This is an optimization exercise on Yosys and OpenROAD, whose aim is small area and a short achievable clock period, not a production implementation.
Where RTL was checked, it was by simulation tests only, not by an equivalence proof against the original.
Some runs may be left out. An edit can pass the tests and still lose a function that they never use.
Function not checked in runs 1 and 7: the RTL went through the layout flow alone.
Power is estimated from default activity; no workload was simulated. The clock port is modelled as an ideal driver; clocking choices that lean on that would not hold on a real chip.

--- flow/design.v: outline only ---
// module sg_nand2: 1 lines
// module sg_nor2: 1 lines
// module sg_inv: 1 lines
// module sg_xor2: 1 lines
// module sg_xnor2: 1 lines
// module sg_aoi21: 1 lines
// module sg_oai21: 1 lines
// module add64: 1124 lines
// module Scrambler: 69 lines
module Scrambler(
  input         clock,
  input         reset,
  input  [63:0] io_in,
  output [63:0] io_out
);
  // ...
==> flow/run.sh <==
#!/bin/bash
# synth_recipe.tcl (not shown) runs the flow's synth.tcl, then flattens the netlist and writes it again
# the make line also repeats each setting of config.mk as NAME=value (left out here)
make -C /OpenROAD-flow-scripts/flow DESIGN_CONFIG=/design/flow/config.mk WORK_HOME=/design/flow/orfs CLKGATE_MAP_FILE= SYNTH_SCRIPT=/design/flow/synth_recipe.tcl finish
==> flow/config.mk <==
export PLATFORM = sky130hd
export DESIGN_NAME = Scrambler
export DESIGN_NICKNAME = Scrambler
export VERILOG_FILES = /design/flow/design.v
export SDC_FILE = /design/flow/constraint.sdc
export NUM_CORES = 4
export LEC_CHECK = 0
export CAP_MARGIN = 20
export CORE_MARGIN = 2
export CORE_UTILIZATION = 65
export CTS_CLUSTER_DIAMETER = 60
export CTS_CLUSTER_SIZE = 24
export SETUP_SLACK_MARGIN = 2.5
export SLEW_MARGIN = 20
export SYNTH_HIERARCHICAL = 1
export SYNTH_MINIMUM_KEEP_SIZE = 0
export TNS_END_PERCENT = 5
==> flow/constraint.sdc <==
create_clock -name core_clock -period 6.0 [get_ports {clock}]
set_input_delay 1.2000 -clock core_clock [delete_from_list [all_inputs] [get_ports {clock}]]
set_output_delay 1.2000 -clock core_clock [all_outputs]
set_load 0.01 [all_outputs]
run_1/clock_wires.png
(2 px per µm)
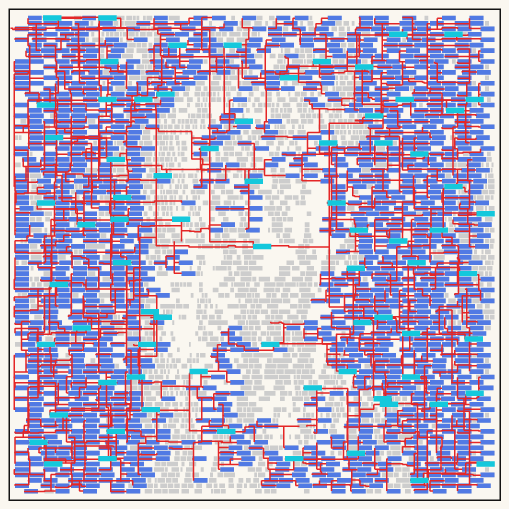
Key: clock-net drivers = cyan [count 75]; clock wires = red [length 13000 µm]; flip-flops = blue [count 1479]
There are 76 routed clock nets.
Clock Power: 5420 µW
clk_skew: 37.8 ps
clock latency on the worst-skew pair: 640 ps

run_1/cts.png
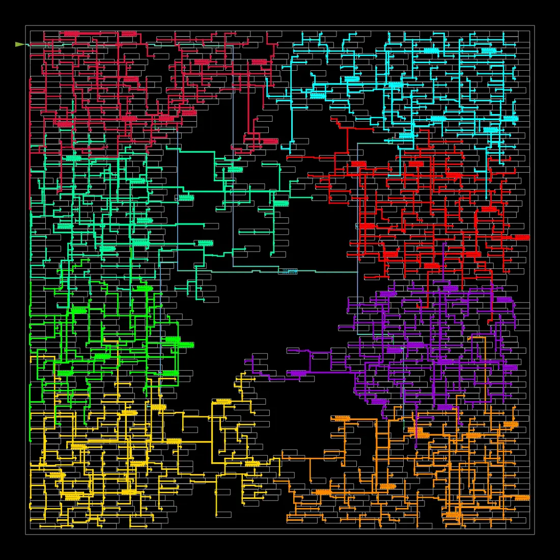
Clock Tree Root: sky130_fd_sc_hd__clkbuf_16
FFs & Latches: 1479
number of levels in the clock H-tree: 3

run_1/clock_nets.png
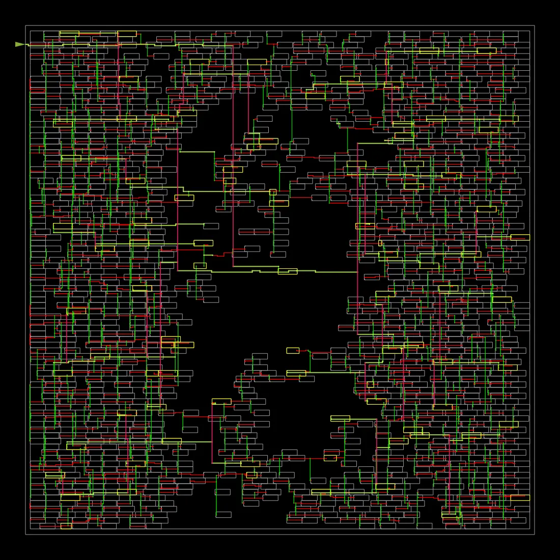
Sink Count: 1479
total CTS buffers: 75
number of clock buffers in the layout: 82

==> reports/qor.log, run 1 <==
qor: power_and_ir_drop.netSwitchingPower 3560 µW
qor: power_and_ir_drop.combinationalPowerShare 0.030
qor: yosys.postSynthRegisterBits 1479
qor: sta.totalNegativeSetupSlack 0 ps
qor: yosys.syn_nets 2893
qor: sta.worst-slew-pin-transition 661 ps
qor: global_route.maximum_number_of_pins_on_one_net_before_global_route_repair 46
qor: layout.final_nets 3189
qor: routing.route.met2.wl 42200 µm
qor: setup_path.slowest_delay 280 ps
qor: routing.post-route-drc-count 0
qor: setup_path.maximum_fanout_along_the_worst_path 3
qor: floorplan.io_pins 130
qor: sta.fin_crit_sh 0.748
qor: setup_path.timing.critical_path.required 4800 ps
qor: yosys.async_flop_share 0
qor: setup_path.worstSetupEndpointType output port
qor: placed_design.placement.cell_area 40000 µm²
qor: yosys.yosysWarningCount 7
qor: global_route.grt_antenna_before_repair 7
qor: setup_path.timing.reg2reg.worst_path_depth 11
qor: worst_hold_path.holdCritPathClass reg -> reg
qor: routing.detail_route.first_pass.iterations 5
qor: floorplan.num_rows 88
qor: sta.fmax 223 MHz
qor: routing.vias_per_cell 5.24
qor: setup_path.worst_path_max_delay_cell sky130_fd_sc_hd__xor2_2
qor: routing.drt.antenna.violating_nets 0
qor: layout.area.growth.synth_to_final 20.5%
qor: sta.finalSetupViolCount 0
qor: layout.layout.cells.most_common_list sky130_fd_sc_hd__dfxtp_1 (1478), sky130_fd_sc_hd__and2_1 (128), sky130_fd_sc_hd__buf_4 (119), sky130_fd_sc_hd__xor2_1 (114), sky130_fd_sc_hd__nor2_4 (104)
qor: routing.postRouteWirelength 87500 µm
qor: placed_design.gp_routability_congestion 0.943
qor: power_and_ir_drop.power 16700 µW
qor: sta.slew_headroom 0.559
qor: floorplan.fp.dieArea 59900 µm²
qor: sta.timing.final.hold_violations 0
qor: run_status.status timing/DRC/antenna clean
qor: setup_path.critical_setup_path_class in -> out
qor: power_and_ir_drop.power.share.switching 0.213
qor: power_and_ir_drop.power.density 368 nW/µm²
qor: job.maxcap_violations 0
qor: yosys.synth.distinct_cells 64
qor: layout.layout.cell_area.non_filler 45400 µm²
## run 1: final cells by class
| cell class | instances | area [µm²] | area share |
|---|---|---|---|
| clock inverters | 9 | 131 | 0.00290 |
| repair buffers | 259 | 2150 | 0.0473 |
| inverters | 33 | 136 | 0.00301 |
| clock buffers | 82 | 1990 | 0.0438 |
| multi-input cells | 1209 | 10400 | 0.229 |
| well taps | 765 | 957 | 0.0211 |
| flip-flops and latches | 1479 | 29600 | 0.653 |
| diodes | 1 | 2.50 | 0.0000552 |
## run 1: power groups by stage
| stage | clock network (µW) | logic (µW) | registers, µW |
|---|---|---|---|
| floorplan | 0 | 213 | 10900 |
| global placement | 0 | 389 | 10900 |
| detailed placement | 0 | 398 | 11000 |
| CTS | 5430 | 468 | 10800 |
| global route | 5820 | 524 | 10800 |
| finish | 5420 | 497 | 10800 |
## run 1: worst reg2reg max path, stage by stage, from the launching register on
cell,delay (ps)
sky130_fd_sc_hd__dfxtp_2,630
sky130_fd_sc_hd__and2_1,240
sky130_fd_sc_hd__ha_1,210
sky130_fd_sc_hd__a21oi_1,130
sky130_fd_sc_hd__nand4b_1,330
sky130_fd_sc_hd__a211oi_1,530
sky130_fd_sc_hd__o21ai_0,250
sky130_fd_sc_hd__a21oi_1,550
sky130_fd_sc_hd__o21ai_1,360
sky130_fd_sc_hd__o31ai_1,450
sky130_fd_sc_hd__a21oi_1,150
sky130_fd_sc_hd__xnor2_1,140
## run 1: cells by family after synthesis
kind of cell	synth area share
flops	0.786
simple gates	0.0669
compound gates	0.0722
xor+xnor	0.0449
buf+inv	0.00764
fa+ha+maj	0.0221
## run 1: Yosys cell counts, drive strengths merged (3+ instances only)
master,number,area (µm²)
nand4,21,131
clkbuf,31,116
a31oi,15,136
nand3,13,65.1
o21a,7,52.6
o21bai,11,82.6
ha,65,813
inv,33,124
a211o,3,26.3
a21oi,153,1060
and2,128,801
buf,9,47.6
and3,6,38.8
nand2b,3,18.8
or3,5,31.3
nand2,170,641
o31ai,4,30.0
a21o,30,225
o211ai,3,22.5
a41oi,3,52.6
xnor2,62,543
o21ai,153,773
a211oi,6,45.0
o2111ai,4,35.0
nor2b,8,50.1
nor3,4,25.0
xor2,131,1150
nor2,171,642
dfxtp,1479,29600
## run 1: metrics by stage
step	util	hold WS (ps)	worst slack [ps]	instances
after floorplan	-	310	2270	2761
after global placement	0.695	309	368	3620
after detailed placement	0.695	312	359	3620
after CTS	0.781	320	1660	3812
after global routing	0.789	317	1510	3836
final	0.789	313	1510	3837
## run 1: what timing repair did
item / in CTS / in global routing
pin swaps: 194 / 110
resized for setup: 848 / 110
endpoints found under the setup margin: 88 / 94
hold buffers: 0 / 0
setup buffers: 101 / 24
endpoints found under the hold margin: 0 / 0
## run 1: metal layers
metal | track usage | vias up
met5 | 0 | -
met4 | 0.0882 | 8
met3 | 0.0467 | 177
met2 | 0.486 | 491
met1 | 0.386 | 9895
li1 | - | 9540
run_1/port_trees.png
(1.5 px per µm)
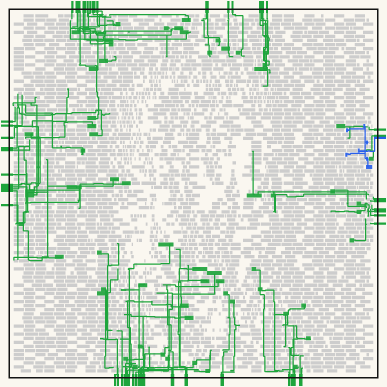

==> run 2: a larger rewrite; changed files in full <==
==> flow/design.v <==
module sg_nand2(input a, input b, output y);  assign y = ~(a & b); endmodule
module sg_nor2(input a, input b, output y);   assign y = ~(a | b); endmodule
module sg_inv(input a, output y);             assign y = ~a; endmodule
module sg_xor2(input a, input b, output y);   assign y = a ^ b; endmodule
module sg_xnor2(input a, input b, output y);  assign y = ~(a ^ b); endmodule
module sg_aoi21(input a1, input a2, input b1, output y); assign y = ~((a1 & a2) | b1); endmodule
module sg_oai21(input a1, input a2, input b1, output y); assign y = ~((a1 | a2) & b1); endmodule
module add64(input [63:0] a, input [63:0] b, output [63:0] s);
  wire g0_0;
  wire p0_0;
  wire x_0;
  wire g0_1;
  wire p0_1;
  wire x_1;
  wire g0_2;
  wire p0_2;
  wire x_2;
  wire g0_3;
  wire p0_3;
  wire x_3;
  wire g0_4;
  wire p0_4;
  wire x_4;
  wire g0_5;
  wire p0_5;
  wire x_5;
  wire g0_6;
  wire p0_6;
  wire x_6;
  wire g0_7;
  wire p0_7;
  wire x_7;
  wire g0_8;
  wire p0_8;
  wire x_8;
  wire g0_9;
  wire p0_9;
  wire x_9;
  wire g0_10;
  wire p0_10;
  wire x_10;
  wire g0_11;
  wire p0_11;
  wire x_11;
  wire g0_12;
  wire p0_12;
  wire x_12;
  wire g0_13;
  wire p0_13;
  wire x_13;
  wire g0_14;
  wire p0_14;
  wire x_14;
  wire g0_15;
  wire p0_15;
  wire x_15;
  wire g0_16;
  wire p0_16;
  wire x_16;
  wire g0_17;
  wire p0_17;
  wire x_17;
  wire g0_18;
  wire p0_18;
  wire x_18;
  wire g0_19;
  wire p0_19;
  wire x_19;
  wire g0_20;
  wire p0_20;
  wire x_20;
  wire g0_21;
  wire p0_21;
  wire x_21;
  wire g0_22;
  wire p0_22;
  wire x_22;
  wire g0_23;
  wire p0_23;
  wire x_23;
  wire g0_24;
  wire p0_24;
  wire x_24;
  wire g0_25;
  wire p0_25;
  wire x_25;
  wire g0_26;
  wire p0_26;
  wire x_26;
  wire g0_27;
  wire p0_27;
  wire x_27;
  wire g0_28;
  wire p0_28;
  wire x_28;
  wire g0_29;
  wire p0_29;
  wire x_29;
  wire g0_30;
  wire p0_30;
  wire x_30;
  wire g0_31;
  wire p0_31;
  wire x_31;
  wire g0_32;
  wire p0_32;
  wire x_32;
  wire g0_33;
  wire p0_33;
  wire x_33;
  wire g0_34;
  wire p0_34;
  wire x_34;
  wire g0_35;
  wire p0_35;
  wire x_35;
  wire g0_36;
  wire p0_36;
  wire x_36;
  wire g0_37;
  wire p0_37;
  wire x_37;
  wire g0_38;
  wire p0_38;
  wire x_38;
  wire g0_39;
  wire p0_39;
  wire x_39;
  wire g0_40;
  wire p0_40;
  wire x_40;
  wire g0_41;
  wire p0_41;
  wire x_41;
  wire g0_42;
  wire p0_42;
  wire x_42;
  wire g0_43;
  wire p0_43;
  wire x_43;
  wire g0_44;
  wire p0_44;
  wire x_44;
  wire g0_45;
  wire p0_45;
  wire x_45;
  wire g0_46;
  wire p0_46;
  wire x_46;
  wire g0_47;
  wire p0_47;
  wire x_47;
  wire g0_48;
  wire p0_48;
  wire x_48;
  wire g0_49;
  wire p0_49;
  wire x_49;
  wire g0_50;
  wire p0_50;
  wire x_50;
  wire g0_51;
  wire p0_51;
  wire x_51;
  wire g0_52;
  wire p0_52;
  wire x_52;
  wire g0_53;
  wire p0_53;
  wire x_53;
  wire g0_54;
  wire p0_54;
  wire x_54;
  wire g0_55;
  wire p0_55;
  wire x_55;
  wire g0_56;
  wire p0_56;
  wire x_56;
  wire g0_57;
  wire p0_57;
  wire x_57;
  wire g0_58;
  wire p0_58;
  wire x_58;
  wire g0_59;
  wire p0_59;
  wire x_59;
  wire g0_60;
  wire p0_60;
  wire x_60;
  wire g0_61;
  wire p0_61;
  wire x_61;
  wire g0_62;
  wire p0_62;
  wire x_62;
  wire g0_63;
  wire p0_63;
  wire x_63;
  wire g1_1;
  wire g1_3;
  wire p1_3;
  wire g1_5;
  wire p1_5;
  wire g1_7;
  wire p1_7;
  wire g1_9;
  wire p1_9;
  wire g1_11;
  wire p1_11;
  wire g1_13;
  wire p1_13;
  wire g1_15;
  wire p1_15;
  wire g1_17;
  wire p1_17;
  wire g1_19;
  wire p1_19;
  wire g1_21;
  wire p1_21;
  wire g1_23;
  wire p1_23;
  wire g1_25;
  wire p1_25;
  wire g1_27;
  wire p1_27;
  wire g1_29;
  wire p1_29;
  wire g1_31;
  wire p1_31;
  wire g1_33;
  wire p1_33;
  wire g1_35;
  wire p1_35;
  wire g1_37;
  wire p1_37;
  wire g1_39;
  wire p1_39;
  wire g1_41;
  wire p1_41;
  wire g1_43;
  wire p1_43;
  wire g1_45;
  wire p1_45;
  wire g1_47;
  wire p1_47;
  wire g1_49;
  wire p1_49;
  wire g1_51;
  wire p1_51;
  wire g1_53;
  wire p1_53;
  wire g1_55;
  wire p1_55;
  wire g1_57;
  wire p1_57;
  wire g1_59;
  wire p1_59;
  wire g1_61;
  wire p1_61;
  wire g1_63;
  wire p1_63;
  wire g2_3;
  wire g2_7;
  wire p2_7;
  wire g2_11;
  wire p2_11;
  wire g2_15;
  wire p2_15;
  wire g2_19;
  wire p2_19;
  wire g2_23;
  wire p2_23;
  wire g2_27;
  wire p2_27;
  wire g2_31;
  wire p2_31;
  wire g2_35;
  wire p2_35;
  wire g2_39;
  wire p2_39;
  wire g2_43;
  wire p2_43;
  wire g2_47;
  wire p2_47;
  wire g2_51;
  wire p2_51;
  wire g2_55;
  wire p2_55;
  wire g2_59;
  wire p2_59;
  wire g2_63;
  wire p2_63;
  wire g2_3_n;
  wire g3_5;
  wire g3_7;
  wire g2_11_n;
  wire g3_13;
  wire p3_13;
  wire p2_11_n;
  wire g3_15;
  wire p3_15;
  wire g2_19_n;
  wire g3_21;
  wire p3_21;
  wire p2_19_n;
  wire g3_23;
  wire p3_23;
  wire g2_27_n;
  wire g3_29;
  wire p3_29;
  wire p2_27_n;
  wire g3_31;
  wire p3_31;
  wire g2_35_n;
  wire g3_37;
  wire p3_37;
  wire p2_35_n;
  wire g3_39;
  wire p3_39;
  wire g2_43_n;
  wire g3_45;
  wire p3_45;
  wire p2_43_n;
  wire g3_47;
  wire p3_47;
  wire g2_51_n;
  wire g3_53;
  wire p3_53;
  wire p2_51_n;
  wire g3_55;
  wire p3_55;
  wire g2_59_n;
  wire g3_61;
  wire p3_61;
  wire p2_59_n;
  wire g3_63;
  wire p3_63;
  wire g4_9;
  wire g3_7_n;
  wire g4_11;
  wire g4_13;
  wire g4_15;
  wire g4_25;
  wire p4_25;
  wire g3_23_n;
  wire g4_27;
  wire p4_27;
  wire p3_23_n;
  wire g4_29;
  wire p4_29;
  wire g4_31;
  wire p4_31;
  wire g4_41;
  wire p4_41;
  wire g3_39_n;
  wire g4_43;
  wire p4_43;
  wire p3_39_n;
  wire g4_45;
  wire p4_45;
  wire g4_47;
  wire p4_47;
  wire g4_57;
  wire p4_57;
  wire g3_55_n;
  wire g4_59;
  wire p4_59;
  wire p3_55_n;
  wire g4_61;
  wire p4_61;
  wire g4_63;
  wire p4_63;
  wire g4_15_n;
  wire g5_17;
  wire g5_19;
  wire g5_21;
  wire g5_23;
  wire g5_25;
  wire g5_27;
  wire g5_29;
  wire g5_31;
  wire g4_47_n;
  wire g5_49;
  wire p5_49;
  wire p4_47_n;
  wire g5_51;
  wire p5_51;
  wire g5_53;
  wire p5_53;
  wire g5_55;
  wire p5_55;
  wire g5_57;
  wire p5_57;
  wire g5_59;
  wire p5_59;
  wire g5_61;
  wire p5_61;
  wire g5_63;
  wire p5_63;
  wire g6_33;
  wire g5_31_n;
  wire g6_35;
  wire g6_37;
  wire g6_39;
  wire g6_41;
  wire g6_43;
  wire g6_45;
  wire g6_47;
  wire g6_49;
  wire g6_51;
  wire g6_53;
  wire g6_55;
  wire g6_57;
  wire g6_59;
  wire g6_61;
  wire g6_63;
  wire g1_1_n;
  wire g7_2;
  wire g7_4;
  wire g7_6;
  wire g7_8;
  wire g7_10;
  wire g4_11_n;
  wire g7_12;
  wire g4_13_n;
  wire g7_14;
  wire g7_16;
  wire g7_18;
  wire g5_19_n;
  wire g7_20;
  wire g5_21_n;
  wire g7_22;
  wire g7_24;
  wire g5_25_n;
  wire g7_26;
  wire g7_28;
  wire g7_30;
  wire g7_32;
  wire g7_34;
  wire g6_35_n;
  wire g7_36;
  wire g6_37_n;
  wire g7_38;
  wire g7_40;
  wire g6_41_n;
  wire g7_42;
  wire g7_44;
  wire g7_46;
  wire g6_47_n;
  wire g7_48;
  wire g6_49_n;
  wire g7_50;
  wire g7_52;
  wire g7_54;
  wire g6_55_n;
  wire g7_56;
  wire g7_58;
  wire g6_59_n;
  wire g7_60;
  wire g6_61_n;
  wire g7_62;
  sg_nand2 u1 (.a(a[0]), .b(b[0]), .y(g0_0));
  sg_nor2 u2 (.a(a[0]), .b(b[0]), .y(p0_0));
  sg_xor2 u3 (.a(a[0]), .b(b[0]), .y(x_0));
  sg_nand2 u4 (.a(a[1]), .b(b[1]), .y(g0_1));
  sg_nor2 u5 (.a(a[1]), .b(b[1]), .y(p0_1));
  sg_xor2 u6 (.a(a[1]), .b(b[1]), .y(x_1));
  sg_nand2 u7 (.a(a[2]), .b(b[2]), .y(g0_2));
  sg_nor2 u8 (.a(a[2]), .b(b[2]), .y(p0_2));
  sg_xor2 u9 (.a(a[2]), .b(b[2]), .y(x_2));
  sg_nand2 u10 (.a(a[3]), .b(b[3]), .y(g0_3));
  sg_nor2 u11 (.a(a[3]), .b(b[3]), .y(p0_3));
  sg_xor2 u12 (.a(a[3]), .b(b[3]), .y(x_3));
  sg_nand2 u13 (.a(a[4]), .b(b[4]), .y(g0_4));
  sg_nor2 u14 (.a(a[4]), .b(b[4]), .y(p0_4));
  sg_xor2 u15 (.a(a[4]), .b(b[4]), .y(x_4));
  sg_nand2 u16 (.a(a[5]), .b(b[5]), .y(g0_5));
  sg_nor2 u17 (.a(a[5]), .b(b[5]), .y(p0_5));
  sg_xor2 u18 (.a(a[5]), .b(b[5]), .y(x_5));
  sg_nand2 u19 (.a(a[6]), .b(b[6]), .y(g0_6));
  sg_nor2 u20 (.a(a[6]), .b(b[6]), .y(p0_6));
  sg_xor2 u21 (.a(a[6]), .b(b[6]), .y(x_6));
  sg_nand2 u22 (.a(a[7]), .b(b[7]), .y(g0_7));
  sg_nor2 u23 (.a(a[7]), .b(b[7]), .y(p0_7));
  sg_xor2 u24 (.a(a[7]), .b(b[7]), .y(x_7));
  sg_nand2 u25 (.a(a[8]), .b(b[8]), .y(g0_8));
  sg_nor2 u26 (.a(a[8]), .b(b[8]), .y(p0_8));
  sg_xor2 u27 (.a(a[8]), .b(b[8]), .y(x_8));
  sg_nand2 u28 (.a(a[9]), .b(b[9]), .y(g0_9));
  sg_nor2 u29 (.a(a[9]), .b(b[9]), .y(p0_9));
  sg_xor2 u30 (.a(a[9]), .b(b[9]), .y(x_9));
  sg_nand2 u31 (.a(a[10]), .b(b[10]), .y(g0_10));
  sg_nor2 u32 (.a(a[10]), .b(b[10]), .y(p0_10));
  sg_xor2 u33 (.a(a[10]), .b(b[10]), .y(x_10));
  sg_nand2 u34 (.a(a[11]), .b(b[11]), .y(g0_11));
  sg_nor2 u35 (.a(a[11]), .b(b[11]), .y(p0_11));
  sg_xor2 u36 (.a(a[11]), .b(b[11]), .y(x_11));
  sg_nand2 u37 (.a(a[12]), .b(b[12]), .y(g0_12));
  sg_nor2 u38 (.a(a[12]), .b(b[12]), .y(p0_12));
  sg_xor2 u39 (.a(a[12]), .b(b[12]), .y(x_12));
  sg_nand2 u40 (.a(a[13]), .b(b[13]), .y(g0_13));
  sg_nor2 u41 (.a(a[13]), .b(b[13]), .y(p0_13));
  sg_xor2 u42 (.a(a[13]), .b(b[13]), .y(x_13));
  sg_nand2 u43 (.a(a[14]), .b(b[14]), .y(g0_14));
  sg_nor2 u44 (.a(a[14]), .b(b[14]), .y(p0_14));
  sg_xor2 u45 (.a(a[14]), .b(b[14]), .y(x_14));
  sg_nand2 u46 (.a(a[15]), .b(b[15]), .y(g0_15));
  sg_nor2 u47 (.a(a[15]), .b(b[15]), .y(p0_15));
  sg_xor2 u48 (.a(a[15]), .b(b[15]), .y(x_15));
  sg_nand2 u49 (.a(a[16]), .b(b[16]), .y(g0_16));
  sg_nor2 u50 (.a(a[16]), .b(b[16]), .y(p0_16));
  sg_xor2 u51 (.a(a[16]), .b(b[16]), .y(x_16));
  sg_nand2 u52 (.a(a[17]), .b(b[17]), .y(g0_17));
  sg_nor2 u53 (.a(a[17]), .b(b[17]), .y(p0_17));
  sg_xor2 u54 (.a(a[17]), .b(b[17]), .y(x_17));
  sg_nand2 u55 (.a(a[18]), .b(b[18]), .y(g0_18));
  sg_nor2 u56 (.a(a[18]), .b(b[18]), .y(p0_18));
  sg_xor2 u57 (.a(a[18]), .b(b[18]), .y(x_18));
  sg_nand2 u58 (.a(a[19]), .b(b[19]), .y(g0_19));
  sg_nor2 u59 (.a(a[19]), .b(b[19]), .y(p0_19));
  sg_xor2 u60 (.a(a[19]), .b(b[19]), .y(x_19));
  sg_nand2 u61 (.a(a[20]), .b(b[20]), .y(g0_20));
  sg_nor2 u62 (.a(a[20]), .b(b[20]), .y(p0_20));
  sg_xor2 u63 (.a(a[20]), .b(b[20]), .y(x_20));
  sg_nand2 u64 (.a(a[21]), .b(b[21]), .y(g0_21));
  sg_nor2 u65 (.a(a[21]), .b(b[21]), .y(p0_21));
  sg_xor2 u66 (.a(a[21]), .b(b[21]), .y(x_21));
  sg_nand2 u67 (.a(a[22]), .b(b[22]), .y(g0_22));
  sg_nor2 u68 (.a(a[22]), .b(b[22]), .y(p0_22));
  sg_xor2 u69 (.a(a[22]), .b(b[22]), .y(x_22));
  sg_nand2 u70 (.a(a[23]), .b(b[23]), .y(g0_23));
  sg_nor2 u71 (.a(a[23]), .b(b[23]), .y(p0_23));
  sg_xor2 u72 (.a(a[23]), .b(b[23]), .y(x_23));
  sg_nand2 u73 (.a(a[24]), .b(b[24]), .y(g0_24));
  sg_nor2 u74 (.a(a[24]), .b(b[24]), .y(p0_24));
  sg_xor2 u75 (.a(a[24]), .b(b[24]), .y(x_24));
  sg_nand2 u76 (.a(a[25]), .b(b[25]), .y(g0_25));
  sg_nor2 u77 (.a(a[25]), .b(b[25]), .y(p0_25));
  sg_xor2 u78 (.a(a[25]), .b(b[25]), .y(x_25));
  sg_nand2 u79 (.a(a[26]), .b(b[26]), .y(g0_26));
  sg_nor2 u80 (.a(a[26]), .b(b[26]), .y(p0_26));
  sg_xor2 u81 (.a(a[26]), .b(b[26]), .y(x_26));
  sg_nand2 u82 (.a(a[27]), .b(b[27]), .y(g0_27));
  sg_nor2 u83 (.a(a[27]), .b(b[27]), .y(p0_27));
  sg_xor2 u84 (.a(a[27]), .b(b[27]), .y(x_27));
  sg_nand2 u85 (.a(a[28]), .b(b[28]), .y(g0_28));
  sg_nor2 u86 (.a(a[28]), .b(b[28]), .y(p0_28));
  sg_xor2 u87 (.a(a[28]), .b(b[28]), .y(x_28));
  sg_nand2 u88 (.a(a[29]), .b(b[29]), .y(g0_29));
  sg_nor2 u89 (.a(a[29]), .b(b[29]), .y(p0_29));
  sg_xor2 u90 (.a(a[29]), .b(b[29]), .y(x_29));
  sg_nand2 u91 (.a(a[30]), .b(b[30]), .y(g0_30));
  sg_nor2 u92 (.a(a[30]), .b(b[30]), .y(p0_30));
  sg_xor2 u93 (.a(a[30]), .b(b[30]), .y(x_30));
  sg_nand2 u94 (.a(a[31]), .b(b[31]), .y(g0_31));
  sg_nor2 u95 (.a(a[31]), .b(b[31]), .y(p0_31));
  sg_xor2 u96 (.a(a[31]), .b(b[31]), .y(x_31));
  sg_nand2 u97 (.a(a[32]), .b(b[32]), .y(g0_32));
  sg_nor2 u98 (.a(a[32]), .b(b[32]), .y(p0_32));
  sg_xor2 u99 (.a(a[32]), .b(b[32]), .y(x_32));
  sg_nand2 u100 (.a(a[33]), .b(b[33]), .y(g0_33));
  sg_nor2 u101 (.a(a[33]), .b(b[33]), .y(p0_33));
  sg_xor2 u102 (.a(a[33]), .b(b[33]), .y(x_33));
  sg_nand2 u103 (.a(a[34]), .b(b[34]), .y(g0_34));
  sg_nor2 u104 (.a(a[34]), .b(b[34]), .y(p0_34));
  sg_xor2 u105 (.a(a[34]), .b(b[34]), .y(x_34));
  sg_nand2 u106 (.a(a[35]), .b(b[35]), .y(g0_35));
  sg_nor2 u107 (.a(a[35]), .b(b[35]), .y(p0_35));
  sg_xor2 u108 (.a(a[35]), .b(b[35]), .y(x_35));
  sg_nand2 u109 (.a(a[36]), .b(b[36]), .y(g0_36));
  sg_nor2 u110 (.a(a[36]), .b(b[36]), .y(p0_36));
  sg_xor2 u111 (.a(a[36]), .b(b[36]), .y(x_36));
  sg_nand2 u112 (.a(a[37]), .b(b[37]), .y(g0_37));
  sg_nor2 u113 (.a(a[37]), .b(b[37]), .y(p0_37));
  sg_xor2 u114 (.a(a[37]), .b(b[37]), .y(x_37));
  sg_nand2 u115 (.a(a[38]), .b(b[38]), .y(g0_38));
  sg_nor2 u116 (.a(a[38]), .b(b[38]), .y(p0_38));
  sg_xor2 u117 (.a(a[38]), .b(b[38]), .y(x_38));
  sg_nand2 u118 (.a(a[39]), .b(b[39]), .y(g0_39));
  sg_nor2 u119 (.a(a[39]), .b(b[39]), .y(p0_39));
  sg_xor2 u120 (.a(a[39]), .b(b[39]), .y(x_39));
  sg_nand2 u121 (.a(a[40]), .b(b[40]), .y(g0_40));
  sg_nor2 u122 (.a(a[40]), .b(b[40]), .y(p0_40));
  sg_xor2 u123 (.a(a[40]), .b(b[40]), .y(x_40));
  sg_nand2 u124 (.a(a[41]), .b(b[41]), .y(g0_41));
  sg_nor2 u125 (.a(a[41]), .b(b[41]), .y(p0_41));
  sg_xor2 u126 (.a(a[41]), .b(b[41]), .y(x_41));
  sg_nand2 u127 (.a(a[42]), .b(b[42]), .y(g0_42));
  sg_nor2 u128 (.a(a[42]), .b(b[42]), .y(p0_42));
  sg_xor2 u129 (.a(a[42]), .b(b[42]), .y(x_42));
  sg_nand2 u130 (.a(a[43]), .b(b[43]), .y(g0_43));
  sg_nor2 u131 (.a(a[43]), .b(b[43]), .y(p0_43));
  sg_xor2 u132 (.a(a[43]), .b(b[43]), .y(x_43));
  sg_nand2 u133 (.a(a[44]), .b(b[44]), .y(g0_44));
  sg_nor2 u134 (.a(a[44]), .b(b[44]), .y(p0_44));
  sg_xor2 u135 (.a(a[44]), .b(b[44]), .y(x_44));
  sg_nand2 u136 (.a(a[45]), .b(b[45]), .y(g0_45));
  sg_nor2 u137 (.a(a[45]), .b(b[45]), .y(p0_45));
  sg_xor2 u138 (.a(a[45]), .b(b[45]), .y(x_45));
  sg_nand2 u139 (.a(a[46]), .b(b[46]), .y(g0_46));
  sg_nor2 u140 (.a(a[46]), .b(b[46]), .y(p0_46));
  sg_xor2 u141 (.a(a[46]), .b(b[46]), .y(x_46));
  sg_nand2 u142 (.a(a[47]), .b(b[47]), .y(g0_47));
  sg_nor2 u143 (.a(a[47]), .b(b[47]), .y(p0_47));
  sg_xor2 u144 (.a(a[47]), .b(b[47]), .y(x_47));
  sg_nand2 u145 (.a(a[48]), .b(b[48]), .y(g0_48));
  sg_nor2 u146 (.a(a[48]), .b(b[48]), .y(p0_48));
  sg_xor2 u147 (.a(a[48]), .b(b[48]), .y(x_48));
  sg_nand2 u148 (.a(a[49]), .b(b[49]), .y(g0_49));
  sg_nor2 u149 (.a(a[49]), .b(b[49]), .y(p0_49));
  sg_xor2 u150 (.a(a[49]), .b(b[49]), .y(x_49));
  sg_nand2 u151 (.a(a[50]), .b(b[50]), .y(g0_50));
  sg_nor2 u152 (.a(a[50]), .b(b[50]), .y(p0_50));
  sg_xor2 u153 (.a(a[50]), .b(b[50]), .y(x_50));
  sg_nand2 u154 (.a(a[51]), .b(b[51]), .y(g0_51));
  sg_nor2 u155 (.a(a[51]), .b(b[51]), .y(p0_51));
  sg_xor2 u156 (.a(a[51]), .b(b[51]), .y(x_51));
  sg_nand2 u157 (.a(a[52]), .b(b[52]), .y(g0_52));
  sg_nor2 u158 (.a(a[52]), .b(b[52]), .y(p0_52));
  sg_xor2 u159 (.a(a[52]), .b(b[52]), .y(x_52));
  sg_nand2 u160 (.a(a[53]), .b(b[53]), .y(g0_53));
  sg_nor2 u161 (.a(a[53]), .b(b[53]), .y(p0_53));
  sg_xor2 u162 (.a(a[53]), .b(b[53]), .y(x_53));
  sg_nand2 u163 (.a(a[54]), .b(b[54]), .y(g0_54));
  sg_nor2 u164 (.a(a[54]), .b(b[54]), .y(p0_54));
  sg_xor2 u165 (.a(a[54]), .b(b[54]), .y(x_54));
  sg_nand2 u166 (.a(a[55]), .b(b[55]), .y(g0_55));
  sg_nor2 u167 (.a(a[55]), .b(b[55]), .y(p0_55));
  sg_xor2 u168 (.a(a[55]), .b(b[55]), .y(x_55));
  sg_nand2 u169 (.a(a[56]), .b(b[56]), .y(g0_56));
  sg_nor2 u170 (.a(a[56]), .b(b[56]), .y(p0_56));
  sg_xor2 u171 (.a(a[56]), .b(b[56]), .y(x_56));
  sg_nand2 u172 (.a(a[57]), .b(b[57]), .y(g0_57));
  sg_nor2 u173 (.a(a[57]), .b(b[57]), .y(p0_57));
  sg_xor2 u174 (.a(a[57]), .b(b[57]), .y(x_57));
  sg_nand2 u175 (.a(a[58]), .b(b[58]), .y(g0_58));
  sg_nor2 u176 (.a(a[58]), .b(b[58]), .y(p0_58));
  sg_xor2 u177 (.a(a[58]), .b(b[58]), .y(x_58));
  sg_nand2 u178 (.a(a[59]), .b(b[59]), .y(g0_59));
  sg_nor2 u179 (.a(a[59]), .b(b[59]), .y(p0_59));
  sg_xor2 u180 (.a(a[59]), .b(b[59]), .y(x_59));
  sg_nand2 u181 (.a(a[60]), .b(b[60]), .y(g0_60));
  sg_nor2 u182 (.a(a[60]), .b(b[60]), .y(p0_60));
  sg_xor2 u183 (.a(a[60]), .b(b[60]), .y(x_60));
  sg_nand2 u184 (.a(a[61]), .b(b[61]), .y(g0_61));
  sg_nor2 u185 (.a(a[61]), .b(b[61]), .y(p0_61));
  sg_xor2 u186 (.a(a[61]), .b(b[61]), .y(x_61));
  sg_nand2 u187 (.a(a[62]), .b(b[62]), .y(g0_62));
  sg_nor2 u188 (.a(a[62]), .b(b[62]), .y(p0_62));
  sg_xor2 u189 (.a(a[62]), .b(b[62]), .y(x_62));
  sg_nand2 u190 (.a(a[63]), .b(b[63]), .y(g0_63));
  sg_nor2 u191 (.a(a[63]), .b(b[63]), .y(p0_63));
  sg_xor2 u192 (.a(a[63]), .b(b[63]), .y(x_63));
  sg_oai21 u193 (.a1(p0_1), .a2(g0_0), .b1(g0_1), .y(g1_1));
  sg_oai21 u194 (.a1(p0_3), .a2(g0_2), .b1(g0_3), .y(g1_3));
  sg_nor2 u195 (.a(p0_3), .b(p0_2), .y(p1_3));
  sg_oai21 u196 (.a1(p0_5), .a2(g0_4), .b1(g0_5), .y(g1_5));
  sg_nor2 u197 (.a(p0_5), .b(p0_4), .y(p1_5));
  sg_oai21 u198 (.a1(p0_7), .a2(g0_6), .b1(g0_7), .y(g1_7));
  sg_nor2 u199 (.a(p0_7), .b(p0_6), .y(p1_7));
  sg_oai21 u200 (.a1(p0_9), .a2(g0_8), .b1(g0_9), .y(g1_9));
  sg_nor2 u201 (.a(p0_9), .b(p0_8), .y(p1_9));
  sg_oai21 u202 (.a1(p0_11), .a2(g0_10), .b1(g0_11), .y(g1_11));
  sg_nor2 u203 (.a(p0_11), .b(p0_10), .y(p1_11));
  sg_oai21 u204 (.a1(p0_13), .a2(g0_12), .b1(g0_13), .y(g1_13));
  sg_nor2 u205 (.a(p0_13), .b(p0_12), .y(p1_13));
  sg_oai21 u206 (.a1(p0_15), .a2(g0_14), .b1(g0_15), .y(g1_15));
  sg_nor2 u207 (.a(p0_15), .b(p0_14), .y(p1_15));
  sg_oai21 u208 (.a1(p0_17), .a2(g0_16), .b1(g0_17), .y(g1_17));
  sg_nor2 u209 (.a(p0_17), .b(p0_16), .y(p1_17));
  sg_oai21 u210 (.a1(p0_19), .a2(g0_18), .b1(g0_19), .y(g1_19));
  sg_nor2 u211 (.a(p0_19), .b(p0_18), .y(p1_19));
  sg_oai21 u212 (.a1(p0_21), .a2(g0_20), .b1(g0_21), .y(g1_21));
  sg_nor2 u213 (.a(p0_21), .b(p0_20), .y(p1_21));
  sg_oai21 u214 (.a1(p0_23), .a2(g0_22), .b1(g0_23), .y(g1_23));
  sg_nor2 u215 (.a(p0_23), .b(p0_22), .y(p1_23));
  sg_oai21 u216 (.a1(p0_25), .a2(g0_24), .b1(g0_25), .y(g1_25));
  sg_nor2 u217 (.a(p0_25), .b(p0_24), .y(p1_25));
  sg_oai21 u218 (.a1(p0_27), .a2(g0_26), .b1(g0_27), .y(g1_27));
  sg_nor2 u219 (.a(p0_27), .b(p0_26), .y(p1_27));
  sg_oai21 u220 (.a1(p0_29), .a2(g0_28), .b1(g0_29), .y(g1_29));
  sg_nor2 u221 (.a(p0_29), .b(p0_28), .y(p1_29));
  sg_oai21 u222 (.a1(p0_31), .a2(g0_30), .b1(g0_31), .y(g1_31));
  sg_nor2 u223 (.a(p0_31), .b(p0_30), .y(p1_31));
  sg_oai21 u224 (.a1(p0_33), .a2(g0_32), .b1(g0_33), .y(g1_33));
  sg_nor2 u225 (.a(p0_33), .b(p0_32), .y(p1_33));
  sg_oai21 u226 (.a1(p0_35), .a2(g0_34), .b1(g0_35), .y(g1_35));
  sg_nor2 u227 (.a(p0_35), .b(p0_34), .y(p1_35));
  sg_oai21 u228 (.a1(p0_37), .a2(g0_36), .b1(g0_37), .y(g1_37));
  sg_nor2 u229 (.a(p0_37), .b(p0_36), .y(p1_37));
  sg_oai21 u230 (.a1(p0_39), .a2(g0_38), .b1(g0_39), .y(g1_39));
  sg_nor2 u231 (.a(p0_39), .b(p0_38), .y(p1_39));
  sg_oai21 u232 (.a1(p0_41), .a2(g0_40), .b1(g0_41), .y(g1_41));
  sg_nor2 u233 (.a(p0_41), .b(p0_40), .y(p1_41));
  sg_oai21 u234 (.a1(p0_43), .a2(g0_42), .b1(g0_43), .y(g1_43));
  sg_nor2 u235 (.a(p0_43), .b(p0_42), .y(p1_43));
  sg_oai21 u236 (.a1(p0_45), .a2(g0_44), .b1(g0_45), .y(g1_45));
  sg_nor2 u237 (.a(p0_45), .b(p0_44), .y(p1_45));
  sg_oai21 u238 (.a1(p0_47), .a2(g0_46), .b1(g0_47), .y(g1_47));
  sg_nor2 u239 (.a(p0_47), .b(p0_46), .y(p1_47));
  sg_oai21 u240 (.a1(p0_49), .a2(g0_48), .b1(g0_49), .y(g1_49));
  sg_nor2 u241 (.a(p0_49), .b(p0_48), .y(p1_49));
  sg_oai21 u242 (.a1(p0_51), .a2(g0_50), .b1(g0_51), .y(g1_51));
  sg_nor2 u243 (.a(p0_51), .b(p0_50), .y(p1_51));
  sg_oai21 u244 (.a1(p0_53), .a2(g0_52), .b1(g0_53), .y(g1_53));
  sg_nor2 u245 (.a(p0_53), .b(p0_52), .y(p1_53));
  sg_oai21 u246 (.a1(p0_55), .a2(g0_54), .b1(g0_55), .y(g1_55));
  sg_nor2 u247 (.a(p0_55), .b(p0_54), .y(p1_55));
  sg_oai21 u248 (.a1(p0_57), .a2(g0_56), .b1(g0_57), .y(g1_57));
  sg_nor2 u249 (.a(p0_57), .b(p0_56), .y(p1_57));
  sg_oai21 u250 (.a1(p0_59), .a2(g0_58), .b1(g0_59), .y(g1_59));
  sg_nor2 u251 (.a(p0_59), .b(p0_58), .y(p1_59));
  sg_oai21 u252 (.a1(p0_61), .a2(g0_60), .b1(g0_61), .y(g1_61));
  sg_nor2 u253 (.a(p0_61), .b(p0_60), .y(p1_61));
  sg_oai21 u254 (.a1(p0_63), .a2(g0_62), .b1(g0_63), .y(g1_63));
  sg_nor2 u255 (.a(p0_63), .b(p0_62), .y(p1_63));
  sg_aoi21 u256 (.a1(p1_3), .a2(g1_1), .b1(g1_3), .y(g2_3));
  sg_aoi21 u257 (.a1(p1_7), .a2(g1_5), .b1(g1_7), .y(g2_7));
  sg_nand2 u258 (.a(p1_7), .b(p1_5), .y(p2_7));
  sg_aoi21 u259 (.a1(p1_11), .a2(g1_9), .b1(g1_11), .y(g2_11));
  sg_nand2 u260 (.a(p1_11), .b(p1_9), .y(p2_11));
  sg_aoi21 u261 (.a1(p1_15), .a2(g1_13), .b1(g1_15), .y(g2_15));
  sg_nand2 u262 (.a(p1_15), .b(p1_13), .y(p2_15));
  sg_aoi21 u263 (.a1(p1_19), .a2(g1_17), .b1(g1_19), .y(g2_19));
  sg_nand2 u264 (.a(p1_19), .b(p1_17), .y(p2_19));
  sg_aoi21 u265 (.a1(p1_23), .a2(g1_21), .b1(g1_23), .y(g2_23));
  sg_nand2 u266 (.a(p1_23), .b(p1_21), .y(p2_23));
  sg_aoi21 u267 (.a1(p1_27), .a2(g1_25), .b1(g1_27), .y(g2_27));
  sg_nand2 u268 (.a(p1_27), .b(p1_25), .y(p2_27));
  sg_aoi21 u269 (.a1(p1_31), .a2(g1_29), .b1(g1_31), .y(g2_31));
  sg_nand2 u270 (.a(p1_31), .b(p1_29), .y(p2_31));
  sg_aoi21 u271 (.a1(p1_35), .a2(g1_33), .b1(g1_35), .y(g2_35));
  sg_nand2 u272 (.a(p1_35), .b(p1_33), .y(p2_35));
  sg_aoi21 u273 (.a1(p1_39), .a2(g1_37), .b1(g1_39), .y(g2_39));
  sg_nand2 u274 (.a(p1_39), .b(p1_37), .y(p2_39));
  sg_aoi21 u275 (.a1(p1_43), .a2(g1_41), .b1(g1_43), .y(g2_43));
  sg_nand2 u276 (.a(p1_43), .b(p1_41), .y(p2_43));
  sg_aoi21 u277 (.a1(p1_47), .a2(g1_45), .b1(g1_47), .y(g2_47));
  sg_nand2 u278 (.a(p1_47), .b(p1_45), .y(p2_47));
  sg_aoi21 u279 (.a1(p1_51), .a2(g1_49), .b1(g1_51), .y(g2_51));
  sg_nand2 u280 (.a(p1_51), .b(p1_49), .y(p2_51));
  sg_aoi21 u281 (.a1(p1_55), .a2(g1_53), .b1(g1_55), .y(g2_55));
  sg_nand2 u282 (.a(p1_55), .b(p1_53), .y(p2_55));
  sg_aoi21 u283 (.a1(p1_59), .a2(g1_57), .b1(g1_59), .y(g2_59));
  sg_nand2 u284 (.a(p1_59), .b(p1_57), .y(p2_59));
  sg_aoi21 u285 (.a1(p1_63), .a2(g1_61), .b1(g1_63), .y(g2_63));
  sg_nand2 u286 (.a(p1_63), .b(p1_61), .y(p2_63));
  sg_inv u287 (.a(g2_3), .y(g2_3_n));
  sg_aoi21 u288 (.a1(p1_5), .a2(g2_3_n), .b1(g1_5), .y(g3_5));
  sg_oai21 u289 (.a1(p2_7), .a2(g2_3), .b1(g2_7), .y(g3_7));
  sg_inv u290 (.a(g2_11), .y(g2_11_n));
  sg_aoi21 u291 (.a1(p1_13), .a2(g2_11_n), .b1(g1_13), .y(g3_13));
  sg_inv u292 (.a(p2_11), .y(p2_11_n));
  sg_nand2 u293 (.a(p1_13), .b(p2_11_n), .y(p3_13));
  sg_oai21 u294 (.a1(p2_15), .a2(g2_11), .b1(g2_15), .y(g3_15));
  sg_nor2 u295 (.a(p2_15), .b(p2_11), .y(p3_15));
  sg_inv u296 (.a(g2_19), .y(g2_19_n));
  sg_aoi21 u297 (.a1(p1_21), .a2(g2_19_n), .b1(g1_21), .y(g3_21));
  sg_inv u298 (.a(p2_19), .y(p2_19_n));
  sg_nand2 u299 (.a(p1_21), .b(p2_19_n), .y(p3_21));
  sg_oai21 u300 (.a1(p2_23), .a2(g2_19), .b1(g2_23), .y(g3_23));
  sg_nor2 u301 (.a(p2_23), .b(p2_19), .y(p3_23));
  sg_inv u302 (.a(g2_27), .y(g2_27_n));
  sg_aoi21 u303 (.a1(p1_29), .a2(g2_27_n), .b1(g1_29), .y(g3_29));
  sg_inv u304 (.a(p2_27), .y(p2_27_n));
  sg_nand2 u305 (.a(p1_29), .b(p2_27_n), .y(p3_29));
  sg_oai21 u306 (.a1(p2_31), .a2(g2_27), .b1(g2_31), .y(g3_31));
  sg_nor2 u307 (.a(p2_31), .b(p2_27), .y(p3_31));
  sg_inv u308 (.a(g2_35), .y(g2_35_n));
  sg_aoi21 u309 (.a1(p1_37), .a2(g2_35_n), .b1(g1_37), .y(g3_37));
  sg_inv u310 (.a(p2_35), .y(p2_35_n));
  sg_nand2 u311 (.a(p1_37), .b(p2_35_n), .y(p3_37));
  sg_oai21 u312 (.a1(p2_39), .a2(g2_35), .b1(g2_39), .y(g3_39));
  sg_nor2 u313 (.a(p2_39), .b(p2_35), .y(p3_39));
  sg_inv u314 (.a(g2_43), .y(g2_43_n));
  sg_aoi21 u315 (.a1(p1_45), .a2(g2_43_n), .b1(g1_45), .y(g3_45));
  sg_inv u316 (.a(p2_43), .y(p2_43_n));
  sg_nand2 u317 (.a(p1_45), .b(p2_43_n), .y(p3_45));
  sg_oai21 u318 (.a1(p2_47), .a2(g2_43), .b1(g2_47), .y(g3_47));
  sg_nor2 u319 (.a(p2_47), .b(p2_43), .y(p3_47));
  sg_inv u320 (.a(g2_51), .y(g2_51_n));
  sg_aoi21 u321 (.a1(p1_53), .a2(g2_51_n), .b1(g1_53), .y(g3_53));
  sg_inv u322 (.a(p2_51), .y(p2_51_n));
  sg_nand2 u323 (.a(p1_53), .b(p2_51_n), .y(p3_53));
  sg_oai21 u324 (.a1(p2_55), .a2(g2_51), .b1(g2_55), .y(g3_55));
  sg_nor2 u325 (.a(p2_55), .b(p2_51), .y(p3_55));
  sg_inv u326 (.a(g2_59), .y(g2_59_n));
  sg_aoi21 u327 (.a1(p1_61), .a2(g2_59_n), .b1(g1_61), .y(g3_61));
  sg_inv u328 (.a(p2_59), .y(p2_59_n));
  sg_nand2 u329 (.a(p1_61), .b(p2_59_n), .y(p3_61));
  sg_oai21 u330 (.a1(p2_63), .a2(g2_59), .b1(g2_63), .y(g3_63));
  sg_nor2 u331 (.a(p2_63), .b(p2_59), .y(p3_63));
  sg_aoi21 u332 (.a1(p1_9), .a2(g3_7), .b1(g1_9), .y(g4_9));
  sg_inv u333 (.a(g3_7), .y(g3_7_n));
  sg_oai21 u334 (.a1(p2_11), .a2(g3_7_n), .b1(g2_11), .y(g4_11));
  sg_oai21 u335 (.a1(p3_13), .a2(g3_7_n), .b1(g3_13), .y(g4_13));
  sg_aoi21 u336 (.a1(p3_15), .a2(g3_7), .b1(g3_15), .y(g4_15));
  sg_aoi21 u337 (.a1(p1_25), .a2(g3_23), .b1(g1_25), .y(g4_25));
  sg_nand2 u338 (.a(p1_25), .b(p3_23), .y(p4_25));
  sg_inv u339 (.a(g3_23), .y(g3_23_n));
  sg_oai21 u340 (.a1(p2_27), .a2(g3_23_n), .b1(g2_27), .y(g4_27));
  sg_inv u341 (.a(p3_23), .y(p3_23_n));
  sg_nor2 u342 (.a(p2_27), .b(p3_23_n), .y(p4_27));
  sg_oai21 u343 (.a1(p3_29), .a2(g3_23_n), .b1(g3_29), .y(g4_29));
  sg_nor2 u344 (.a(p3_29), .b(p3_23_n), .y(p4_29));
  sg_aoi21 u345 (.a1(p3_31), .a2(g3_23), .b1(g3_31), .y(g4_31));
  sg_nand2 u346 (.a(p3_31), .b(p3_23), .y(p4_31));
  sg_aoi21 u347 (.a1(p1_41), .a2(g3_39), .b1(g1_41), .y(g4_41));
  sg_nand2 u348 (.a(p1_41), .b(p3_39), .y(p4_41));
  sg_inv u349 (.a(g3_39), .y(g3_39_n));
  sg_oai21 u350 (.a1(p2_43), .a2(g3_39_n), .b1(g2_43), .y(g4_43));
  sg_inv u351 (.a(p3_39), .y(p3_39_n));
  sg_nor2 u352 (.a(p2_43), .b(p3_39_n), .y(p4_43));
  sg_oai21 u353 (.a1(p3_45), .a2(g3_39_n), .b1(g3_45), .y(g4_45));
  sg_nor2 u354 (.a(p3_45), .b(p3_39_n), .y(p4_45));
  sg_aoi21 u355 (.a1(p3_47), .a2(g3_39), .b1(g3_47), .y(g4_47));
  sg_nand2 u356 (.a(p3_47), .b(p3_39), .y(p4_47));
  sg_aoi21 u357 (.a1(p1_57), .a2(g3_55), .b1(g1_57), .y(g4_57));
  sg_nand2 u358 (.a(p1_57), .b(p3_55), .y(p4_57));
  sg_inv u359 (.a(g3_55), .y(g3_55_n));
  sg_oai21 u360 (.a1(p2_59), .a2(g3_55_n), .b1(g2_59), .y(g4_59));
  sg_inv u361 (.a(p3_55), .y(p3_55_n));
  sg_nor2 u362 (.a(p2_59), .b(p3_55_n), .y(p4_59));
  sg_oai21 u363 (.a1(p3_61), .a2(g3_55_n), .b1(g3_61), .y(g4_61));
  sg_nor2 u364 (.a(p3_61), .b(p3_55_n), .y(p4_61));
  sg_aoi21 u365 (.a1(p3_63), .a2(g3_55), .b1(g3_63), .y(g4_63));
  sg_nand2 u366 (.a(p3_63), .b(p3_55), .y(p4_63));
  sg_inv u367 (.a(g4_15), .y(g4_15_n));
  sg_aoi21 u368 (.a1(p1_17), .a2(g4_15_n), .b1(g1_17), .y(g5_17));
  sg_oai21 u369 (.a1(p2_19), .a2(g4_15), .b1(g2_19), .y(g5_19));
  sg_oai21 u370 (.a1(p3_21), .a2(g4_15), .b1(g3_21), .y(g5_21));
  sg_aoi21 u371 (.a1(p3_23), .a2(g4_15_n), .b1(g3_23), .y(g5_23));
  sg_oai21 u372 (.a1(p4_25), .a2(g4_15), .b1(g4_25), .y(g5_25));
  sg_aoi21 u373 (.a1(p4_27), .a2(g4_15_n), .b1(g4_27), .y(g5_27));
  sg_aoi21 u374 (.a1(p4_29), .a2(g4_15_n), .b1(g4_29), .y(g5_29));
  sg_oai21 u375 (.a1(p4_31), .a2(g4_15), .b1(g4_31), .y(g5_31));
  sg_inv u376 (.a(g4_47), .y(g4_47_n));
  sg_aoi21 u377 (.a1(p1_49), .a2(g4_47_n), .b1(g1_49), .y(g5_49));
  sg_inv u378 (.a(p4_47), .y(p4_47_n));
  sg_nand2 u379 (.a(p1_49), .b(p4_47_n), .y(p5_49));
  sg_oai21 u380 (.a1(p2_51), .a2(g4_47), .b1(g2_51), .y(g5_51));
  sg_nor2 u381 (.a(p2_51), .b(p4_47), .y(p5_51));
  sg_oai21 u382 (.a1(p3_53), .a2(g4_47), .b1(g3_53), .y(g5_53));
  sg_nor2 u383 (.a(p3_53), .b(p4_47), .y(p5_53));
  sg_aoi21 u384 (.a1(p3_55), .a2(g4_47_n), .b1(g3_55), .y(g5_55));
  sg_nand2 u385 (.a(p3_55), .b(p4_47_n), .y(p5_55));
  sg_oai21 u386 (.a1(p4_57), .a2(g4_47), .b1(g4_57), .y(g5_57));
  sg_nor2 u387 (.a(p4_57), .b(p4_47), .y(p5_57));
  sg_aoi21 u388 (.a1(p4_59), .a2(g4_47_n), .b1(g4_59), .y(g5_59));
  sg_nand2 u389 (.a(p4_59), .b(p4_47_n), .y(p5_59));
  sg_aoi21 u390 (.a1(p4_61), .a2(g4_47_n), .b1(g4_61), .y(g5_61));
  sg_nand2 u391 (.a(p4_61), .b(p4_47_n), .y(p5_61));
  sg_oai21 u392 (.a1(p4_63), .a2(g4_47), .b1(g4_63), .y(g5_63));
  sg_nor2 u393 (.a(p4_63), .b(p4_47), .y(p5_63));
  sg_aoi21 u394 (.a1(p1_33), .a2(g5_31), .b1(g1_33), .y(g6_33));
  sg_inv u395 (.a(g5_31), .y(g5_31_n));
  sg_oai21 u396 (.a1(p2_35), .a2(g5_31_n), .b1(g2_35), .y(g6_35));
  sg_oai21 u397 (.a1(p3_37), .a2(g5_31_n), .b1(g3_37), .y(g6_37));
  sg_aoi21 u398 (.a1(p3_39), .a2(g5_31), .b1(g3_39), .y(g6_39));
  sg_oai21 u399 (.a1(p4_41), .a2(g5_31_n), .b1(g4_41), .y(g6_41));
  sg_aoi21 u400 (.a1(p4_43), .a2(g5_31), .b1(g4_43), .y(g6_43));
  sg_aoi21 u401 (.a1(p4_45), .a2(g5_31), .b1(g4_45), .y(g6_45));
  sg_oai21 u402 (.a1(p4_47), .a2(g5_31_n), .b1(g4_47), .y(g6_47));
  sg_oai21 u403 (.a1(p5_49), .a2(g5_31_n), .b1(g5_49), .y(g6_49));
  sg_aoi21 u404 (.a1(p5_51), .a2(g5_31), .b1(g5_51), .y(g6_51));
  sg_aoi21 u405 (.a1(p5_53), .a2(g5_31), .b1(g5_53), .y(g6_53));
  sg_oai21 u406 (.a1(p5_55), .a2(g5_31_n), .b1(g5_55), .y(g6_55));
  sg_aoi21 u407 (.a1(p5_57), .a2(g5_31), .b1(g5_57), .y(g6_57));
  sg_oai21 u408 (.a1(p5_59), .a2(g5_31_n), .b1(g5_59), .y(g6_59));
  sg_oai21 u409 (.a1(p5_61), .a2(g5_31_n), .b1(g5_61), .y(g6_61));
  sg_aoi21 u410 (.a1(p5_63), .a2(g5_31), .b1(g5_63), .y(g6_63));
  sg_inv u411 (.a(g1_1), .y(g1_1_n));
  sg_oai21 u412 (.a1(p0_2), .a2(g1_1_n), .b1(g0_2), .y(g7_2));
  sg_oai21 u413 (.a1(p0_4), .a2(g2_3), .b1(g0_4), .y(g7_4));
  sg_oai21 u414 (.a1(p0_6), .a2(g3_5), .b1(g0_6), .y(g7_6));
  sg_oai21 u415 (.a1(p0_8), .a2(g3_7_n), .b1(g0_8), .y(g7_8));
  sg_oai21 u416 (.a1(p0_10), .a2(g4_9), .b1(g0_10), .y(g7_10));
  sg_inv u417 (.a(g4_11), .y(g4_11_n));
  sg_oai21 u418 (.a1(p0_12), .a2(g4_11_n), .b1(g0_12), .y(g7_12));
  sg_inv u419 (.a(g4_13), .y(g4_13_n));
  sg_oai21 u420 (.a1(p0_14), .a2(g4_13_n), .b1(g0_14), .y(g7_14));
  sg_oai21 u421 (.a1(p0_16), .a2(g4_15), .b1(g0_16), .y(g7_16));
  sg_oai21 u422 (.a1(p0_18), .a2(g5_17), .b1(g0_18), .y(g7_18));
  sg_inv u423 (.a(g5_19), .y(g5_19_n));
  sg_oai21 u424 (.a1(p0_20), .a2(g5_19_n), .b1(g0_20), .y(g7_20));
  sg_inv u425 (.a(g5_21), .y(g5_21_n));
  sg_oai21 u426 (.a1(p0_22), .a2(g5_21_n), .b1(g0_22), .y(g7_22));
  sg_oai21 u427 (.a1(p0_24), .a2(g5_23), .b1(g0_24), .y(g7_24));
  sg_inv u428 (.a(g5_25), .y(g5_25_n));
  sg_oai21 u429 (.a1(p0_26), .a2(g5_25_n), .b1(g0_26), .y(g7_26));
  sg_oai21 u430 (.a1(p0_28), .a2(g5_27), .b1(g0_28), .y(g7_28));
  sg_oai21 u431 (.a1(p0_30), .a2(g5_29), .b1(g0_30), .y(g7_30));
  sg_oai21 u432 (.a1(p0_32), .a2(g5_31_n), .b1(g0_32), .y(g7_32));
  sg_oai21 u433 (.a1(p0_34), .a2(g6_33), .b1(g0_34), .y(g7_34));
  sg_inv u434 (.a(g6_35), .y(g6_35_n));
  sg_oai21 u435 (.a1(p0_36), .a2(g6_35_n), .b1(g0_36), .y(g7_36));
  sg_inv u436 (.a(g6_37), .y(g6_37_n));
  sg_oai21 u437 (.a1(p0_38), .a2(g6_37_n), .b1(g0_38), .y(g7_38));
  sg_oai21 u438 (.a1(p0_40), .a2(g6_39), .b1(g0_40), .y(g7_40));
  sg_inv u439 (.a(g6_41), .y(g6_41_n));
  sg_oai21 u440 (.a1(p0_42), .a2(g6_41_n), .b1(g0_42), .y(g7_42));
  sg_oai21 u441 (.a1(p0_44), .a2(g6_43), .b1(g0_44), .y(g7_44));
  sg_oai21 u442 (.a1(p0_46), .a2(g6_45), .b1(g0_46), .y(g7_46));
  sg_inv u443 (.a(g6_47), .y(g6_47_n));
  sg_oai21 u444 (.a1(p0_48), .a2(g6_47_n), .b1(g0_48), .y(g7_48));
  sg_inv u445 (.a(g6_49), .y(g6_49_n));
  sg_oai21 u446 (.a1(p0_50), .a2(g6_49_n), .b1(g0_50), .y(g7_50));
  sg_oai21 u447 (.a1(p0_52), .a2(g6_51), .b1(g0_52), .y(g7_52));
  sg_oai21 u448 (.a1(p0_54), .a2(g6_53), .b1(g0_54), .y(g7_54));
  sg_inv u449 (.a(g6_55), .y(g6_55_n));
  sg_oai21 u450 (.a1(p0_56), .a2(g6_55_n), .b1(g0_56), .y(g7_56));
  sg_oai21 u451 (.a1(p0_58), .a2(g6_57), .b1(g0_58), .y(g7_58));
  sg_inv u452 (.a(g6_59), .y(g6_59_n));
  sg_oai21 u453 (.a1(p0_60), .a2(g6_59_n), .b1(g0_60), .y(g7_60));
  sg_inv u454 (.a(g6_61), .y(g6_61_n));
  sg_oai21 u455 (.a1(p0_62), .a2(g6_61_n), .b1(g0_62), .y(g7_62));
  assign s[0] = x_0;
  sg_xnor2 u456 (.a(x_1), .b(g0_0), .y(s[1]));
  sg_xor2 u457 (.a(x_2), .b(g1_1), .y(s[2]));
  sg_xor2 u458 (.a(x_3), .b(g7_2), .y(s[3]));
  sg_xnor2 u459 (.a(x_4), .b(g2_3), .y(s[4]));
  sg_xor2 u460 (.a(x_5), .b(g7_4), .y(s[5]));
  sg_xnor2 u461 (.a(x_6), .b(g3_5), .y(s[6]));
  sg_xor2 u462 (.a(x_7), .b(g7_6), .y(s[7]));
  sg_xor2 u463 (.a(x_8), .b(g3_7), .y(s[8]));
  sg_xor2 u464 (.a(x_9), .b(g7_8), .y(s[9]));
  sg_xnor2 u465 (.a(x_10), .b(g4_9), .y(s[10]));
  sg_xor2 u466 (.a(x_11), .b(g7_10), .y(s[11]));
  sg_xor2 u467 (.a(x_12), .b(g4_11), .y(s[12]));
  sg_xor2 u468 (.a(x_13), .b(g7_12), .y(s[13]));
  sg_xor2 u469 (.a(x_14), .b(g4_13), .y(s[14]));
  sg_xor2 u470 (.a(x_15), .b(g7_14), .y(s[15]));
  sg_xnor2 u471 (.a(x_16), .b(g4_15), .y(s[16]));
  sg_xor2 u472 (.a(x_17), .b(g7_16), .y(s[17]));
  sg_xnor2 u473 (.a(x_18), .b(g5_17), .y(s[18]));
  sg_xor2 u474 (.a(x_19), .b(g7_18), .y(s[19]));
  sg_xor2 u475 (.a(x_20), .b(g5_19), .y(s[20]));
  sg_xor2 u476 (.a(x_21), .b(g7_20), .y(s[21]));
  sg_xor2 u477 (.a(x_22), .b(g5_21), .y(s[22]));
  sg_xor2 u478 (.a(x_23), .b(g7_22), .y(s[23]));
  sg_xnor2 u479 (.a(x_24), .b(g5_23), .y(s[24]));
  sg_xor2 u480 (.a(x_25), .b(g7_24), .y(s[25]));
  sg_xor2 u481 (.a(x_26), .b(g5_25), .y(s[26]));
  sg_xor2 u482 (.a(x_27), .b(g7_26), .y(s[27]));
  sg_xnor2 u483 (.a(x_28), .b(g5_27), .y(s[28]));
  sg_xor2 u484 (.a(x_29), .b(g7_28), .y(s[29]));
  sg_xnor2 u485 (.a(x_30), .b(g5_29), .y(s[30]));
  sg_xor2 u486 (.a(x_31), .b(g7_30), .y(s[31]));
  sg_xor2 u487 (.a(x_32), .b(g5_31), .y(s[32]));
  sg_xor2 u488 (.a(x_33), .b(g7_32), .y(s[33]));
  sg_xnor2 u489 (.a(x_34), .b(g6_33), .y(s[34]));
  sg_xor2 u490 (.a(x_35), .b(g7_34), .y(s[35]));
  sg_xor2 u491 (.a(x_36), .b(g6_35), .y(s[36]));
  sg_xor2 u492 (.a(x_37), .b(g7_36), .y(s[37]));
  sg_xor2 u493 (.a(x_38), .b(g6_37), .y(s[38]));
  sg_xor2 u494 (.a(x_39), .b(g7_38), .y(s[39]));
  sg_xnor2 u495 (.a(x_40), .b(g6_39), .y(s[40]));
  sg_xor2 u496 (.a(x_41), .b(g7_40), .y(s[41]));
  sg_xor2 u497 (.a(x_42), .b(g6_41), .y(s[42]));
  sg_xor2 u498 (.a(x_43), .b(g7_42), .y(s[43]));
  sg_xnor2 u499 (.a(x_44), .b(g6_43), .y(s[44]));
  sg_xor2 u500 (.a(x_45), .b(g7_44), .y(s[45]));
  sg_xnor2 u501 (.a(x_46), .b(g6_45), .y(s[46]));
  sg_xor2 u502 (.a(x_47), .b(g7_46), .y(s[47]));
  sg_xor2 u503 (.a(x_48), .b(g6_47), .y(s[48]));
  sg_xor2 u504 (.a(x_49), .b(g7_48), .y(s[49]));
  sg_xor2 u505 (.a(x_50), .b(g6_49), .y(s[50]));
  sg_xor2 u506 (.a(x_51), .b(g7_50), .y(s[51]));
  sg_xnor2 u507 (.a(x_52), .b(g6_51), .y(s[52]));
  sg_xor2 u508 (.a(x_53), .b(g7_52), .y(s[53]));
  sg_xnor2 u509 (.a(x_54), .b(g6_53), .y(s[54]));
  sg_xor2 u510 (.a(x_55), .b(g7_54), .y(s[55]));
  sg_xor2 u511 (.a(x_56), .b(g6_55), .y(s[56]));
  sg_xor2 u512 (.a(x_57), .b(g7_56), .y(s[57]));
  sg_xnor2 u513 (.a(x_58), .b(g6_57), .y(s[58]));
  sg_xor2 u514 (.a(x_59), .b(g7_58), .y(s[59]));
  sg_xor2 u515 (.a(x_60), .b(g6_59), .y(s[60]));
  sg_xor2 u516 (.a(x_61), .b(g7_60), .y(s[61]));
  sg_xor2 u517 (.a(x_62), .b(g6_61), .y(s[62]));
  sg_xor2 u518 (.a(x_63), .b(g7_62), .y(s[63]));
endmodule
module Scrambler(
  input         clock,
  input         reset,
  input  [63:0] io_in,
  output [63:0] io_out
);
  reg [63:0] p1;
  reg [63:0] p2;
  reg [63:0] p3;
  reg [63:0] p4;
  reg [63:0] p5;
  reg [63:0] p6;
  reg [63:0] q1;
  reg [63:0] q2;
  reg [63:0] q3;
  reg [63:0] q4;
  reg [63:0] q5;
  reg [63:0] q6;
  reg [63:0] q7;
  reg [63:0] q8;
  reg [63:0] q9;
  reg [63:0] q10;
  reg [63:0] q11;
  reg [63:0] q12;
  reg [63:0] q13;
  reg [63:0] q14;
  reg [63:0] q15;
  reg [63:0] q16;
  reg [63:0] q17;
  reg  [4:0] cnt;    
  reg        m6;     
  reg        m18;    
  wire m18_next = !reset && (m18 || cnt == 5'd17);
  add64 u_out (.a(io_in), .b(q17), .s(io_out));
  always @(posedge clock) begin
    p1  <= io_out;
    p2  <= p1;
    p3  <= p2;
    p4  <= p3;
    p5  <= p4;
    p6  <= p5;
    q1  <= p1 + (m6 ? p6 : 64'h0);
    q2 <= q1;
    q3 <= q2;
    q4 <= q3;
    q5 <= q4;
    q6 <= q5;
    q7 <= q6;
    q8 <= q7;
    q9 <= q8;
    q10 <= q9;
    q11 <= q10;
    q12 <= q11;
    q13 <= q12;
    q14 <= q13;
    q15 <= q14;
    q16 <= q15;
    q17 <= m18_next ? q16 : 64'h0;
  end
  always @(posedge clock) begin
    if (reset) begin
      cnt <= 5'd0;
    end else if (!m18) begin
      cnt <= cnt + 5'd1;
    end
    m6  <= !reset && (m6 || cnt == 5'd5);
    m18 <= m18_next;
  end
endmodule
run_2/port_trees.png
(1.5 px per µm)
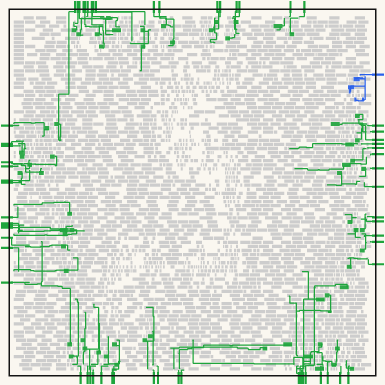
Key: reset = blue [direction input, edge east, end cells 7, buffers 1, wire 56.8 µm]; io_out = green [direction output, edge 20 south, 17 north, 14 west, 13 east, end cells 64, buffers 65, wire 2810 µm]

run_2/layers.png
(2 px per µm) Two of the layers only.
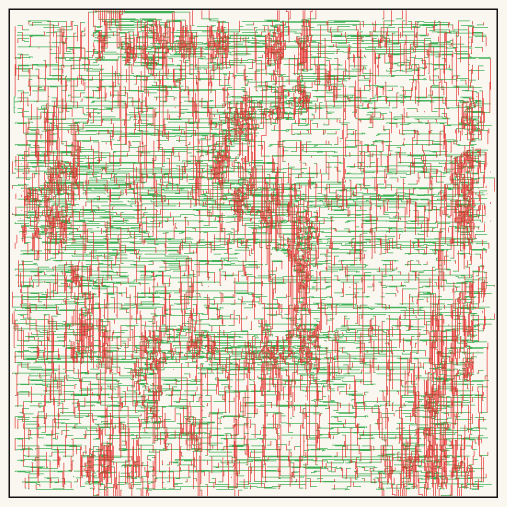
Key: M2 = red [wire length 27.4 mm]; M1 = green [wire length 31.5 mm]
final wirelength: 62500 µm
routed wire length per instance: 16.8 µm
overall track demand over capacity in global routing: 0.212

==> run 2 against run 1 <==
  * Now fails the layout checks on antenna rules
  * Sequential share of layout area grew 3.6 points
  * First-iteration DRC count shrank 22%
  * Via count shrank 8.6%
  * Global-route usage shrank 7.7 points
  * Clock power shrank 3%
  * Wire length shrank 29%
  * Register-to-register slack gained 230 ps
  * Clock-buffer cell count shrank 2
  * Sequential power is essentially flat
  * Hold slack gained 2.7 ps
  * Synthesized area shrank 1.2%
==> reports/qor.log, run 2 <==
qor: floorplan.num_rows 87
qor: sta.finalSetupViolCount 0
qor: routing.post-route-drc-count 0
qor: job.maxcap_violations 0
qor: layout.final_nets 3085
qor: clock_network.number_of_levels_in_the_clock_h_tree 3
qor: sta.final.setup.worst_slack 1520 ps
qor: routing.drt.antenna.violating_nets 1
qor: clock_network.clock_tree.root_cell sky130_fd_sc_hd__clkbuf_16
qor: yosys.netlist_top_cells_count sky130_fd_sc_hd__dfxtp_1 (1479), sky130_fd_sc_hd__nand2_1 (147), sky130_fd_sc_hd__nor2_1 (144)
qor: sta.fmax 223 MHz
qor: setup_path.maximum_fanout_along_the_worst_path 4
qor: yosys.synthTopCellsByArea sky130_fd_sc_hd__dfxtp_1 (80%), sky130_fd_sc_hd__xor2_1 (3.2%), sky130_fd_sc_hd__ha_1 (2.2%)
qor: power_and_ir_drop.power.density 381 nW/µm²
qor: power_and_ir_drop.combinationalPowerShare 0.025
qor: yosys.synth.top_cell.area_share 0.796
qor: yosys.synth.distinct_cells 64
qor: routing.vias_per_cell 4.93
qor: yosys.yosys.area.top_type sky130_fd_sc_hd__dfxtp_1
qor: sta.slew_headroom 0.403
qor: setup_path.worstSetupEndpointType output port
qor: yosys.syn_nets 2819
qor: power_and_ir_drop.power.share.switching 0.200
qor: floorplan.io_pins 130
qor: worst_hold_path.holdCritPathClass reg -> reg
qor: run_status.status failed layout checks
qor: run_status.violations antenna rules
qor: layout.layout.cells.most_common_list sky130_fd_sc_hd__dfxtp_1 (1478), sky130_fd_sc_hd__and2_1 (128), sky130_fd_sc_hd__xor2_1 (128), sky130_fd_sc_hd__nand2_1 (123), sky130_fd_sc_hd__buf_4 (97)
qor: setup_path.timing.critical_path.required 4800 ps
qor: routing.detail_route.first_pass.iterations 5
qor: floorplan.fp.dieArea 59200 µm²
qor: global_route.grt_antenna_before_repair 2
qor: setup_path.critical_setup_path_class in -> out
qor: yosys.async_flop_share 0
qor: sta.fin_crit_sh 0.747
run_2/cts.png
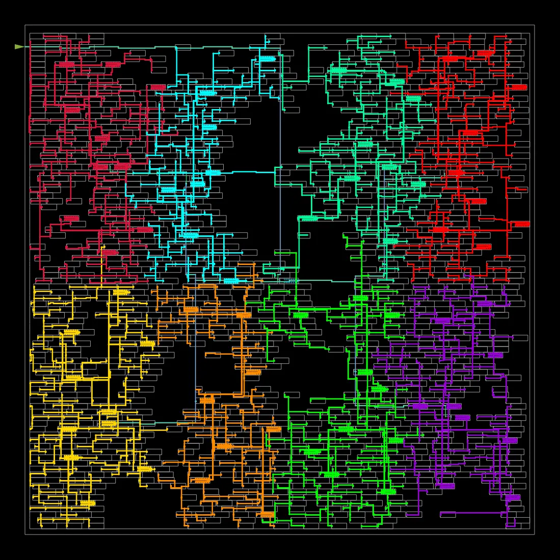
total CTS buffers: 74

## run 2: cell count changes after synthesis, sizes merged, moves of 22 or more
cell,change
a21oi,-27
inv,+24
nand2,-22
nor2,-27
o21ai,-22
## run 2: routing by layer
| metal | up-vias | routed length (µm) | GRT usage | share of wire |
|---|---|---|---|---|
| li1 | 9172 | - | - | - |
| met1 | 8765 | 31500 | 0.314 | 0.50 |
| met2 | 320 | 27400 | 0.322 | 0.44 |
| met3 | 120 | 2110 | 0.0323 | 0.034 |
| met4 | 0 | 1510 | 0.0659 | 0.024 |
| met5 | - | 0 | 0 | 0 |
## run 2: final cells by class
cell class	count	area [µm²]
Clock inverter	11	139
Timing Repair Buffer	230	1840
Clock buffer	80	1960
Tap cell	756	946
Inverter	57	239
Multi-Input combinational cell	1111	8270
Sequential cell	1479	29600
Fill cell	3433	13500
Antenna cell	5	12.5
## run 2: power by group through the flow
stage | Sequential (µW) | Combinational [µW] | Clock, µW
5_1_grt | 10800 | 435 | 5740
2_1_floorplan | 10900 | 208 | 0
3_3_place_gp | 10900 | 360 | 0
3_5_place_dp | 11000 | 366 | 0
6_report | 10700 | 402 | 5260
4_1_cts | 10800 | 383 | 5390
## run 2: stage by stage
step                cell area, µm²  cells  hold WS (ps)   util  power (µW)
finish                       43000   3729           315  0.761       16400
floorplan                    37300   2687           310      -       11100
global placement             39500   3540           309  0.699       11300
global route                 43000   3724           322  0.761       17000
CTS                          42600   3705           321  0.755       16500
detailed placement           39500   3540           312  0.699       11300
## run 2: critical path: stages
cell	delay (ps)
sky130_fd_sc_hd__buf_8	100
sky130_fd_sc_hd__nor2_4	100
sky130_fd_sc_hd__nor2_1	60
sky130_fd_sc_hd__buf_4	160
sky130_fd_sc_hd__a21oi_4	150
sky130_fd_sc_hd__o21ai_4	90
sky130_fd_sc_hd__a21oi_4	140
sky130_fd_sc_hd__buf_12	150
sky130_fd_sc_hd__clkinvlp_4	220
sky130_fd_sc_hd__a21oi_4	220
sky130_fd_sc_hd__o21ai_1	110
sky130_fd_sc_hd__xor2_1	190
sky130_fd_sc_hd__buf_4	160
sky130_fd_sc_hd__clkdlybuf4s15_2	220
## run 2: kinds of logic (layout without fill, tap and decap cells)
| kind of cell | after synthesis | in the layout | share of synthesized area |
|---|---|---|---|
| and+or+nand+nor | 490 | 490 | 0.0628 |
| DFF | 1479 | 1479 | 0.796 |
| xor gates and xnor gates | 193 | 193 | 0.0454 |
| AOI/OAI and AO/OA | 362 | 362 | 0.0637 |
| adders and majority gates | 66 | 66 | 0.0224 |
| other | 0 | 5 | 0 |
| buffers and inverters | 97 | 378 | 0.0102 |
## run 2: timing repair
| item | in CTS | in global routing |
|---|---|---|
| pin swaps | 99 | 72 |
| hold buffers | 0 | 0 |
| hold endpoints to repair | 0 | 0 |
| buffers inserted | 74 | 19 |
| setup endpoints to repair | 96 | 101 |
| gates resized for setup | 416 | 113 |
run_2/clock_wires.png
(2 px per µm)
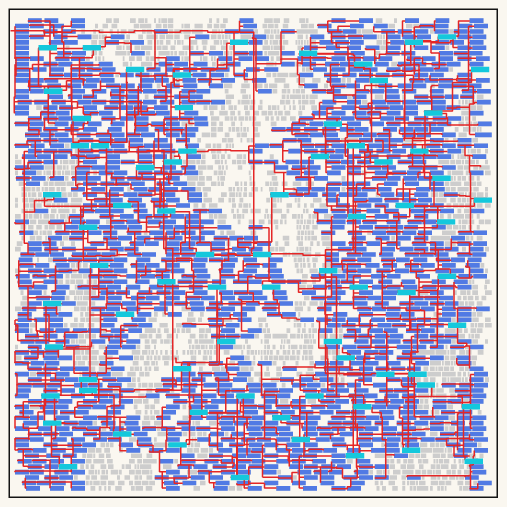

==> run 2 -> run 3 <==
--- a/flow/config.mk
+++ b/flow/config.mk
@@ -10,7 +10,7 @@
 export CORE_UTILIZATION = 65
 export CTS_CLUSTER_DIAMETER = 60
 export CTS_CLUSTER_SIZE = 24
-export SETUP_SLACK_MARGIN = 2.5
+export SETUP_SLACK_MARGIN = 2.0
 export SLEW_MARGIN = 20
 export SYNTH_HIERARCHICAL = 1
 export SYNTH_MINIMUM_KEEP_SIZE = 0
run_3/clock_wires.png
(2 px per µm)
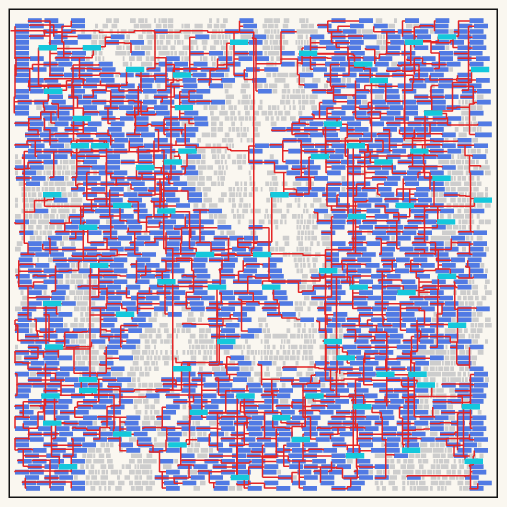
Key: clock-net drivers = cyan [count 74]; flip-flops = blue [count 1479]; clock wires = red [length 12300 µm]
There are 75 routed clock nets.
Clock Power: 5260 µW
fraction of power consumed by the clock network: 0.321

run_3/cts.png
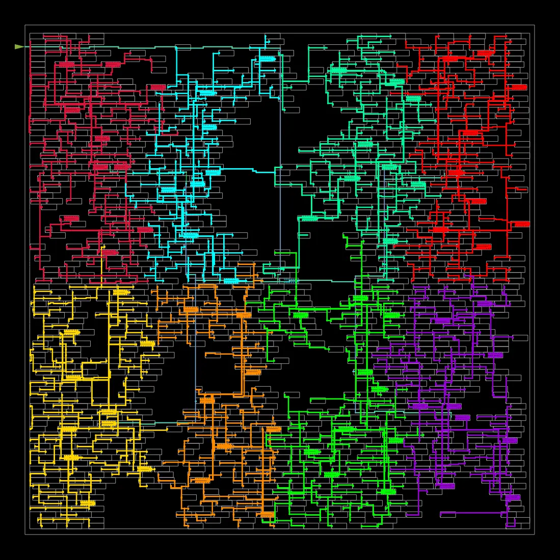

run_3/layers.png
(2 px per µm) Two of the layers only.
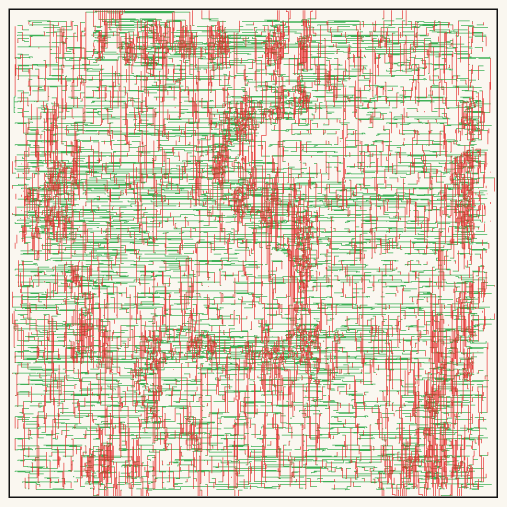
Key: M1 = green [wire length 31.5 mm]; M2 = red [wire length 27.4 mm]

==> run 3 against run 2 <==
  * Still fails the layout checks on antenna rules
  * Critical path depth stayed put
  * Sequential cell count is the same
  * Total power is essentially flat
  * Sequential power about the same
  * Sequential share of layout area stayed put
  * Combinational power about the same
  * Clock skew fell by 3.1 ps
  * Clock power about the same
  * Critical path type unchanged
  * Largest cell class unchanged
  * Highest routed layer unchanged
==> reports/qor.log, run 3 <==
qor: global_route.grtUsageTotal 0.212
qor: layout.nFillCells 3433
qor: clock_network.clock_tree.root_cell sky130_fd_sc_hd__clkbuf_16
qor: clock_network.cts_num_sinks 1479
qor: routing.post-route-drc-count 0
qor: floorplan.num_rows 87
qor: routing.routed_wire_length_per_instance 16.8 µm
qor: setup_path.worstSetupEndpointType output port
qor: yosys.synth.distinct_cells 64
qor: job.maxcap_violations 0
qor: clock_network.number_of_levels_in_the_clock_h_tree 3
qor: power_and_ir_drop.power.share.switching 0.200
qor: clock_network.cts_inserted_buffers 74
qor: layout.area.growth.synth_to_final 15.6%
qor: run_status.violations antenna rules
qor: power_and_ir_drop.power.density 381 nW/µm²
qor: yosys.netlist_top_cells_count sky130_fd_sc_hd__dfxtp_1 (1479), sky130_fd_sc_hd__nand2_1 (147), sky130_fd_sc_hd__nor2_1 (144)
qor: global_route.maximum_number_of_pins_on_one_net_before_global_route_repair 46
qor: power_and_ir_drop.netSwitchingPower 3280 µW
qor: power_and_ir_drop.combinationalPowerShare 0.025
qor: layout.layout.cells.most_common_list sky130_fd_sc_hd__dfxtp_1 (1478), sky130_fd_sc_hd__and2_1 (128), sky130_fd_sc_hd__xor2_1 (128), sky130_fd_sc_hd__nand2_1 (123), sky130_fd_sc_hd__buf_4 (97)
qor: yosys.async_flop_share 0
qor: yosys.syn_nets 2819
qor: floorplan.fp.dieArea 59200 µm²
qor: global_route.grt_antenna_before_repair 2
qor: sta.skew 22.6 ps
qor: setup_path.critical_setup_path_class in -> out
qor: setup_path.maximum_fanout_along_the_worst_path 4
qor: routing.vias_per_cell 4.93
qor: routing.drt.antenna.violating_nets 1
qor: clock_network.worstSkewPairLatency 620 ps
qor: worst_hold_path.holdCritPathClass reg -> reg
qor: sta.totalNegativeSetupSlack 0 ps
qor: run_status.status failed layout checks
qor: power_and_ir_drop.power 16400 µW
qor: sta.fin_crit_sh 0.748
qor: clock_network.post_cts_hold_buffer_count 0
qor: yosys.postSynthRegisterBits 1479
qor: yosys.yosys.area.top_type sky130_fd_sc_hd__dfxtp_1
==> run 3: cell counts after synthesis <==
Identical to the previous run, type by type.
==> run 3: repair_timing <==
item                                    4_1_cts  5_1_grt
pin swaps                                    99       71
endpoints found under the setup margin       70       78
cloned                                        0        0
resized for setup                           416      112
setup buffers                                74       19
==> run 3: worst max-delay path, stage by stage <==
cell	delay, ps
sky130_fd_sc_hd__buf_8	100
sky130_fd_sc_hd__nor2_4	100
sky130_fd_sc_hd__nor2_1	60
sky130_fd_sc_hd__buf_4	160
sky130_fd_sc_hd__a21oi_4	150
sky130_fd_sc_hd__o21ai_4	90
sky130_fd_sc_hd__a21oi_4	140
sky130_fd_sc_hd__buf_12	150
sky130_fd_sc_hd__clkinvlp_4	220
sky130_fd_sc_hd__a21oi_4	230
sky130_fd_sc_hd__o21ai_1	110
sky130_fd_sc_hd__xor2_1	190
sky130_fd_sc_hd__buf_4	160
sky130_fd_sc_hd__clkdlybuf4s15_2	220
==> run 3: layer usage <==
layer,routed length (µm),GRT usage
met5,0,0
met2,27400,0.322
met4,1480,0.0659
met1,31500,0.314
met3,2200,0.0323
==> run 3: layout make-up <==
type / instances / area, µm² / share of cell area
diodes: 5 / 12.5 / 0.000291
clock buffers: 80 / 1960 / 0.0455
clock inverters: 11 / 139 / 0.00323
inverters: 57 / 239 / 0.00556
multi-input cells: 1111 / 8270 / 0.192
flip-flops and latches: 1479 / 29600 / 0.688
well taps: 756 / 946 / 0.0220
repair buffers: 230 / 1840 / 0.0428
==> run 3: stage by stage <==
step / hold slack (ps) / cell area [µm²] / setup WS, ps / instances
after floorplan: 310 / 37300 / 1940 / 2687
after global placement: 309 / 39500 / 454 / 3540
after detailed placement: 312 / 39500 / 410 / 3540
after CTS: 321 / 42600 / 1550 / 3705
after global routing: 322 / 43000 / 1440 / 3724
final: 315 / 43000 / 1510 / 3729
==> run 3: cells by family after synthesis <==
| logic type | after synthesis | share of synthesized area |
|---|---|---|
| xor+xnor | 193 | 0.0454 |
| simple gates | 490 | 0.0628 |
| fa+ha+maj | 66 | 0.0224 |
| flops | 1479 | 0.796 |
| compound gates | 362 | 0.0637 |
| buf+inv | 97 | 0.0102 |
==> run 3: power by group through the flow <==
stage	clock network (µW)	registers (µW)	logic, µW
floorplan	0	10900	208
global placement	0	10900	360
detailed placement	0	11000	366
CTS	5390	10800	383
global route	5740	10800	435
finish	5260	10700	402
run_3/sizing.png
(2 px per µm)
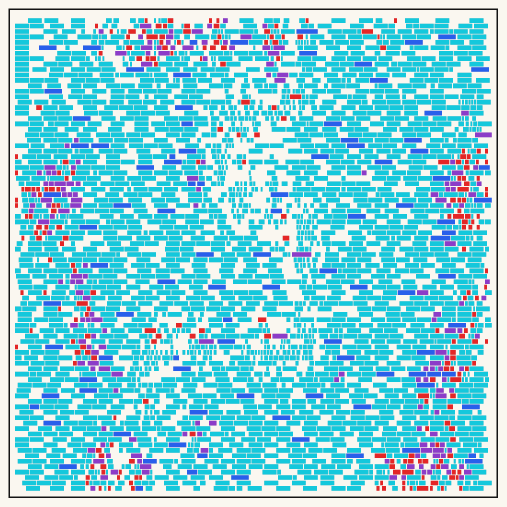

==> run 3 -> run 4 <==
--- a/flow/config.mk
+++ b/flow/config.mk
@@ -8,9 +8,9 @@
 export CAP_MARGIN = 20
 export CORE_MARGIN = 2
 export CORE_UTILIZATION = 65
-export CTS_CLUSTER_DIAMETER = 60
-export CTS_CLUSTER_SIZE = 24
-export SETUP_SLACK_MARGIN = 2.0
+export CTS_CLUSTER_DIAMETER = 80
+export CTS_CLUSTER_SIZE = 32
+export SETUP_SLACK_MARGIN = 2.5
 export SLEW_MARGIN = 20
 export SYNTH_HIERARCHICAL = 1
 export SYNTH_MINIMUM_KEEP_SIZE = 0
run_4/sizing.png
(2 px per µm)
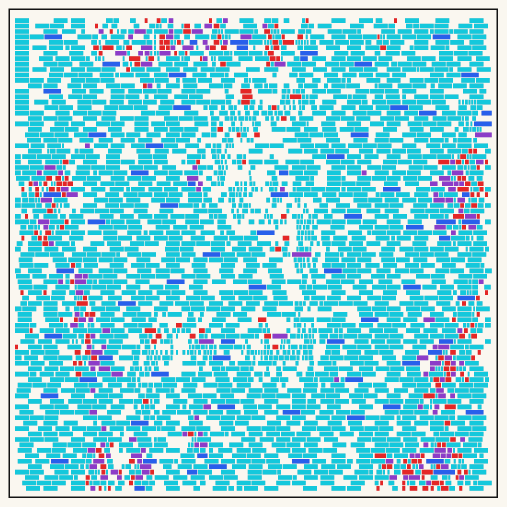
Key: x3 and x4 = purple [cells 145, share 5.0%, most used buf_4]; x1 and smaller = cyan [cells 2484, share 85%, most used dfxtp_1]; x6 and larger = blue [cells 72, share 2.5%, most used clkbuf_16]; x2 = red [cells 211, share 7.2%, most used nor2_2]

run_4/layers.png
(2 px per µm) Two of the layers only.
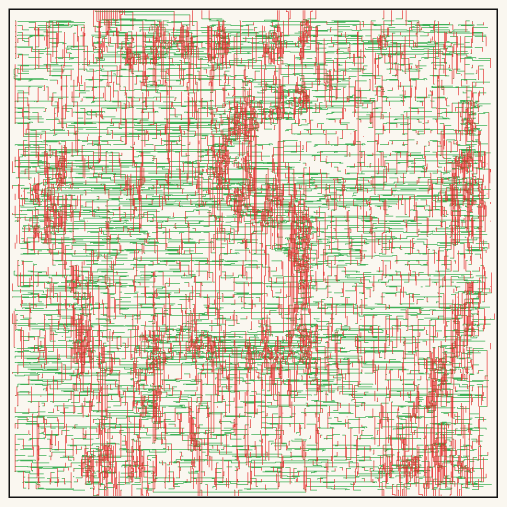
Key: M1 = green [wire length 31.1 mm]; M2 = red [wire length 25.4 mm]
overall track demand over capacity in global routing: 0.201
final wirelength: 60100 µm

run_4/cts.png
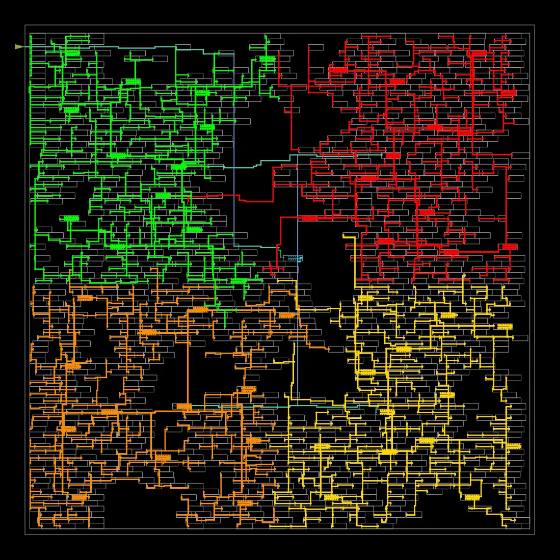
number of levels in the clock H-tree: 2
total CTS buffers: 53

==> run 4 against run 3 <==
  * The run now finishes clean
  * Sequential share of layout area increased by 1.4 points
  * Sequential cell count unchanged
  * Total power decreased by 5.9%
  * Synthesized area unchanged
  * Final cell count decreased by 1.6%
  * Hold slack improved by 9.4 ps
  * Cell area decreased by 2.0%
  * Non-clock buffer count decreased by 23
  * Critical path type unchanged
==> reports/qor.log, run 4 <==
qor: routing.post-route-drc-count 0
qor: yosys.netlist_top_cells_count sky130_fd_sc_hd__dfxtp_1 (1479), sky130_fd_sc_hd__nand2_1 (147), sky130_fd_sc_hd__nor2_1 (144)
qor: power_and_ir_drop.combinationalPowerShare 0.026
qor: clock_network.worstSkewPairLatency 630 ps
qor: floorplan.fp.dieArea 59200 µm²
qor: yosys.synth.top_cell.area_share 0.796
qor: setup_path.worstSetupEndpointType output port
qor: sta.worst-slew-pin-transition 898 ps
qor: sta.timing.final.hold_violations 0
qor: routing.detail_route.first_pass.iterations 5
qor: sta.fmax 224 MHz
qor: power_and_ir_drop.power.share.switching 0.200
qor: setup_path.timing.reg2reg.worst_path_depth 13
qor: run_status.status timing/DRC/antenna clean
qor: routing.drt.antenna.violating_nets 0
qor: sta.skew 21.1 ps
qor: setup_path.timing.critical_path.required 4800 ps
qor: clock_network.clock_tree.root_cell sky130_fd_sc_hd__clkbuf_16
qor: power_and_ir_drop.clock_power_share 0.279
qor: setup_path.worstPathCellList dlygate4sd2_1 > nor2_2 > nor2_4 > nand2_4 > nor2_4 > buf_4 > buf_4 > inv_1 > nor2_1 > a21oi_4 > o21ai_1 > xor2_1 > buf_2
qor: routing.vias_per_cell 4.90
qor: setup_path.critical_setup_path_class in -> out
qor: floorplan.io_pins 130
qor: yosys.yosysMostFrequentCell sky130_fd_sc_hd__dfxtp_1
qor: yosys.postSynthRegisterBits 1479
qor: sta.finalSetupViolCount 0
qor: global_route.maximum_number_of_pins_on_one_net_before_global_route_repair 46
qor: sta.totalNegativeSetupSlack 0 ps
qor: yosys.yosysWarningCount 7
qor: layout.area.growth.synth_to_final 13.3%
qor: yosys.synthTopCellsByArea sky130_fd_sc_hd__dfxtp_1 (80%), sky130_fd_sc_hd__xor2_1 (3.2%), sky130_fd_sc_hd__ha_1 (2.2%)
## run 4: cell counts after synthesis
Identical to the previous run, type by type.
## run 4: timing repair
action	in CTS	in global routing
setup buffers	58	12
setup endpoints to repair	96	101
gates cloned	0	0
gates resized for setup	403	81
pin swaps	95	43
hold buffers	0	0
## run 4: critical path: cells and delay by family
kind                   cells  cell delay (ps)
AND/OR/NAND/NOR            5              770
XOR/XNOR                   1              200
buffers and inverters      5              820
AO/OA/AOI/OAI              2              250
## run 4: power by group through the flow
| stage | Clock (µW) | Sequential, µW | Combinational [µW] |
|---|---|---|---|
| detailed placement | 0 | 11000 | 366 |
| global route | 4750 | 10800 | 433 |
| global placement | 0 | 10900 | 360 |
| finish | 4300 | 10700 | 400 |
| floorplan | 0 | 10900 | 208 |
| CTS | 4420 | 10800 | 381 |
## run 4: through the flow
step | setup WS, ps | hold slack [ps] | utilization | power [µW] | instances
2_1_floorplan | 1940 | 310 | - | 11100 | 2687
3_3_place_gp | 454 | 309 | 0.699 | 11300 | 3540
3_5_place_dp | 410 | 312 | 0.699 | 11300 | 3540
4_1_cts | 1560 | 328 | 0.741 | 15500 | 3656
5_1_grt | 1460 | 327 | 0.746 | 16000 | 3668
6_report | 1540 | 324 | 0.746 | 15400 | 3669
## run 4: final cells by class
type | instances | area (µm²)
Sequential cell | 1479 | 29600
Fill cell | 3588 | 14300
Clock inverter | 4 | 68.8
Clock buffer | 54 | 1340
Inverter | 57 | 233
Multi-Input combinational cell | 1111 | 8220
Tap cell | 756 | 946
Antenna cell | 1 | 2.50
Timing Repair Buffer | 207 | 1750
## run 4: kinds of logic (layout without fill, tap and decap cells)
family          after synthesis  after routing  synth area share
compound gates              362            362            0.0637
buf+inv                      97            322            0.0102
simple gates                490            490            0.0628
fa+ha+maj                    66             66            0.0224
xor+xnor                    193            193            0.0454
flops                      1479           1479             0.796
other cells                   0              1                 0
## run 4: metal layers
metal	global-route usage	share of wire	up-vias
li1	-	-	9063
met1	0.307	0.52	8512
met2	0.301	0.42	312
met3	0.0302	0.039	98
met4	0.0498	0.021	0
met5	0	0	-
run_4/port_trees.png
(1.5 px per µm)
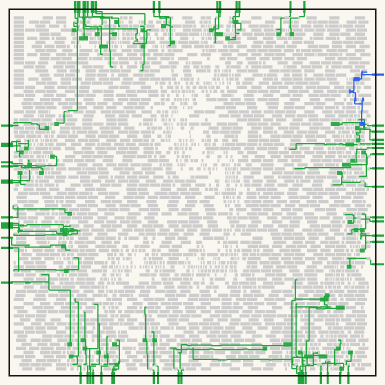

==> run 4 -> run 5 <==
==> flow/flow/run.sh (new file) <==
#!/bin/bash
# Layout flow: the standard flow (standard.sh, the ORFS make targets), run
# in two steps.  Synthesis is the standard one, unchanged.  The rest of the
# layout differs from the standard flow in two settings only:
#  - the port buffers that buffer_ports inserts are plain buffers (buf_2)
#    rather than the delay cell it would pick on its own, and
#  - the resizer may swap a cell for one of another footprint
#    (MATCH_CELL_FOOTPRINT=0; sky130hd's platform config sets it to 1).
# Each step's full output goes to its own log file in the work folder.
set -euo pipefail
bash standard.sh synth > run_synth.log 2>&1
bash standard.sh "BUFFER_PORTS_ARGS=-buffer_cell sky130_fd_sc_hd__buf_2" \
  MATCH_CELL_FOOTPRINT=0 finish > run_layout.log 2>&1
==> flow/standard.sh (new file) <==
#!/bin/bash
# synth_recipe.tcl (not shown) runs the flow's synth.tcl, then flattens the netlist and writes it again
# the make line also repeats each setting of config.mk as NAME=value (left out here)
make -C /OpenROAD-flow-scripts/flow DESIGN_CONFIG=/design/flow/config.mk WORK_HOME=/design/flow/orfs CLKGATE_MAP_FILE= SYNTH_SCRIPT=/design/flow/synth_recipe.tcl "${@:-finish}"
--- a/flow/config.mk
+++ b/flow/config.mk
@@ -7,7 +7,7 @@
 export LEC_CHECK = 0
 export CAP_MARGIN = 20
 export CORE_MARGIN = 2
-export CORE_UTILIZATION = 65
+export CORE_UTILIZATION = 75
 export CTS_CLUSTER_DIAMETER = 80
 export CTS_CLUSTER_SIZE = 32
 export SETUP_SLACK_MARGIN = 2.5
removed: flow/run.sh
run_5/port_trees.png
(1.5 px per µm)
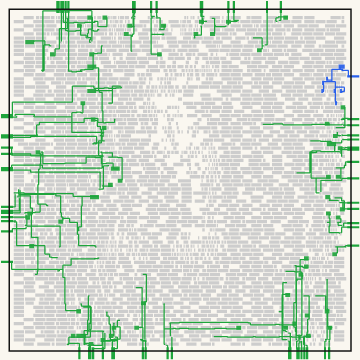
Key: reset = blue [direction input, edge east, end cells 7, buffers 1, wire 71.4 µm]; io_out = green [direction output, edge 20 south, 16 north, 15 west, 13 east, end cells 64, buffers 64, wire 3580 µm]
Port Buffers: 129
boundary pin count: 130

run_5/clock_wires.png
(2 px per µm)
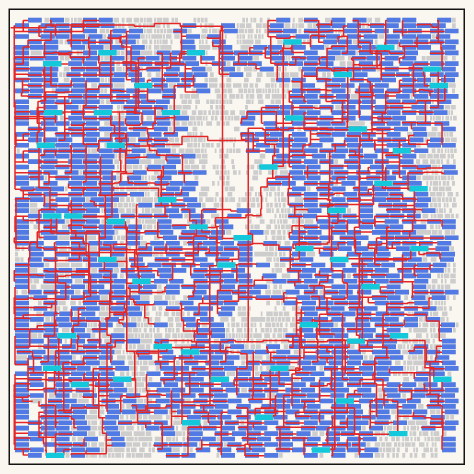
Key: clock-net drivers = cyan [count 52]; flip-flops = blue [count 1479]; clock wires = red [length 12000 µm]
Position of the flops: spread over the die. There are 53 routed clock nets.

==> run 5 against run 4 <==
  * Still clean
  * Via count is 6.7% higher
  * Non-clock buffer count is 28 lower
  * Synthesized area stayed put
  * Die area is 13% lower
  * Utilization is 9.3 points higher
  * Total power is 0.65% higher
  * Critical path depth is 2 higher
  * First-iteration DRC count is 30% higher
  * Sequential power hardly changed
  * Wire length is 24% higher
  * Largest power group unchanged
  * Highest routed layer is now met5
==> reports/qor.log, run 5 <==
qor: layout.nFillCells 2263
qor: placed_design.placement.cell_area 38700 µm²
qor: sta.timing.final.hold_violations 0
qor: layout.layout.cells.most_common_list sky130_fd_sc_hd__dfxtp_1 (1478), sky130_fd_sc_hd__nand2_1 (132), sky130_fd_sc_hd__xor2_1 (132), sky130_fd_sc_hd__and2_1 (128), sky130_fd_sc_hd__buf_2 (114)
qor: yosys.syn_nets 2819
qor: setup_path.maximum_fanout_along_the_worst_path 5
qor: sta.slew_headroom 0.450
qor: global_route.global_route.usage.met1 0.365
qor: setup_path.critical_setup_path_class in -> out
qor: placed_design.post-place-cells 3444
qor: layout.commonest_non_fill_non_tap_cell_in_the_layout sky130_fd_sc_hd__dfxtp_1
qor: clock_network.cts_num_sinks 1479
qor: sta.skew 41.5 ps
qor: setup_path.timing.reg2reg.worst_path_depth 12
qor: routing.detail_route.first_pass.iterations 6
qor: placed_design.preCtsSetupSlack 1020 ps
qor: clock_network.post_cts_hold_buffer_count 0
qor: routing.routed_wire_length_per_instance 21.0 µm
qor: clock_network.worstSkewPairLatency 670 ps
qor: floorplan.num_rows 81
qor: global_route.maximum_number_of_pins_on_one_net_before_global_route_repair 66
qor: setup_path.worstSetupEndpointType output port
qor: yosys.synth.top_cell.area_share 0.796
qor: run_status.status timing/DRC/antenna clean
qor: clock_network.cts_inserted_buffers 52
qor: routing.vias_per_cell 5.40
qor: setup_path.timing.critical_path.required 4800 ps
qor: sta.finalWorstPathRequiredPeriod 4680 ps
qor: sta.totalNegativeSetupSlack 0 ps
qor: layout.layout.area.seq 29600 µm²
qor: global_route.grtUsageTotal 0.275
qor: power_and_ir_drop.power 15500 µW
qor: yosys.synth.distinct_cells 64
qor: routing.postRouteWirelength 74500 µm
qor: global_route.grt_residual_overflow 0
qor: layout.final_nets 3013
qor: layout.multi_input_area 7880 µm²
qor: routing.post-route-drc-count 0
qor: routing.drt.antenna.violating_nets 0
qor: floorplan.fp.dieArea 51400 µm²
qor: global_route.grt.busiest_layer met2
qor: yosys.netlist_top_cells_count sky130_fd_sc_hd__dfxtp_1 (1479), sky130_fd_sc_hd__nand2_1 (147), sky130_fd_sc_hd__nor2_1 (144)
qor: clock_network.clock_tree_from_tritoncts yes
qor: yosys.synthTopCellsByArea sky130_fd_sc_hd__dfxtp_1 (80%), sky130_fd_sc_hd__xor2_1 (3.2%), sky130_fd_sc_hd__ha_1 (2.2%)
qor: layout.finish.cell_count_without_fillers 3552
qor: clock_network.number_of_levels_in_the_clock_h_tree 2
qor: global_route.groute.layer.met2.usage 0.463
qor: clock_network.cts_buffer_depth 3
qor: clock_network.clock_tree.root_cell sky130_fd_sc_hd__clkbuf_16
qor: global_route.grt_antenna_before_repair 9
qor: yosys.yosys.area.top_type sky130_fd_sc_hd__dfxtp_1
qor: yosys.yosysWarningCount 7
qor: placed_design.gp_routability_congestion 0.907
qor: worst_hold_path.holdCritPathClass reg -> reg
qor: yosys.postSynthRegisterBits 1479
run_5/sizing.png
(2 px per µm)
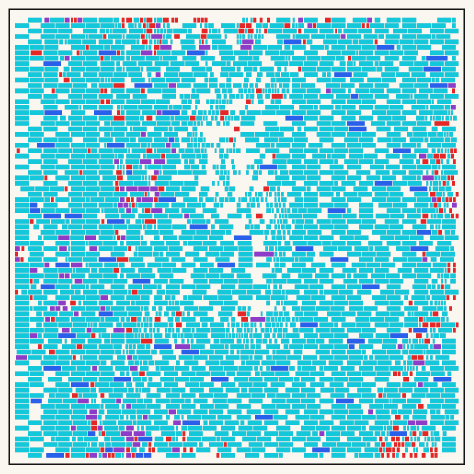
Key: x1 and smaller = cyan [cells 2472, share 86%, most used dfxtp_1]; x3 and x4 = purple [cells 106, share 3.7%, most used buf_4]; x6 and larger = blue [cells 71, share 2.5%, most used clkbuf_16]; x2 = red [cells 236, share 8.2%, most used buf_2]
setup slack after layout: 1320 ps
Repair and plain buffers: 179
signed area change from the synthesized netlist to the final layout: 10.4%
post-route cell area: 41100 µm²

run 5: cell counts after synthesis:
No cell type changed its count.
run 5: cells by family after synthesis:
kind of cell               share of synthesized area
DFF                                            0.796
and+or+nand+nor                               0.0628
AOI/OAI and AO/OA                             0.0637
xor gates and xnor gates                      0.0454
buffers and inverters                         0.0102
adders and majority gates                     0.0224
run 5: timing repair:
item | CTS | global route
gates cloned | 0 | 1
pin swaps | 22 | 32
resized for setup | 77 | 93
setup buffers | 32 | 14
setup endpoints to repair | 84 | 92
run 5: worst max-delay path: stages:
cell                        delay, ps
sky130_fd_sc_hd__buf_6            110
sky130_fd_sc_hd__nor2_4            60
sky130_fd_sc_hd__o21ai_4          250
sky130_fd_sc_hd__a21oi_4          100
sky130_fd_sc_hd__o21ai_2          220
sky130_fd_sc_hd__a21oi_4           60
sky130_fd_sc_hd__buf_12           150
sky130_fd_sc_hd__o21ai_4          150
sky130_fd_sc_hd__buf_12           180
sky130_fd_sc_hd__clkinv_16         90
sky130_fd_sc_hd__o21ai_2          210
sky130_fd_sc_hd__inv_1             90
sky130_fd_sc_hd__o21ai_1          180
sky130_fd_sc_hd__xor2_1           200
sky130_fd_sc_hd__buf_2            170
run 5: area by class of cell:
cell class | instances | area share
tap | 664 | 0.0202
antenna | 3 | 0.000183
sequential | 1479 | 0.721
timing repair inverter | 1 | 0.000274
timing repair buffer | 179 | 0.0276
clock inverter | 5 | 0.00116
clock buffer | 53 | 0.0323
multi-input combinational | 1111 | 0.192
inverter | 57 | 0.00585
run 5: metrics by stage:
stage	utilization	hold WS (ps)
after global routing	0.839	329
after floorplan	-	310
after global placement	0.790	310
after detailed placement	0.790	312
after CTS	0.830	321
final	0.839	322
run 5: layer usage:
metal	vias up	wire, µm
met5	-	57
met4	10	2470
met3	207	3810
met2	652	36100
met1	9311	32000
li1	9008	-
run 5: where the power goes:
part / internal (µW) / switching (µW)
Clock: 1620 / 2740
Sequential: 10500 / 237
Combinational: 139 / 249
run_5/layers.png
(2 px per µm) Two of the layers only.
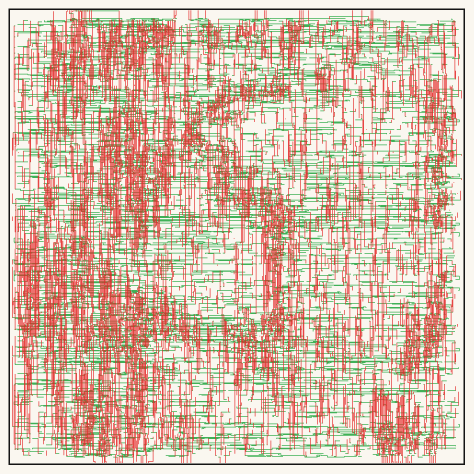

==> run 5 -> run 6 <==
--- a/flow/config.mk
+++ b/flow/config.mk
@@ -7,7 +7,7 @@
 export LEC_CHECK = 0
 export CAP_MARGIN = 20
 export CORE_MARGIN = 2
-export CORE_UTILIZATION = 75
+export CORE_UTILIZATION = 65
 export CTS_CLUSTER_DIAMETER = 80
 export CTS_CLUSTER_SIZE = 32
 export SETUP_SLACK_MARGIN = 2.5
run_6/layers.png
(2 px per µm) Two of the layers only.
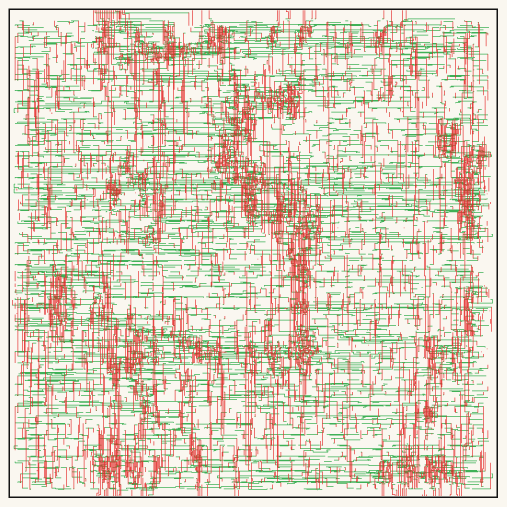
Key: M2 = red [wire length 24.5 mm]; M1 = green [wire length 29.1 mm]

run_6/port_trees.png
(1.5 px per µm)
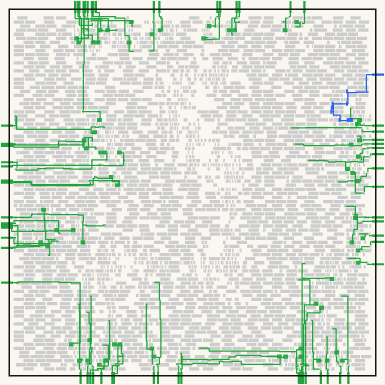
Key: io_out = green [direction output, edge 20 south, 17 north, 14 west, 13 east, end cells 64, buffers 64, wire 3040 µm]; reset = blue [direction input, edge east, end cells 7, buffers 1, wire 73.0 µm]

==> run 6 against run 5 <==
  * Sequential share of layout area rose by 0.19 points
  * Wire length fell by 22%
  * Global-route usage fell by 7.9 points
  * Critical path type unchanged
  * Register-to-register slack barely moved
  * Critical path depth fell by 1
  * Combinational power fell by 8.5%
  * Synthesized area did not move
  * Clock skew fell by 25 ps
  * Synthesized cell count did not move
  * Via count fell by 7.2%
  * Largest cell class unchanged
  * Setup slack improved by 210 ps
==> reports/qor.log, run 6 <==
qor: sta.skew 16.7 ps
qor: setup_path.worstSetupEndpointType output port
qor: floorplan.io_pins 130
qor: yosys.async_flop_share 0
qor: routing.postRouteWirelength 57900 µm
qor: routing.post-route-drc-count 0
qor: setup_path.maximum_fanout_along_the_worst_path 7
qor: clock_network.cts_buffer_depth 3
qor: global_route.grtUsageTotal 0.195
qor: floorplan.fp.dieArea 59200 µm²
qor: sta.timing.final.hold_violations 0
qor: setup_path.timing.reg2reg.worst_path_depth 12
qor: yosys.synth.top_cell.area_share 0.796
qor: placed_design.portBuffers 129
qor: layout.final_nets 3002
qor: setup_path.worst_path_max_delay_cell sky130_fd_sc_hd__xor2_1
qor: routing.detail_route.first_pass.iterations 7
qor: routing.vias_per_cell 4.89
qor: clock_network.cts_inserted_buffers 53
qor: layout.finish.cell_count_without_fillers 3638
qor: layout.layout.cells.most_common_list sky130_fd_sc_hd__dfxtp_1 (1478), sky130_fd_sc_hd__xor2_1 (135), sky130_fd_sc_hd__nand2_1 (132), sky130_fd_sc_hd__and2_1 (128), sky130_fd_sc_hd__buf_2 (116)
qor: power_and_ir_drop.seqPwrFrac 0.695
qor: floorplan.num_rows 87
qor: setup_path.critical_setup_path_class in -> out
qor: placed_design.gp_routability_congestion 0.901
qor: sta.finalSetupViolCount 0
qor: sta.fmax 224 MHz
qor: global_route.grt_residual_overflow 0
qor: clock_network.clock_tree_from_tritoncts yes
qor: clock_network.post_cts_hold_buffer_count 0
qor: setup_path.slowest_delay 220 ps
qor: power_and_ir_drop.netSwitchingPower 3070 µW
qor: setup_path.critical-path-top-cell-by-count sky130_fd_sc_hd__o21ai_4
qor: setup_path.timing.critical_path.required 4800 ps
qor: job.maxcap_violations 0
qor: sta.totalNegativeSetupSlack 0 ps
qor: yosys.yosysWarningCount 7
qor: routing.routed_wire_length_per_instance 15.9 µm
qor: yosys.synthTopCellsByArea sky130_fd_sc_hd__dfxtp_1 (80%), sky130_fd_sc_hd__xor2_1 (3.2%), sky130_fd_sc_hd__ha_1 (2.2%)
qor: placed_design.post-place-cells 3535
qor: run_status.status timing/DRC/antenna clean
qor: power_and_ir_drop.power.share.switching 0.199
qor: yosys.netlist_top_cells_count sky130_fd_sc_hd__dfxtp_1 (1479), sky130_fd_sc_hd__nand2_1 (147), sky130_fd_sc_hd__nor2_1 (144)
qor: clock_network.clock_tree.root_cell sky130_fd_sc_hd__clkbuf_16
qor: clock_network.number_of_levels_in_the_clock_h_tree 2
qor: power_and_ir_drop.combinationalPowerShare 0.023
qor: power_and_ir_drop.clock_power_share 0.282
qor: sta.slew_headroom 0.455
qor: yosys.synth.distinct_cells 64
run_6/clock_wires.png
(2 px per µm)
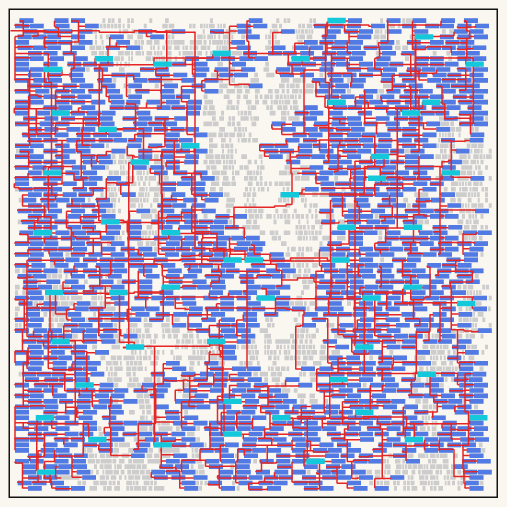
Key: clock wires = red [length 11800 µm]; clock-net drivers = cyan [count 53]; flip-flops = blue [count 1479]
Position of the flops: spread over the die.

[run 6: final cells by class]
cell class	instances	area, µm²
Sequential cell	1479	29600
Fill cell	3706	15500
Multi-Input combinational cell	1111	7740
Clock buffer	55	1340
Timing Repair Buffer	168	1010
Tap cell	756	946
Inverter	57	219
Clock inverter	5	98.8
Antenna cell	7	17.5
[run 6: timing repair]
| action | in CTS | in global routing |
|---|---|---|
| gates resized for setup | 57 | 66 |
| pin swaps | 19 | 37 |
| setup buffers | 17 | 19 |
| endpoints found under the setup margin | 88 | 95 |
[run 6: critical path: cells and delay by family]
family | cells | cell delay (ps)
AND/OR/NAND/NOR | 1 | 60
buffers and inverters | 5 | 740
XOR/XNOR | 1 | 220
AO/OA/AOI/OAI | 7 | 1040
[run 6: metrics by stage]
stage          setup WS [ps]  total power [µW]  area [µm²]
6_report                1530             15400       41000
5_1_grt                 1400             16000       41000
4_1_cts                 1500             15600       40600
2_1_floorplan           1940             11100       37300
3_3_place_gp            1110             11200       38800
3_5_place_dp            1010             11300       38800
[run 6: metal layers]
layer,wire (µm),vias to the layer above,track usage
met5,62,-,0
met4,1430,12,0.0583
met3,2860,108,0.0398
met2,24500,324,0.290
met1,29100,8353,0.291
li1,-,9000,-
[run 6: logic make-up (layout without fill, tap and decap cells)]
logic type / count (synthesis) / in the layout / synth area share
compound gates: 362 / 362 / 0.0637
xor+xnor: 193 / 193 / 0.0454
fa+ha+maj: 66 / 66 / 0.0224
buf+inv: 97 / 285 / 0.0102
flops: 1479 / 1479 / 0.796
other cells: 0 / 7 / 0
simple gates: 490 / 490 / 0.0628
[run 6: power by group through the flow]
| stage | sequential [µW] | combinational, µW | clock [µW] |
|---|---|---|---|
| 3_5_place_dp | 11000 | 324 | 0 |
| 6_report | 10700 | 355 | 4350 |
| 3_3_place_gp | 10900 | 316 | 0 |
| 5_1_grt | 10800 | 386 | 4800 |
| 4_1_cts | 10700 | 336 | 4470 |
| 2_1_floorplan | 10900 | 208 | 0 |
run_6/clock_nets.png
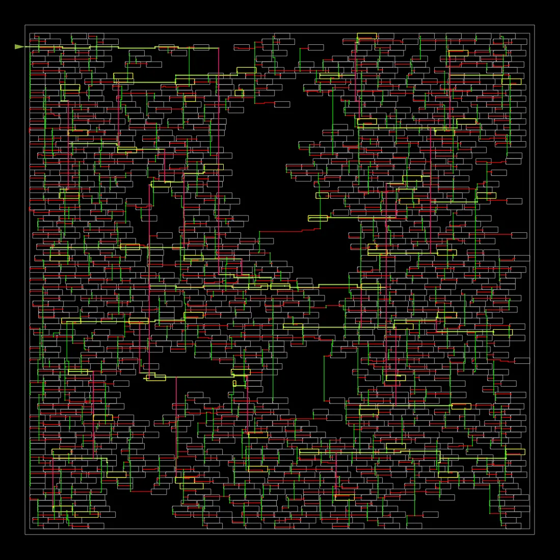

==> run 6 -> run 7 <==
--- a/flow/design.v
+++ b/flow/design.v
@@ -5,7 +5,7 @@
 module sg_xnor2(input a, input b, output y);  assign y = ~(a ^ b); endmodule
 module sg_aoi21(input a1, input a2, input b1, output y); assign y = ~((a1 & a2) | b1); endmodule
 module sg_oai21(input a1, input a2, input b1, output y); assign y = ~((a1 | a2) & b1); endmodule
-module add64(input [63:0] a, input [63:0] b, output [63:0] s);
+module add64(input [63:0] a, input [63:0] b, output [63:0] s, output [63:0] s2);
   wire g0_0;
   wire p0_0;
   wire x_0;
@@ -918,68 +918,132 @@
   sg_oai21 u455 (.a1(p0_62), .a2(g6_61_n), .b1(g0_62), .y(g7_62));
   assign s[0] = x_0;
   sg_xnor2 u456 (.a(x_1), .b(g0_0), .y(s[1]));
-  sg_xor2 u457 (.a(x_2), .b(g1_1), .y(s[2]));
-  sg_xor2 u458 (.a(x_3), .b(g7_2), .y(s[3]));
-  sg_xnor2 u459 (.a(x_4), .b(g2_3), .y(s[4]));
-  sg_xor2 u460 (.a(x_5), .b(g7_4), .y(s[5]));
-  sg_xnor2 u461 (.a(x_6), .b(g3_5), .y(s[6]));
-  sg_xor2 u462 (.a(x_7), .b(g7_6), .y(s[7]));
-  sg_xor2 u463 (.a(x_8), .b(g3_7), .y(s[8]));
-  sg_xor2 u464 (.a(x_9), .b(g7_8), .y(s[9]));
-  sg_xnor2 u465 (.a(x_10), .b(g4_9), .y(s[10]));
-  sg_xor2 u466 (.a(x_11), .b(g7_10), .y(s[11]));
-  sg_xor2 u467 (.a(x_12), .b(g4_11), .y(s[12]));
-  sg_xor2 u468 (.a(x_13), .b(g7_12), .y(s[13]));
-  sg_xor2 u469 (.a(x_14), .b(g4_13), .y(s[14]));
-  sg_xor2 u470 (.a(x_15), .b(g7_14), .y(s[15]));
-  sg_xnor2 u471 (.a(x_16), .b(g4_15), .y(s[16]));
-  sg_xor2 u472 (.a(x_17), .b(g7_16), .y(s[17]));
-  sg_xnor2 u473 (.a(x_18), .b(g5_17), .y(s[18]));
-  sg_xor2 u474 (.a(x_19), .b(g7_18), .y(s[19]));
-  sg_xor2 u475 (.a(x_20), .b(g5_19), .y(s[20]));
-  sg_xor2 u476 (.a(x_21), .b(g7_20), .y(s[21]));
-  sg_xor2 u477 (.a(x_22), .b(g5_21), .y(s[22]));
-  sg_xor2 u478 (.a(x_23), .b(g7_22), .y(s[23]));
-  sg_xnor2 u479 (.a(x_24), .b(g5_23), .y(s[24]));
-  sg_xor2 u480 (.a(x_25), .b(g7_24), .y(s[25]));
-  sg_xor2 u481 (.a(x_26), .b(g5_25), .y(s[26]));
-  sg_xor2 u482 (.a(x_27), .b(g7_26), .y(s[27]));
-  sg_xnor2 u483 (.a(x_28), .b(g5_27), .y(s[28]));
-  sg_xor2 u484 (.a(x_29), .b(g7_28), .y(s[29]));
-  sg_xnor2 u485 (.a(x_30), .b(g5_29), .y(s[30]));
-  sg_xor2 u486 (.a(x_31), .b(g7_30), .y(s[31]));
-  sg_xor2 u487 (.a(x_32), .b(g5_31), .y(s[32]));
-  sg_xor2 u488 (.a(x_33), .b(g7_32), .y(s[33]));
-  sg_xnor2 u489 (.a(x_34), .b(g6_33), .y(s[34]));
-  sg_xor2 u490 (.a(x_35), .b(g7_34), .y(s[35]));
-  sg_xor2 u491 (.a(x_36), .b(g6_35), .y(s[36]));
-  sg_xor2 u492 (.a(x_37), .b(g7_36), .y(s[37]));
-  sg_xor2 u493 (.a(x_38), .b(g6_37), .y(s[38]));
-  sg_xor2 u494 (.a(x_39), .b(g7_38), .y(s[39]));
-  sg_xnor2 u495 (.a(x_40), .b(g6_39), .y(s[40]));
-  sg_xor2 u496 (.a(x_41), .b(g7_40), .y(s[41]));
-  sg_xor2 u497 (.a(x_42), .b(g6_41), .y(s[42]));
-  sg_xor2 u498 (.a(x_43), .b(g7_42), .y(s[43]));
-  sg_xnor2 u499 (.a(x_44), .b(g6_43), .y(s[44]));
-  sg_xor2 u500 (.a(x_45), .b(g7_44), .y(s[45]));
-  sg_xnor2 u501 (.a(x_46), .b(g6_45), .y(s[46]));
-  sg_xor2 u502 (.a(x_47), .b(g7_46), .y(s[47]));
-  sg_xor2 u503 (.a(x_48), .b(g6_47), .y(s[48]));
-  sg_xor2 u504 (.a(x_49), .b(g7_48), .y(s[49]));
-  sg_xor2 u505 (.a(x_50), .b(g6_49), .y(s[50]));
-  sg_xor2 u506 (.a(x_51), .b(g7_50), .y(s[51]));
-  sg_xnor2 u507 (.a(x_52), .b(g6_51), .y(s[52]));
-  sg_xor2 u508 (.a(x_53), .b(g7_52), .y(s[53]));
-  sg_xnor2 u509 (.a(x_54), .b(g6_53), .y(s[54]));
-  sg_xor2 u510 (.a(x_55), .b(g7_54), .y(s[55]));
-  sg_xor2 u511 (.a(x_56), .b(g6_55), .y(s[56]));
-  sg_xor2 u512 (.a(x_57), .b(g7_56), .y(s[57]));
-  sg_xnor2 u513 (.a(x_58), .b(g6_57), .y(s[58]));
-  sg_xor2 u514 (.a(x_59), .b(g7_58), .y(s[59]));
-  sg_xor2 u515 (.a(x_60), .b(g6_59), .y(s[60]));
-  sg_xor2 u516 (.a(x_61), .b(g7_60), .y(s[61]));
-  sg_xor2 u517 (.a(x_62), .b(g6_61), .y(s[62]));
-  sg_xor2 u518 (.a(x_63), .b(g7_62), .y(s[63]));
+  sg_xnor2 u457 (.a(x_1), .b(g0_0), .y(s2[1]));
+  sg_xor2 u458 (.a(x_2), .b(g1_1), .y(s[2]));
+  sg_xor2 u459 (.a(x_2), .b(g1_1), .y(s2[2]));
+  sg_xor2 u460 (.a(x_3), .b(g7_2), .y(s[3]));
+  sg_xor2 u461 (.a(x_3), .b(g7_2), .y(s2[3]));
+  sg_xnor2 u462 (.a(x_4), .b(g2_3), .y(s[4]));
+  sg_xnor2 u463 (.a(x_4), .b(g2_3), .y(s2[4]));
+  sg_xor2 u464 (.a(x_5), .b(g7_4), .y(s[5]));
+  sg_xor2 u465 (.a(x_5), .b(g7_4), .y(s2[5]));
+  sg_xnor2 u466 (.a(x_6), .b(g3_5), .y(s[6]));
+  sg_xnor2 u467 (.a(x_6), .b(g3_5), .y(s2[6]));
+  sg_xor2 u468 (.a(x_7), .b(g7_6), .y(s[7]));
+  sg_xor2 u469 (.a(x_7), .b(g7_6), .y(s2[7]));
+  sg_xor2 u470 (.a(x_8), .b(g3_7), .y(s[8]));
+  sg_xor2 u471 (.a(x_8), .b(g3_7), .y(s2[8]));
+  sg_xor2 u472 (.a(x_9), .b(g7_8), .y(s[9]));
+  sg_xor2 u473 (.a(x_9), .b(g7_8), .y(s2[9]));
+  sg_xnor2 u474 (.a(x_10), .b(g4_9), .y(s[10]));
+  sg_xnor2 u475 (.a(x_10), .b(g4_9), .y(s2[10]));
+  sg_xor2 u476 (.a(x_11), .b(g7_10), .y(s[11]));
+  sg_xor2 u477 (.a(x_11), .b(g7_10), .y(s2[11]));
+  sg_xor2 u478 (.a(x_12), .b(g4_11), .y(s[12]));
+  sg_xor2 u479 (.a(x_12), .b(g4_11), .y(s2[12]));
+  sg_xor2 u480 (.a(x_13), .b(g7_12), .y(s[13]));
+  sg_xor2 u481 (.a(x_13), .b(g7_12), .y(s2[13]));
+  sg_xor2 u482 (.a(x_14), .b(g4_13), .y(s[14]));
+  sg_xor2 u483 (.a(x_14), .b(g4_13), .y(s2[14]));
+  sg_xor2 u484 (.a(x_15), .b(g7_14), .y(s[15]));
+  sg_xor2 u485 (.a(x_15), .b(g7_14), .y(s2[15]));
+  sg_xnor2 u486 (.a(x_16), .b(g4_15), .y(s[16]));
+  sg_xnor2 u487 (.a(x_16), .b(g4_15), .y(s2[16]));
+  sg_xor2 u488 (.a(x_17), .b(g7_16), .y(s[17]));
+  sg_xor2 u489 (.a(x_17), .b(g7_16), .y(s2[17]));
+  sg_xnor2 u490 (.a(x_18), .b(g5_17), .y(s[18]));
+  sg_xnor2 u491 (.a(x_18), .b(g5_17), .y(s2[18]));
+  sg_xor2 u492 (.a(x_19), .b(g7_18), .y(s[19]));
+  sg_xor2 u493 (.a(x_19), .b(g7_18), .y(s2[19]));
+  sg_xor2 u494 (.a(x_20), .b(g5_19), .y(s[20]));
+  sg_xor2 u495 (.a(x_20), .b(g5_19), .y(s2[20]));
+  sg_xor2 u496 (.a(x_21), .b(g7_20), .y(s[21]));
+  sg_xor2 u497 (.a(x_21), .b(g7_20), .y(s2[21]));
+  sg_xor2 u498 (.a(x_22), .b(g5_21), .y(s[22]));
+  sg_xor2 u499 (.a(x_22), .b(g5_21), .y(s2[22]));
+  sg_xor2 u500 (.a(x_23), .b(g7_22), .y(s[23]));
+  sg_xor2 u501 (.a(x_23), .b(g7_22), .y(s2[23]));
+  sg_xnor2 u502 (.a(x_24), .b(g5_23), .y(s[24]));
+  sg_xnor2 u503 (.a(x_24), .b(g5_23), .y(s2[24]));
+  sg_xor2 u504 (.a(x_25), .b(g7_24), .y(s[25]));
+  sg_xor2 u505 (.a(x_25), .b(g7_24), .y(s2[25]));
+  sg_xor2 u506 (.a(x_26), .b(g5_25), .y(s[26]));
+  sg_xor2 u507 (.a(x_26), .b(g5_25), .y(s2[26]));
+  sg_xor2 u508 (.a(x_27), .b(g7_26), .y(s[27]));
+  sg_xor2 u509 (.a(x_27), .b(g7_26), .y(s2[27]));
+  sg_xnor2 u510 (.a(x_28), .b(g5_27), .y(s[28]));
+  sg_xnor2 u511 (.a(x_28), .b(g5_27), .y(s2[28]));
+  sg_xor2 u512 (.a(x_29), .b(g7_28), .y(s[29]));
+  sg_xor2 u513 (.a(x_29), .b(g7_28), .y(s2[29]));
+  sg_xnor2 u514 (.a(x_30), .b(g5_29), .y(s[30]));
+  sg_xnor2 u515 (.a(x_30), .b(g5_29), .y(s2[30]));
+  sg_xor2 u516 (.a(x_31), .b(g7_30), .y(s[31]));
+  sg_xor2 u517 (.a(x_31), .b(g7_30), .y(s2[31]));
+  sg_xor2 u518 (.a(x_32), .b(g5_31), .y(s[32]));
+  sg_xor2 u519 (.a(x_32), .b(g5_31), .y(s2[32]));
+  sg_xor2 u520 (.a(x_33), .b(g7_32), .y(s[33]));
+  sg_xor2 u521 (.a(x_33), .b(g7_32), .y(s2[33]));
+  sg_xnor2 u522 (.a(x_34), .b(g6_33), .y(s[34]));
+  sg_xnor2 u523 (.a(x_34), .b(g6_33), .y(s2[34]));
+  sg_xor2 u524 (.a(x_35), .b(g7_34), .y(s[35]));
+  sg_xor2 u525 (.a(x_35), .b(g7_34), .y(s2[35]));
+  sg_xor2 u526 (.a(x_36), .b(g6_35), .y(s[36]));
+  sg_xor2 u527 (.a(x_36), .b(g6_35), .y(s2[36]));
+  sg_xor2 u528 (.a(x_37), .b(g7_36), .y(s[37]));
+  sg_xor2 u529 (.a(x_37), .b(g7_36), .y(s2[37]));
+  sg_xor2 u530 (.a(x_38), .b(g6_37), .y(s[38]));
+  sg_xor2 u531 (.a(x_38), .b(g6_37), .y(s2[38]));
+  sg_xor2 u532 (.a(x_39), .b(g7_38), .y(s[39]));
+  sg_xor2 u533 (.a(x_39), .b(g7_38), .y(s2[39]));
+  sg_xnor2 u534 (.a(x_40), .b(g6_39), .y(s[40]));
+  sg_xnor2 u535 (.a(x_40), .b(g6_39), .y(s2[40]));
+  sg_xor2 u536 (.a(x_41), .b(g7_40), .y(s[41]));
+  sg_xor2 u537 (.a(x_41), .b(g7_40), .y(s2[41]));
+  sg_xor2 u538 (.a(x_42), .b(g6_41), .y(s[42]));
+  sg_xor2 u539 (.a(x_42), .b(g6_41), .y(s2[42]));
+  sg_xor2 u540 (.a(x_43), .b(g7_42), .y(s[43]));
+  sg_xor2 u541 (.a(x_43), .b(g7_42), .y(s2[43]));
+  sg_xnor2 u542 (.a(x_44), .b(g6_43), .y(s[44]));
+  sg_xnor2 u543 (.a(x_44), .b(g6_43), .y(s2[44]));
+  sg_xor2 u544 (.a(x_45), .b(g7_44), .y(s[45]));
+  sg_xor2 u545 (.a(x_45), .b(g7_44), .y(s2[45]));
+  sg_xnor2 u546 (.a(x_46), .b(g6_45), .y(s[46]));
+  sg_xnor2 u547 (.a(x_46), .b(g6_45), .y(s2[46]));
+  sg_xor2 u548 (.a(x_47), .b(g7_46), .y(s[47]));
+  sg_xor2 u549 (.a(x_47), .b(g7_46), .y(s2[47]));
+  sg_xor2 u550 (.a(x_48), .b(g6_47), .y(s[48]));
+  sg_xor2 u551 (.a(x_48), .b(g6_47), .y(s2[48]));
+  sg_xor2 u552 (.a(x_49), .b(g7_48), .y(s[49]));
+  sg_xor2 u553 (.a(x_49), .b(g7_48), .y(s2[49]));
+  sg_xor2 u554 (.a(x_50), .b(g6_49), .y(s[50]));
+  sg_xor2 u555 (.a(x_50), .b(g6_49), .y(s2[50]));
+  sg_xor2 u556 (.a(x_51), .b(g7_50), .y(s[51]));
+  sg_xor2 u557 (.a(x_51), .b(g7_50), .y(s2[51]));
+  sg_xnor2 u558 (.a(x_52), .b(g6_51), .y(s[52]));
+  sg_xnor2 u559 (.a(x_52), .b(g6_51), .y(s2[52]));
+  sg_xor2 u560 (.a(x_53), .b(g7_52), .y(s[53]));
+  sg_xor2 u561 (.a(x_53), .b(g7_52), .y(s2[53]));
+  sg_xnor2 u562 (.a(x_54), .b(g6_53), .y(s[54]));
+  sg_xnor2 u563 (.a(x_54), .b(g6_53), .y(s2[54]));
+  sg_xor2 u564 (.a(x_55), .b(g7_54), .y(s[55]));
+  sg_xor2 u565 (.a(x_55), .b(g7_54), .y(s2[55]));
+  sg_xor2 u566 (.a(x_56), .b(g6_55), .y(s[56]));
+  sg_xor2 u567 (.a(x_56), .b(g6_55), .y(s2[56]));
+  sg_xor2 u568 (.a(x_57), .b(g7_56), .y(s[57]));
+  sg_xor2 u569 (.a(x_57), .b(g7_56), .y(s2[57]));
+  sg_xnor2 u570 (.a(x_58), .b(g6_57), .y(s[58]));
+  sg_xnor2 u571 (.a(x_58), .b(g6_57), .y(s2[58]));
+  sg_xor2 u572 (.a(x_59), .b(g7_58), .y(s[59]));
+  sg_xor2 u573 (.a(x_59), .b(g7_58), .y(s2[59]));
+  sg_xor2 u574 (.a(x_60), .b(g6_59), .y(s[60]));
+  sg_xor2 u575 (.a(x_60), .b(g6_59), .y(s2[60]));
+  sg_xor2 u576 (.a(x_61), .b(g7_60), .y(s[61]));
+  sg_xor2 u577 (.a(x_61), .b(g7_60), .y(s2[61]));
+  sg_xor2 u578 (.a(x_62), .b(g6_61), .y(s[62]));
+  sg_xor2 u579 (.a(x_62), .b(g6_61), .y(s2[62]));
+  sg_xor2 u580 (.a(x_63), .b(g7_62), .y(s[63]));
+  sg_xor2 u581 (.a(x_63), .b(g7_62), .y(s2[63]));
+  assign s2[0] = s[0];
 endmodule
 module Scrambler(
   input         clock,
@@ -1014,9 +1078,10 @@
   reg        m6;     
   reg        m18;    
   wire m18_next = !reset && (m18 || cnt == 5'd17);
-  add64 u_out (.a(io_in), .b(q17), .s(io_out));
+  wire [63:0] io_out2;   
+  add64 u_out (.a(io_in), .b(q17), .s(io_out), .s2(io_out2));
   always @(posedge clock) begin
-    p1  <= io_out;
+    p1  <= io_out2;
     p2  <= p1;
     p3  <= p2;
     p4  <= p3;
==> flow/run.sh (new file) <==
#!/bin/bash
# synth_recipe.tcl (not shown) runs the flow's synth.tcl, then flattens the netlist and writes it again
# the make line also repeats each setting of config.mk as NAME=value (left out here)
make -C /OpenROAD-flow-scripts/flow DESIGN_CONFIG=/design/flow/config.mk WORK_HOME=/design/flow/orfs CLKGATE_MAP_FILE= SYNTH_SCRIPT=/design/flow/synth_recipe.tcl finish
removed: flow/flow/run.sh
removed: flow/standard.sh
run_7/clock_nets.png
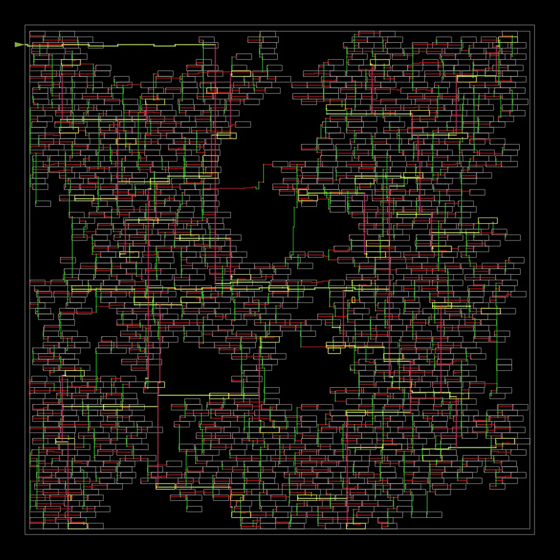
number of clock buffers in the layout: 56
Clock Power: 4360 µW
clk_skew: 18.0 ps

run_7/clock_wires.png
(2 px per µm)
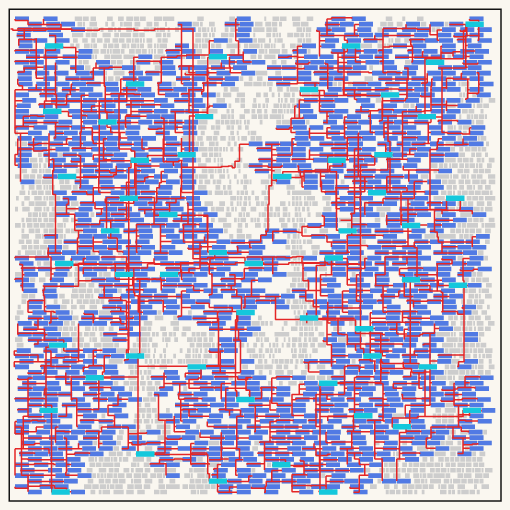
Key: clock-net drivers = cyan [count 53]; flip-flops = blue [count 1479]; clock wires = red [length 11700 µm]
There are 54 routed clock nets. Position of the flops: spread over the die.
fraction of power consumed by the clock network: 0.281

run_7/port_trees.png
(1.5 px per µm)
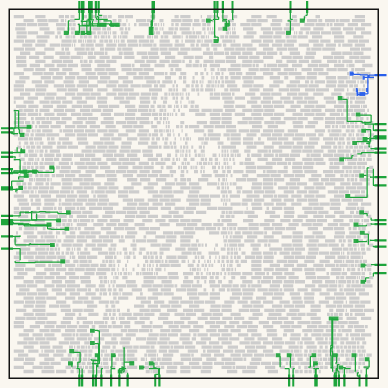
Key: reset = blue [direction input, edge east, end cells 7, buffers 1, wire 49.5 µm]; io_out = green [direction output, edge 20 south, 16 north, 14 west, 14 east, end cells 64, buffers 64, wire 1410 µm]

==> run 7 against run 6 <==
  * Still clean
  * Maximum frequency rose by 0.48%
  * Sequential share of layout area fell by 4.2 points
  * Non-clock buffer count rose by 88
==> reports/qor.log, run 7 <==
qor: layout.commonest_non_fill_non_tap_cell_in_the_layout sky130_fd_sc_hd__dfxtp_1
qor: yosys.yosysWarningCount 7
qor: placed_design.portBuffers 129
qor: power_and_ir_drop.seqPwrFrac 0.691
qor: worst_hold_path.holdCritPathClass reg -> reg
qor: routing.postRouteWirelength 62300 µm
qor: sta.finalWorstPathRequiredPeriod 4440 ps
qor: run_status.status timing/DRC/antenna clean
qor: layout.finish.cell_count_without_fillers 3794
qor: routing.drt.antenna.violating_nets 0
qor: layout.multi_input_area 9080 µm²
qor: routing.routed_wire_length_per_instance 16.4 µm
qor: clock_network.clock_tree_from_tritoncts yes
qor: layout.layout.cells.most_common_list sky130_fd_sc_hd__dfxtp_1 (1478), sky130_fd_sc_hd__xor2_1 (183), sky130_fd_sc_hd__and2_1 (128), sky130_fd_sc_hd__buf_4 (121), sky130_fd_sc_hd__nand2_1 (110)
qor: yosys.netlist_top_cells_count sky130_fd_sc_hd__dfxtp_1 (1479), sky130_fd_sc_hd__xor2_1 (183), sky130_fd_sc_hd__nand2_1 (147)
qor: power_and_ir_drop.combinationalPowerShare 0.028
qor: sta.fmax 225 MHz
qor: floorplan.io_pins 130
qor: yosys.synth.top_cell.area_share 0.784
qor: sta.fin_hold_ws 326 ps
qor: power_and_ir_drop.internal-power 12400 µW
qor: sta.timing.final.hold_violations 0
qor: layout.final_nets 3154
qor: yosys.syn_nets 2883
qor: setup_path.timing.critical_path.required 4800 ps
qor: clock_network.cts_buffer_depth 3
qor: setup_path.critical_setup_path_class in -> out
qor: layout.fin_util 0.755
qor: global_route.grtUsageTotal 0.205
qor: sta.totalNegativeSetupSlack 0 ps
qor: layout.area.growth.synth_to_final 15.1%
qor: global_route.maximum_number_of_pins_on_one_net_before_global_route_repair 37
qor: clock_network.worstSkewPairLatency 640 ps
qor: layout.layout.area.seq 29600 µm²
qor: power_and_ir_drop.power.share.switching 0.201
qor: power_and_ir_drop.power 15500 µW
qor: setup_path.worstSetupEndpointType output port
qor: global_route.grt_residual_overflow 0
qor: yosys.postSynthRegisterBits 1479
qor: yosys.async_flop_share 0
qor: placed_design.gp_routability_congestion 0.905
qor: yosys.yosysMostFrequentCell sky130_fd_sc_hd__dfxtp_1
qor: routing.vias_per_cell 4.93
qor: placed_design.post-place-cells 3615
qor: power_and_ir_drop.power.density 357 nW/µm²
qor: global_route.grt_antenna_before_repair 2
qor: floorplan.num_rows 88
qor: layout.nFillCells 3632
qor: yosys.synth.distinct_cells 64
qor: yosys.yosys.area.top_type sky130_fd_sc_hd__dfxtp_1
qor: yosys.synthTopCellsByArea sky130_fd_sc_hd__dfxtp_1 (78%), sky130_fd_sc_hd__xor2_1 (4.2%), sky130_fd_sc_hd__ha_1 (2.2%)
qor: clock_network.cts_inserted_buffers 53
qor: sta.worst-slew-pin-transition 914 ps
qor: floorplan.fp.dieArea 60100 µm²
qor: power_and_ir_drop.netSwitchingPower 3110 µW
qor: routing.post-route-drc-count 0
qor: sta.fin_crit_sh 0.741
qor: sta.slew_headroom 0.390
qor: job.maxcap_violations 0
qor: setup_path.maximum_fanout_along_the_worst_path 4
run 7: cell count changes after synthesis, sizes merged:
cell   before  now
buf         9   10
xnor2      57   73
xor2      136  183
run 7: cell type report:
cell class / instances / share of cell area
antenna: 1 / 0.0000575
clock inverter: 5 / 0.00216
timing repair inverter: 1 / 0.000144
tap: 765 / 0.0220
clock buffer: 56 / 0.0310
inverter: 57 / 0.00550
timing repair buffer: 256 / 0.0495
multi-input combinational: 1174 / 0.209
sequential: 1479 / 0.681
run 7: logic make-up (layout without fill, tap and decap cells):
family / Yosys count / in the layout / synth area share
buf+inv: 98 / 375 / 0.0102
compound gates: 362 / 362 / 0.0628
simple gates: 490 / 490 / 0.0618
other cells: 0 / 1 / 0
xor+xnor: 256 / 256 / 0.0594
flops: 1479 / 1479 / 0.784
fa+ha+maj: 66 / 66 / 0.0221
run 7: stage by stage:
| step | area, µm² | setup WS, ps |
|---|---|---|
| 6_report | 43500 | 1560 |
| 5_1_grt | 43500 | 1450 |
| 2_1_floorplan | 38000 | 1760 |
| 4_1_cts | 43000 | 1570 |
| 3_3_place_gp | 40100 | 269 |
| 3_5_place_dp | 40100 | 230 |
run 7: metal layers:
layer	vias to the layer above	GRT usage	wire, µm
met4	0	0.0631	1610
met5	-	0	0
met1	8880	0.306	31600
met3	114	0.0250	2110
met2	320	0.316	27000
li1	9376	-	-
run 7: timing repair:
item                       4_1_cts  5_1_grt
hold buffers                     0        0
resized for setup              491      124
hold endpoints to repair         0        0
cloned                           2        0
setup endpoints to repair       81       90
buffers inserted                88       27
pin swaps                      129       75
run 7: critical path, stage by stage:
cell                            delay [ps]
sky130_fd_sc_hd__buf_2                 140
sky130_fd_sc_hd__nor2_4                150
sky130_fd_sc_hd__o21ai_2                80
sky130_fd_sc_hd__a21oi_4               170
sky130_fd_sc_hd__o21ai_4                90
sky130_fd_sc_hd__a21oi_4               130
sky130_fd_sc_hd__buf_12                150
sky130_fd_sc_hd__o21ai_4                60
sky130_fd_sc_hd__buf_12                150
sky130_fd_sc_hd__buf_12                130
sky130_fd_sc_hd__buf_16                150
sky130_fd_sc_hd__buf_12                130
sky130_fd_sc_hd__xor2_1                190
sky130_fd_sc_hd__dlygate4sd2_1         300
run 7: power by group through the flow:
stage,clock (µW),combinational (µW),sequential (µW)
after floorplan,0,225,10900
after CTS,4460,406,10700
final,4360,429,10700
after detailed placement,0,388,11000
after global placement,0,381,10900
after global routing,4790,464,10800

Check on run 7: ideal ports give 1.555 ns setup slack; a clkbuf_16 on the clock port and buf_2 on the inputs give 1.512 ns; moving port delays by the midpoint clock arrival (0.688 ns) as well gives 1.512 ns.
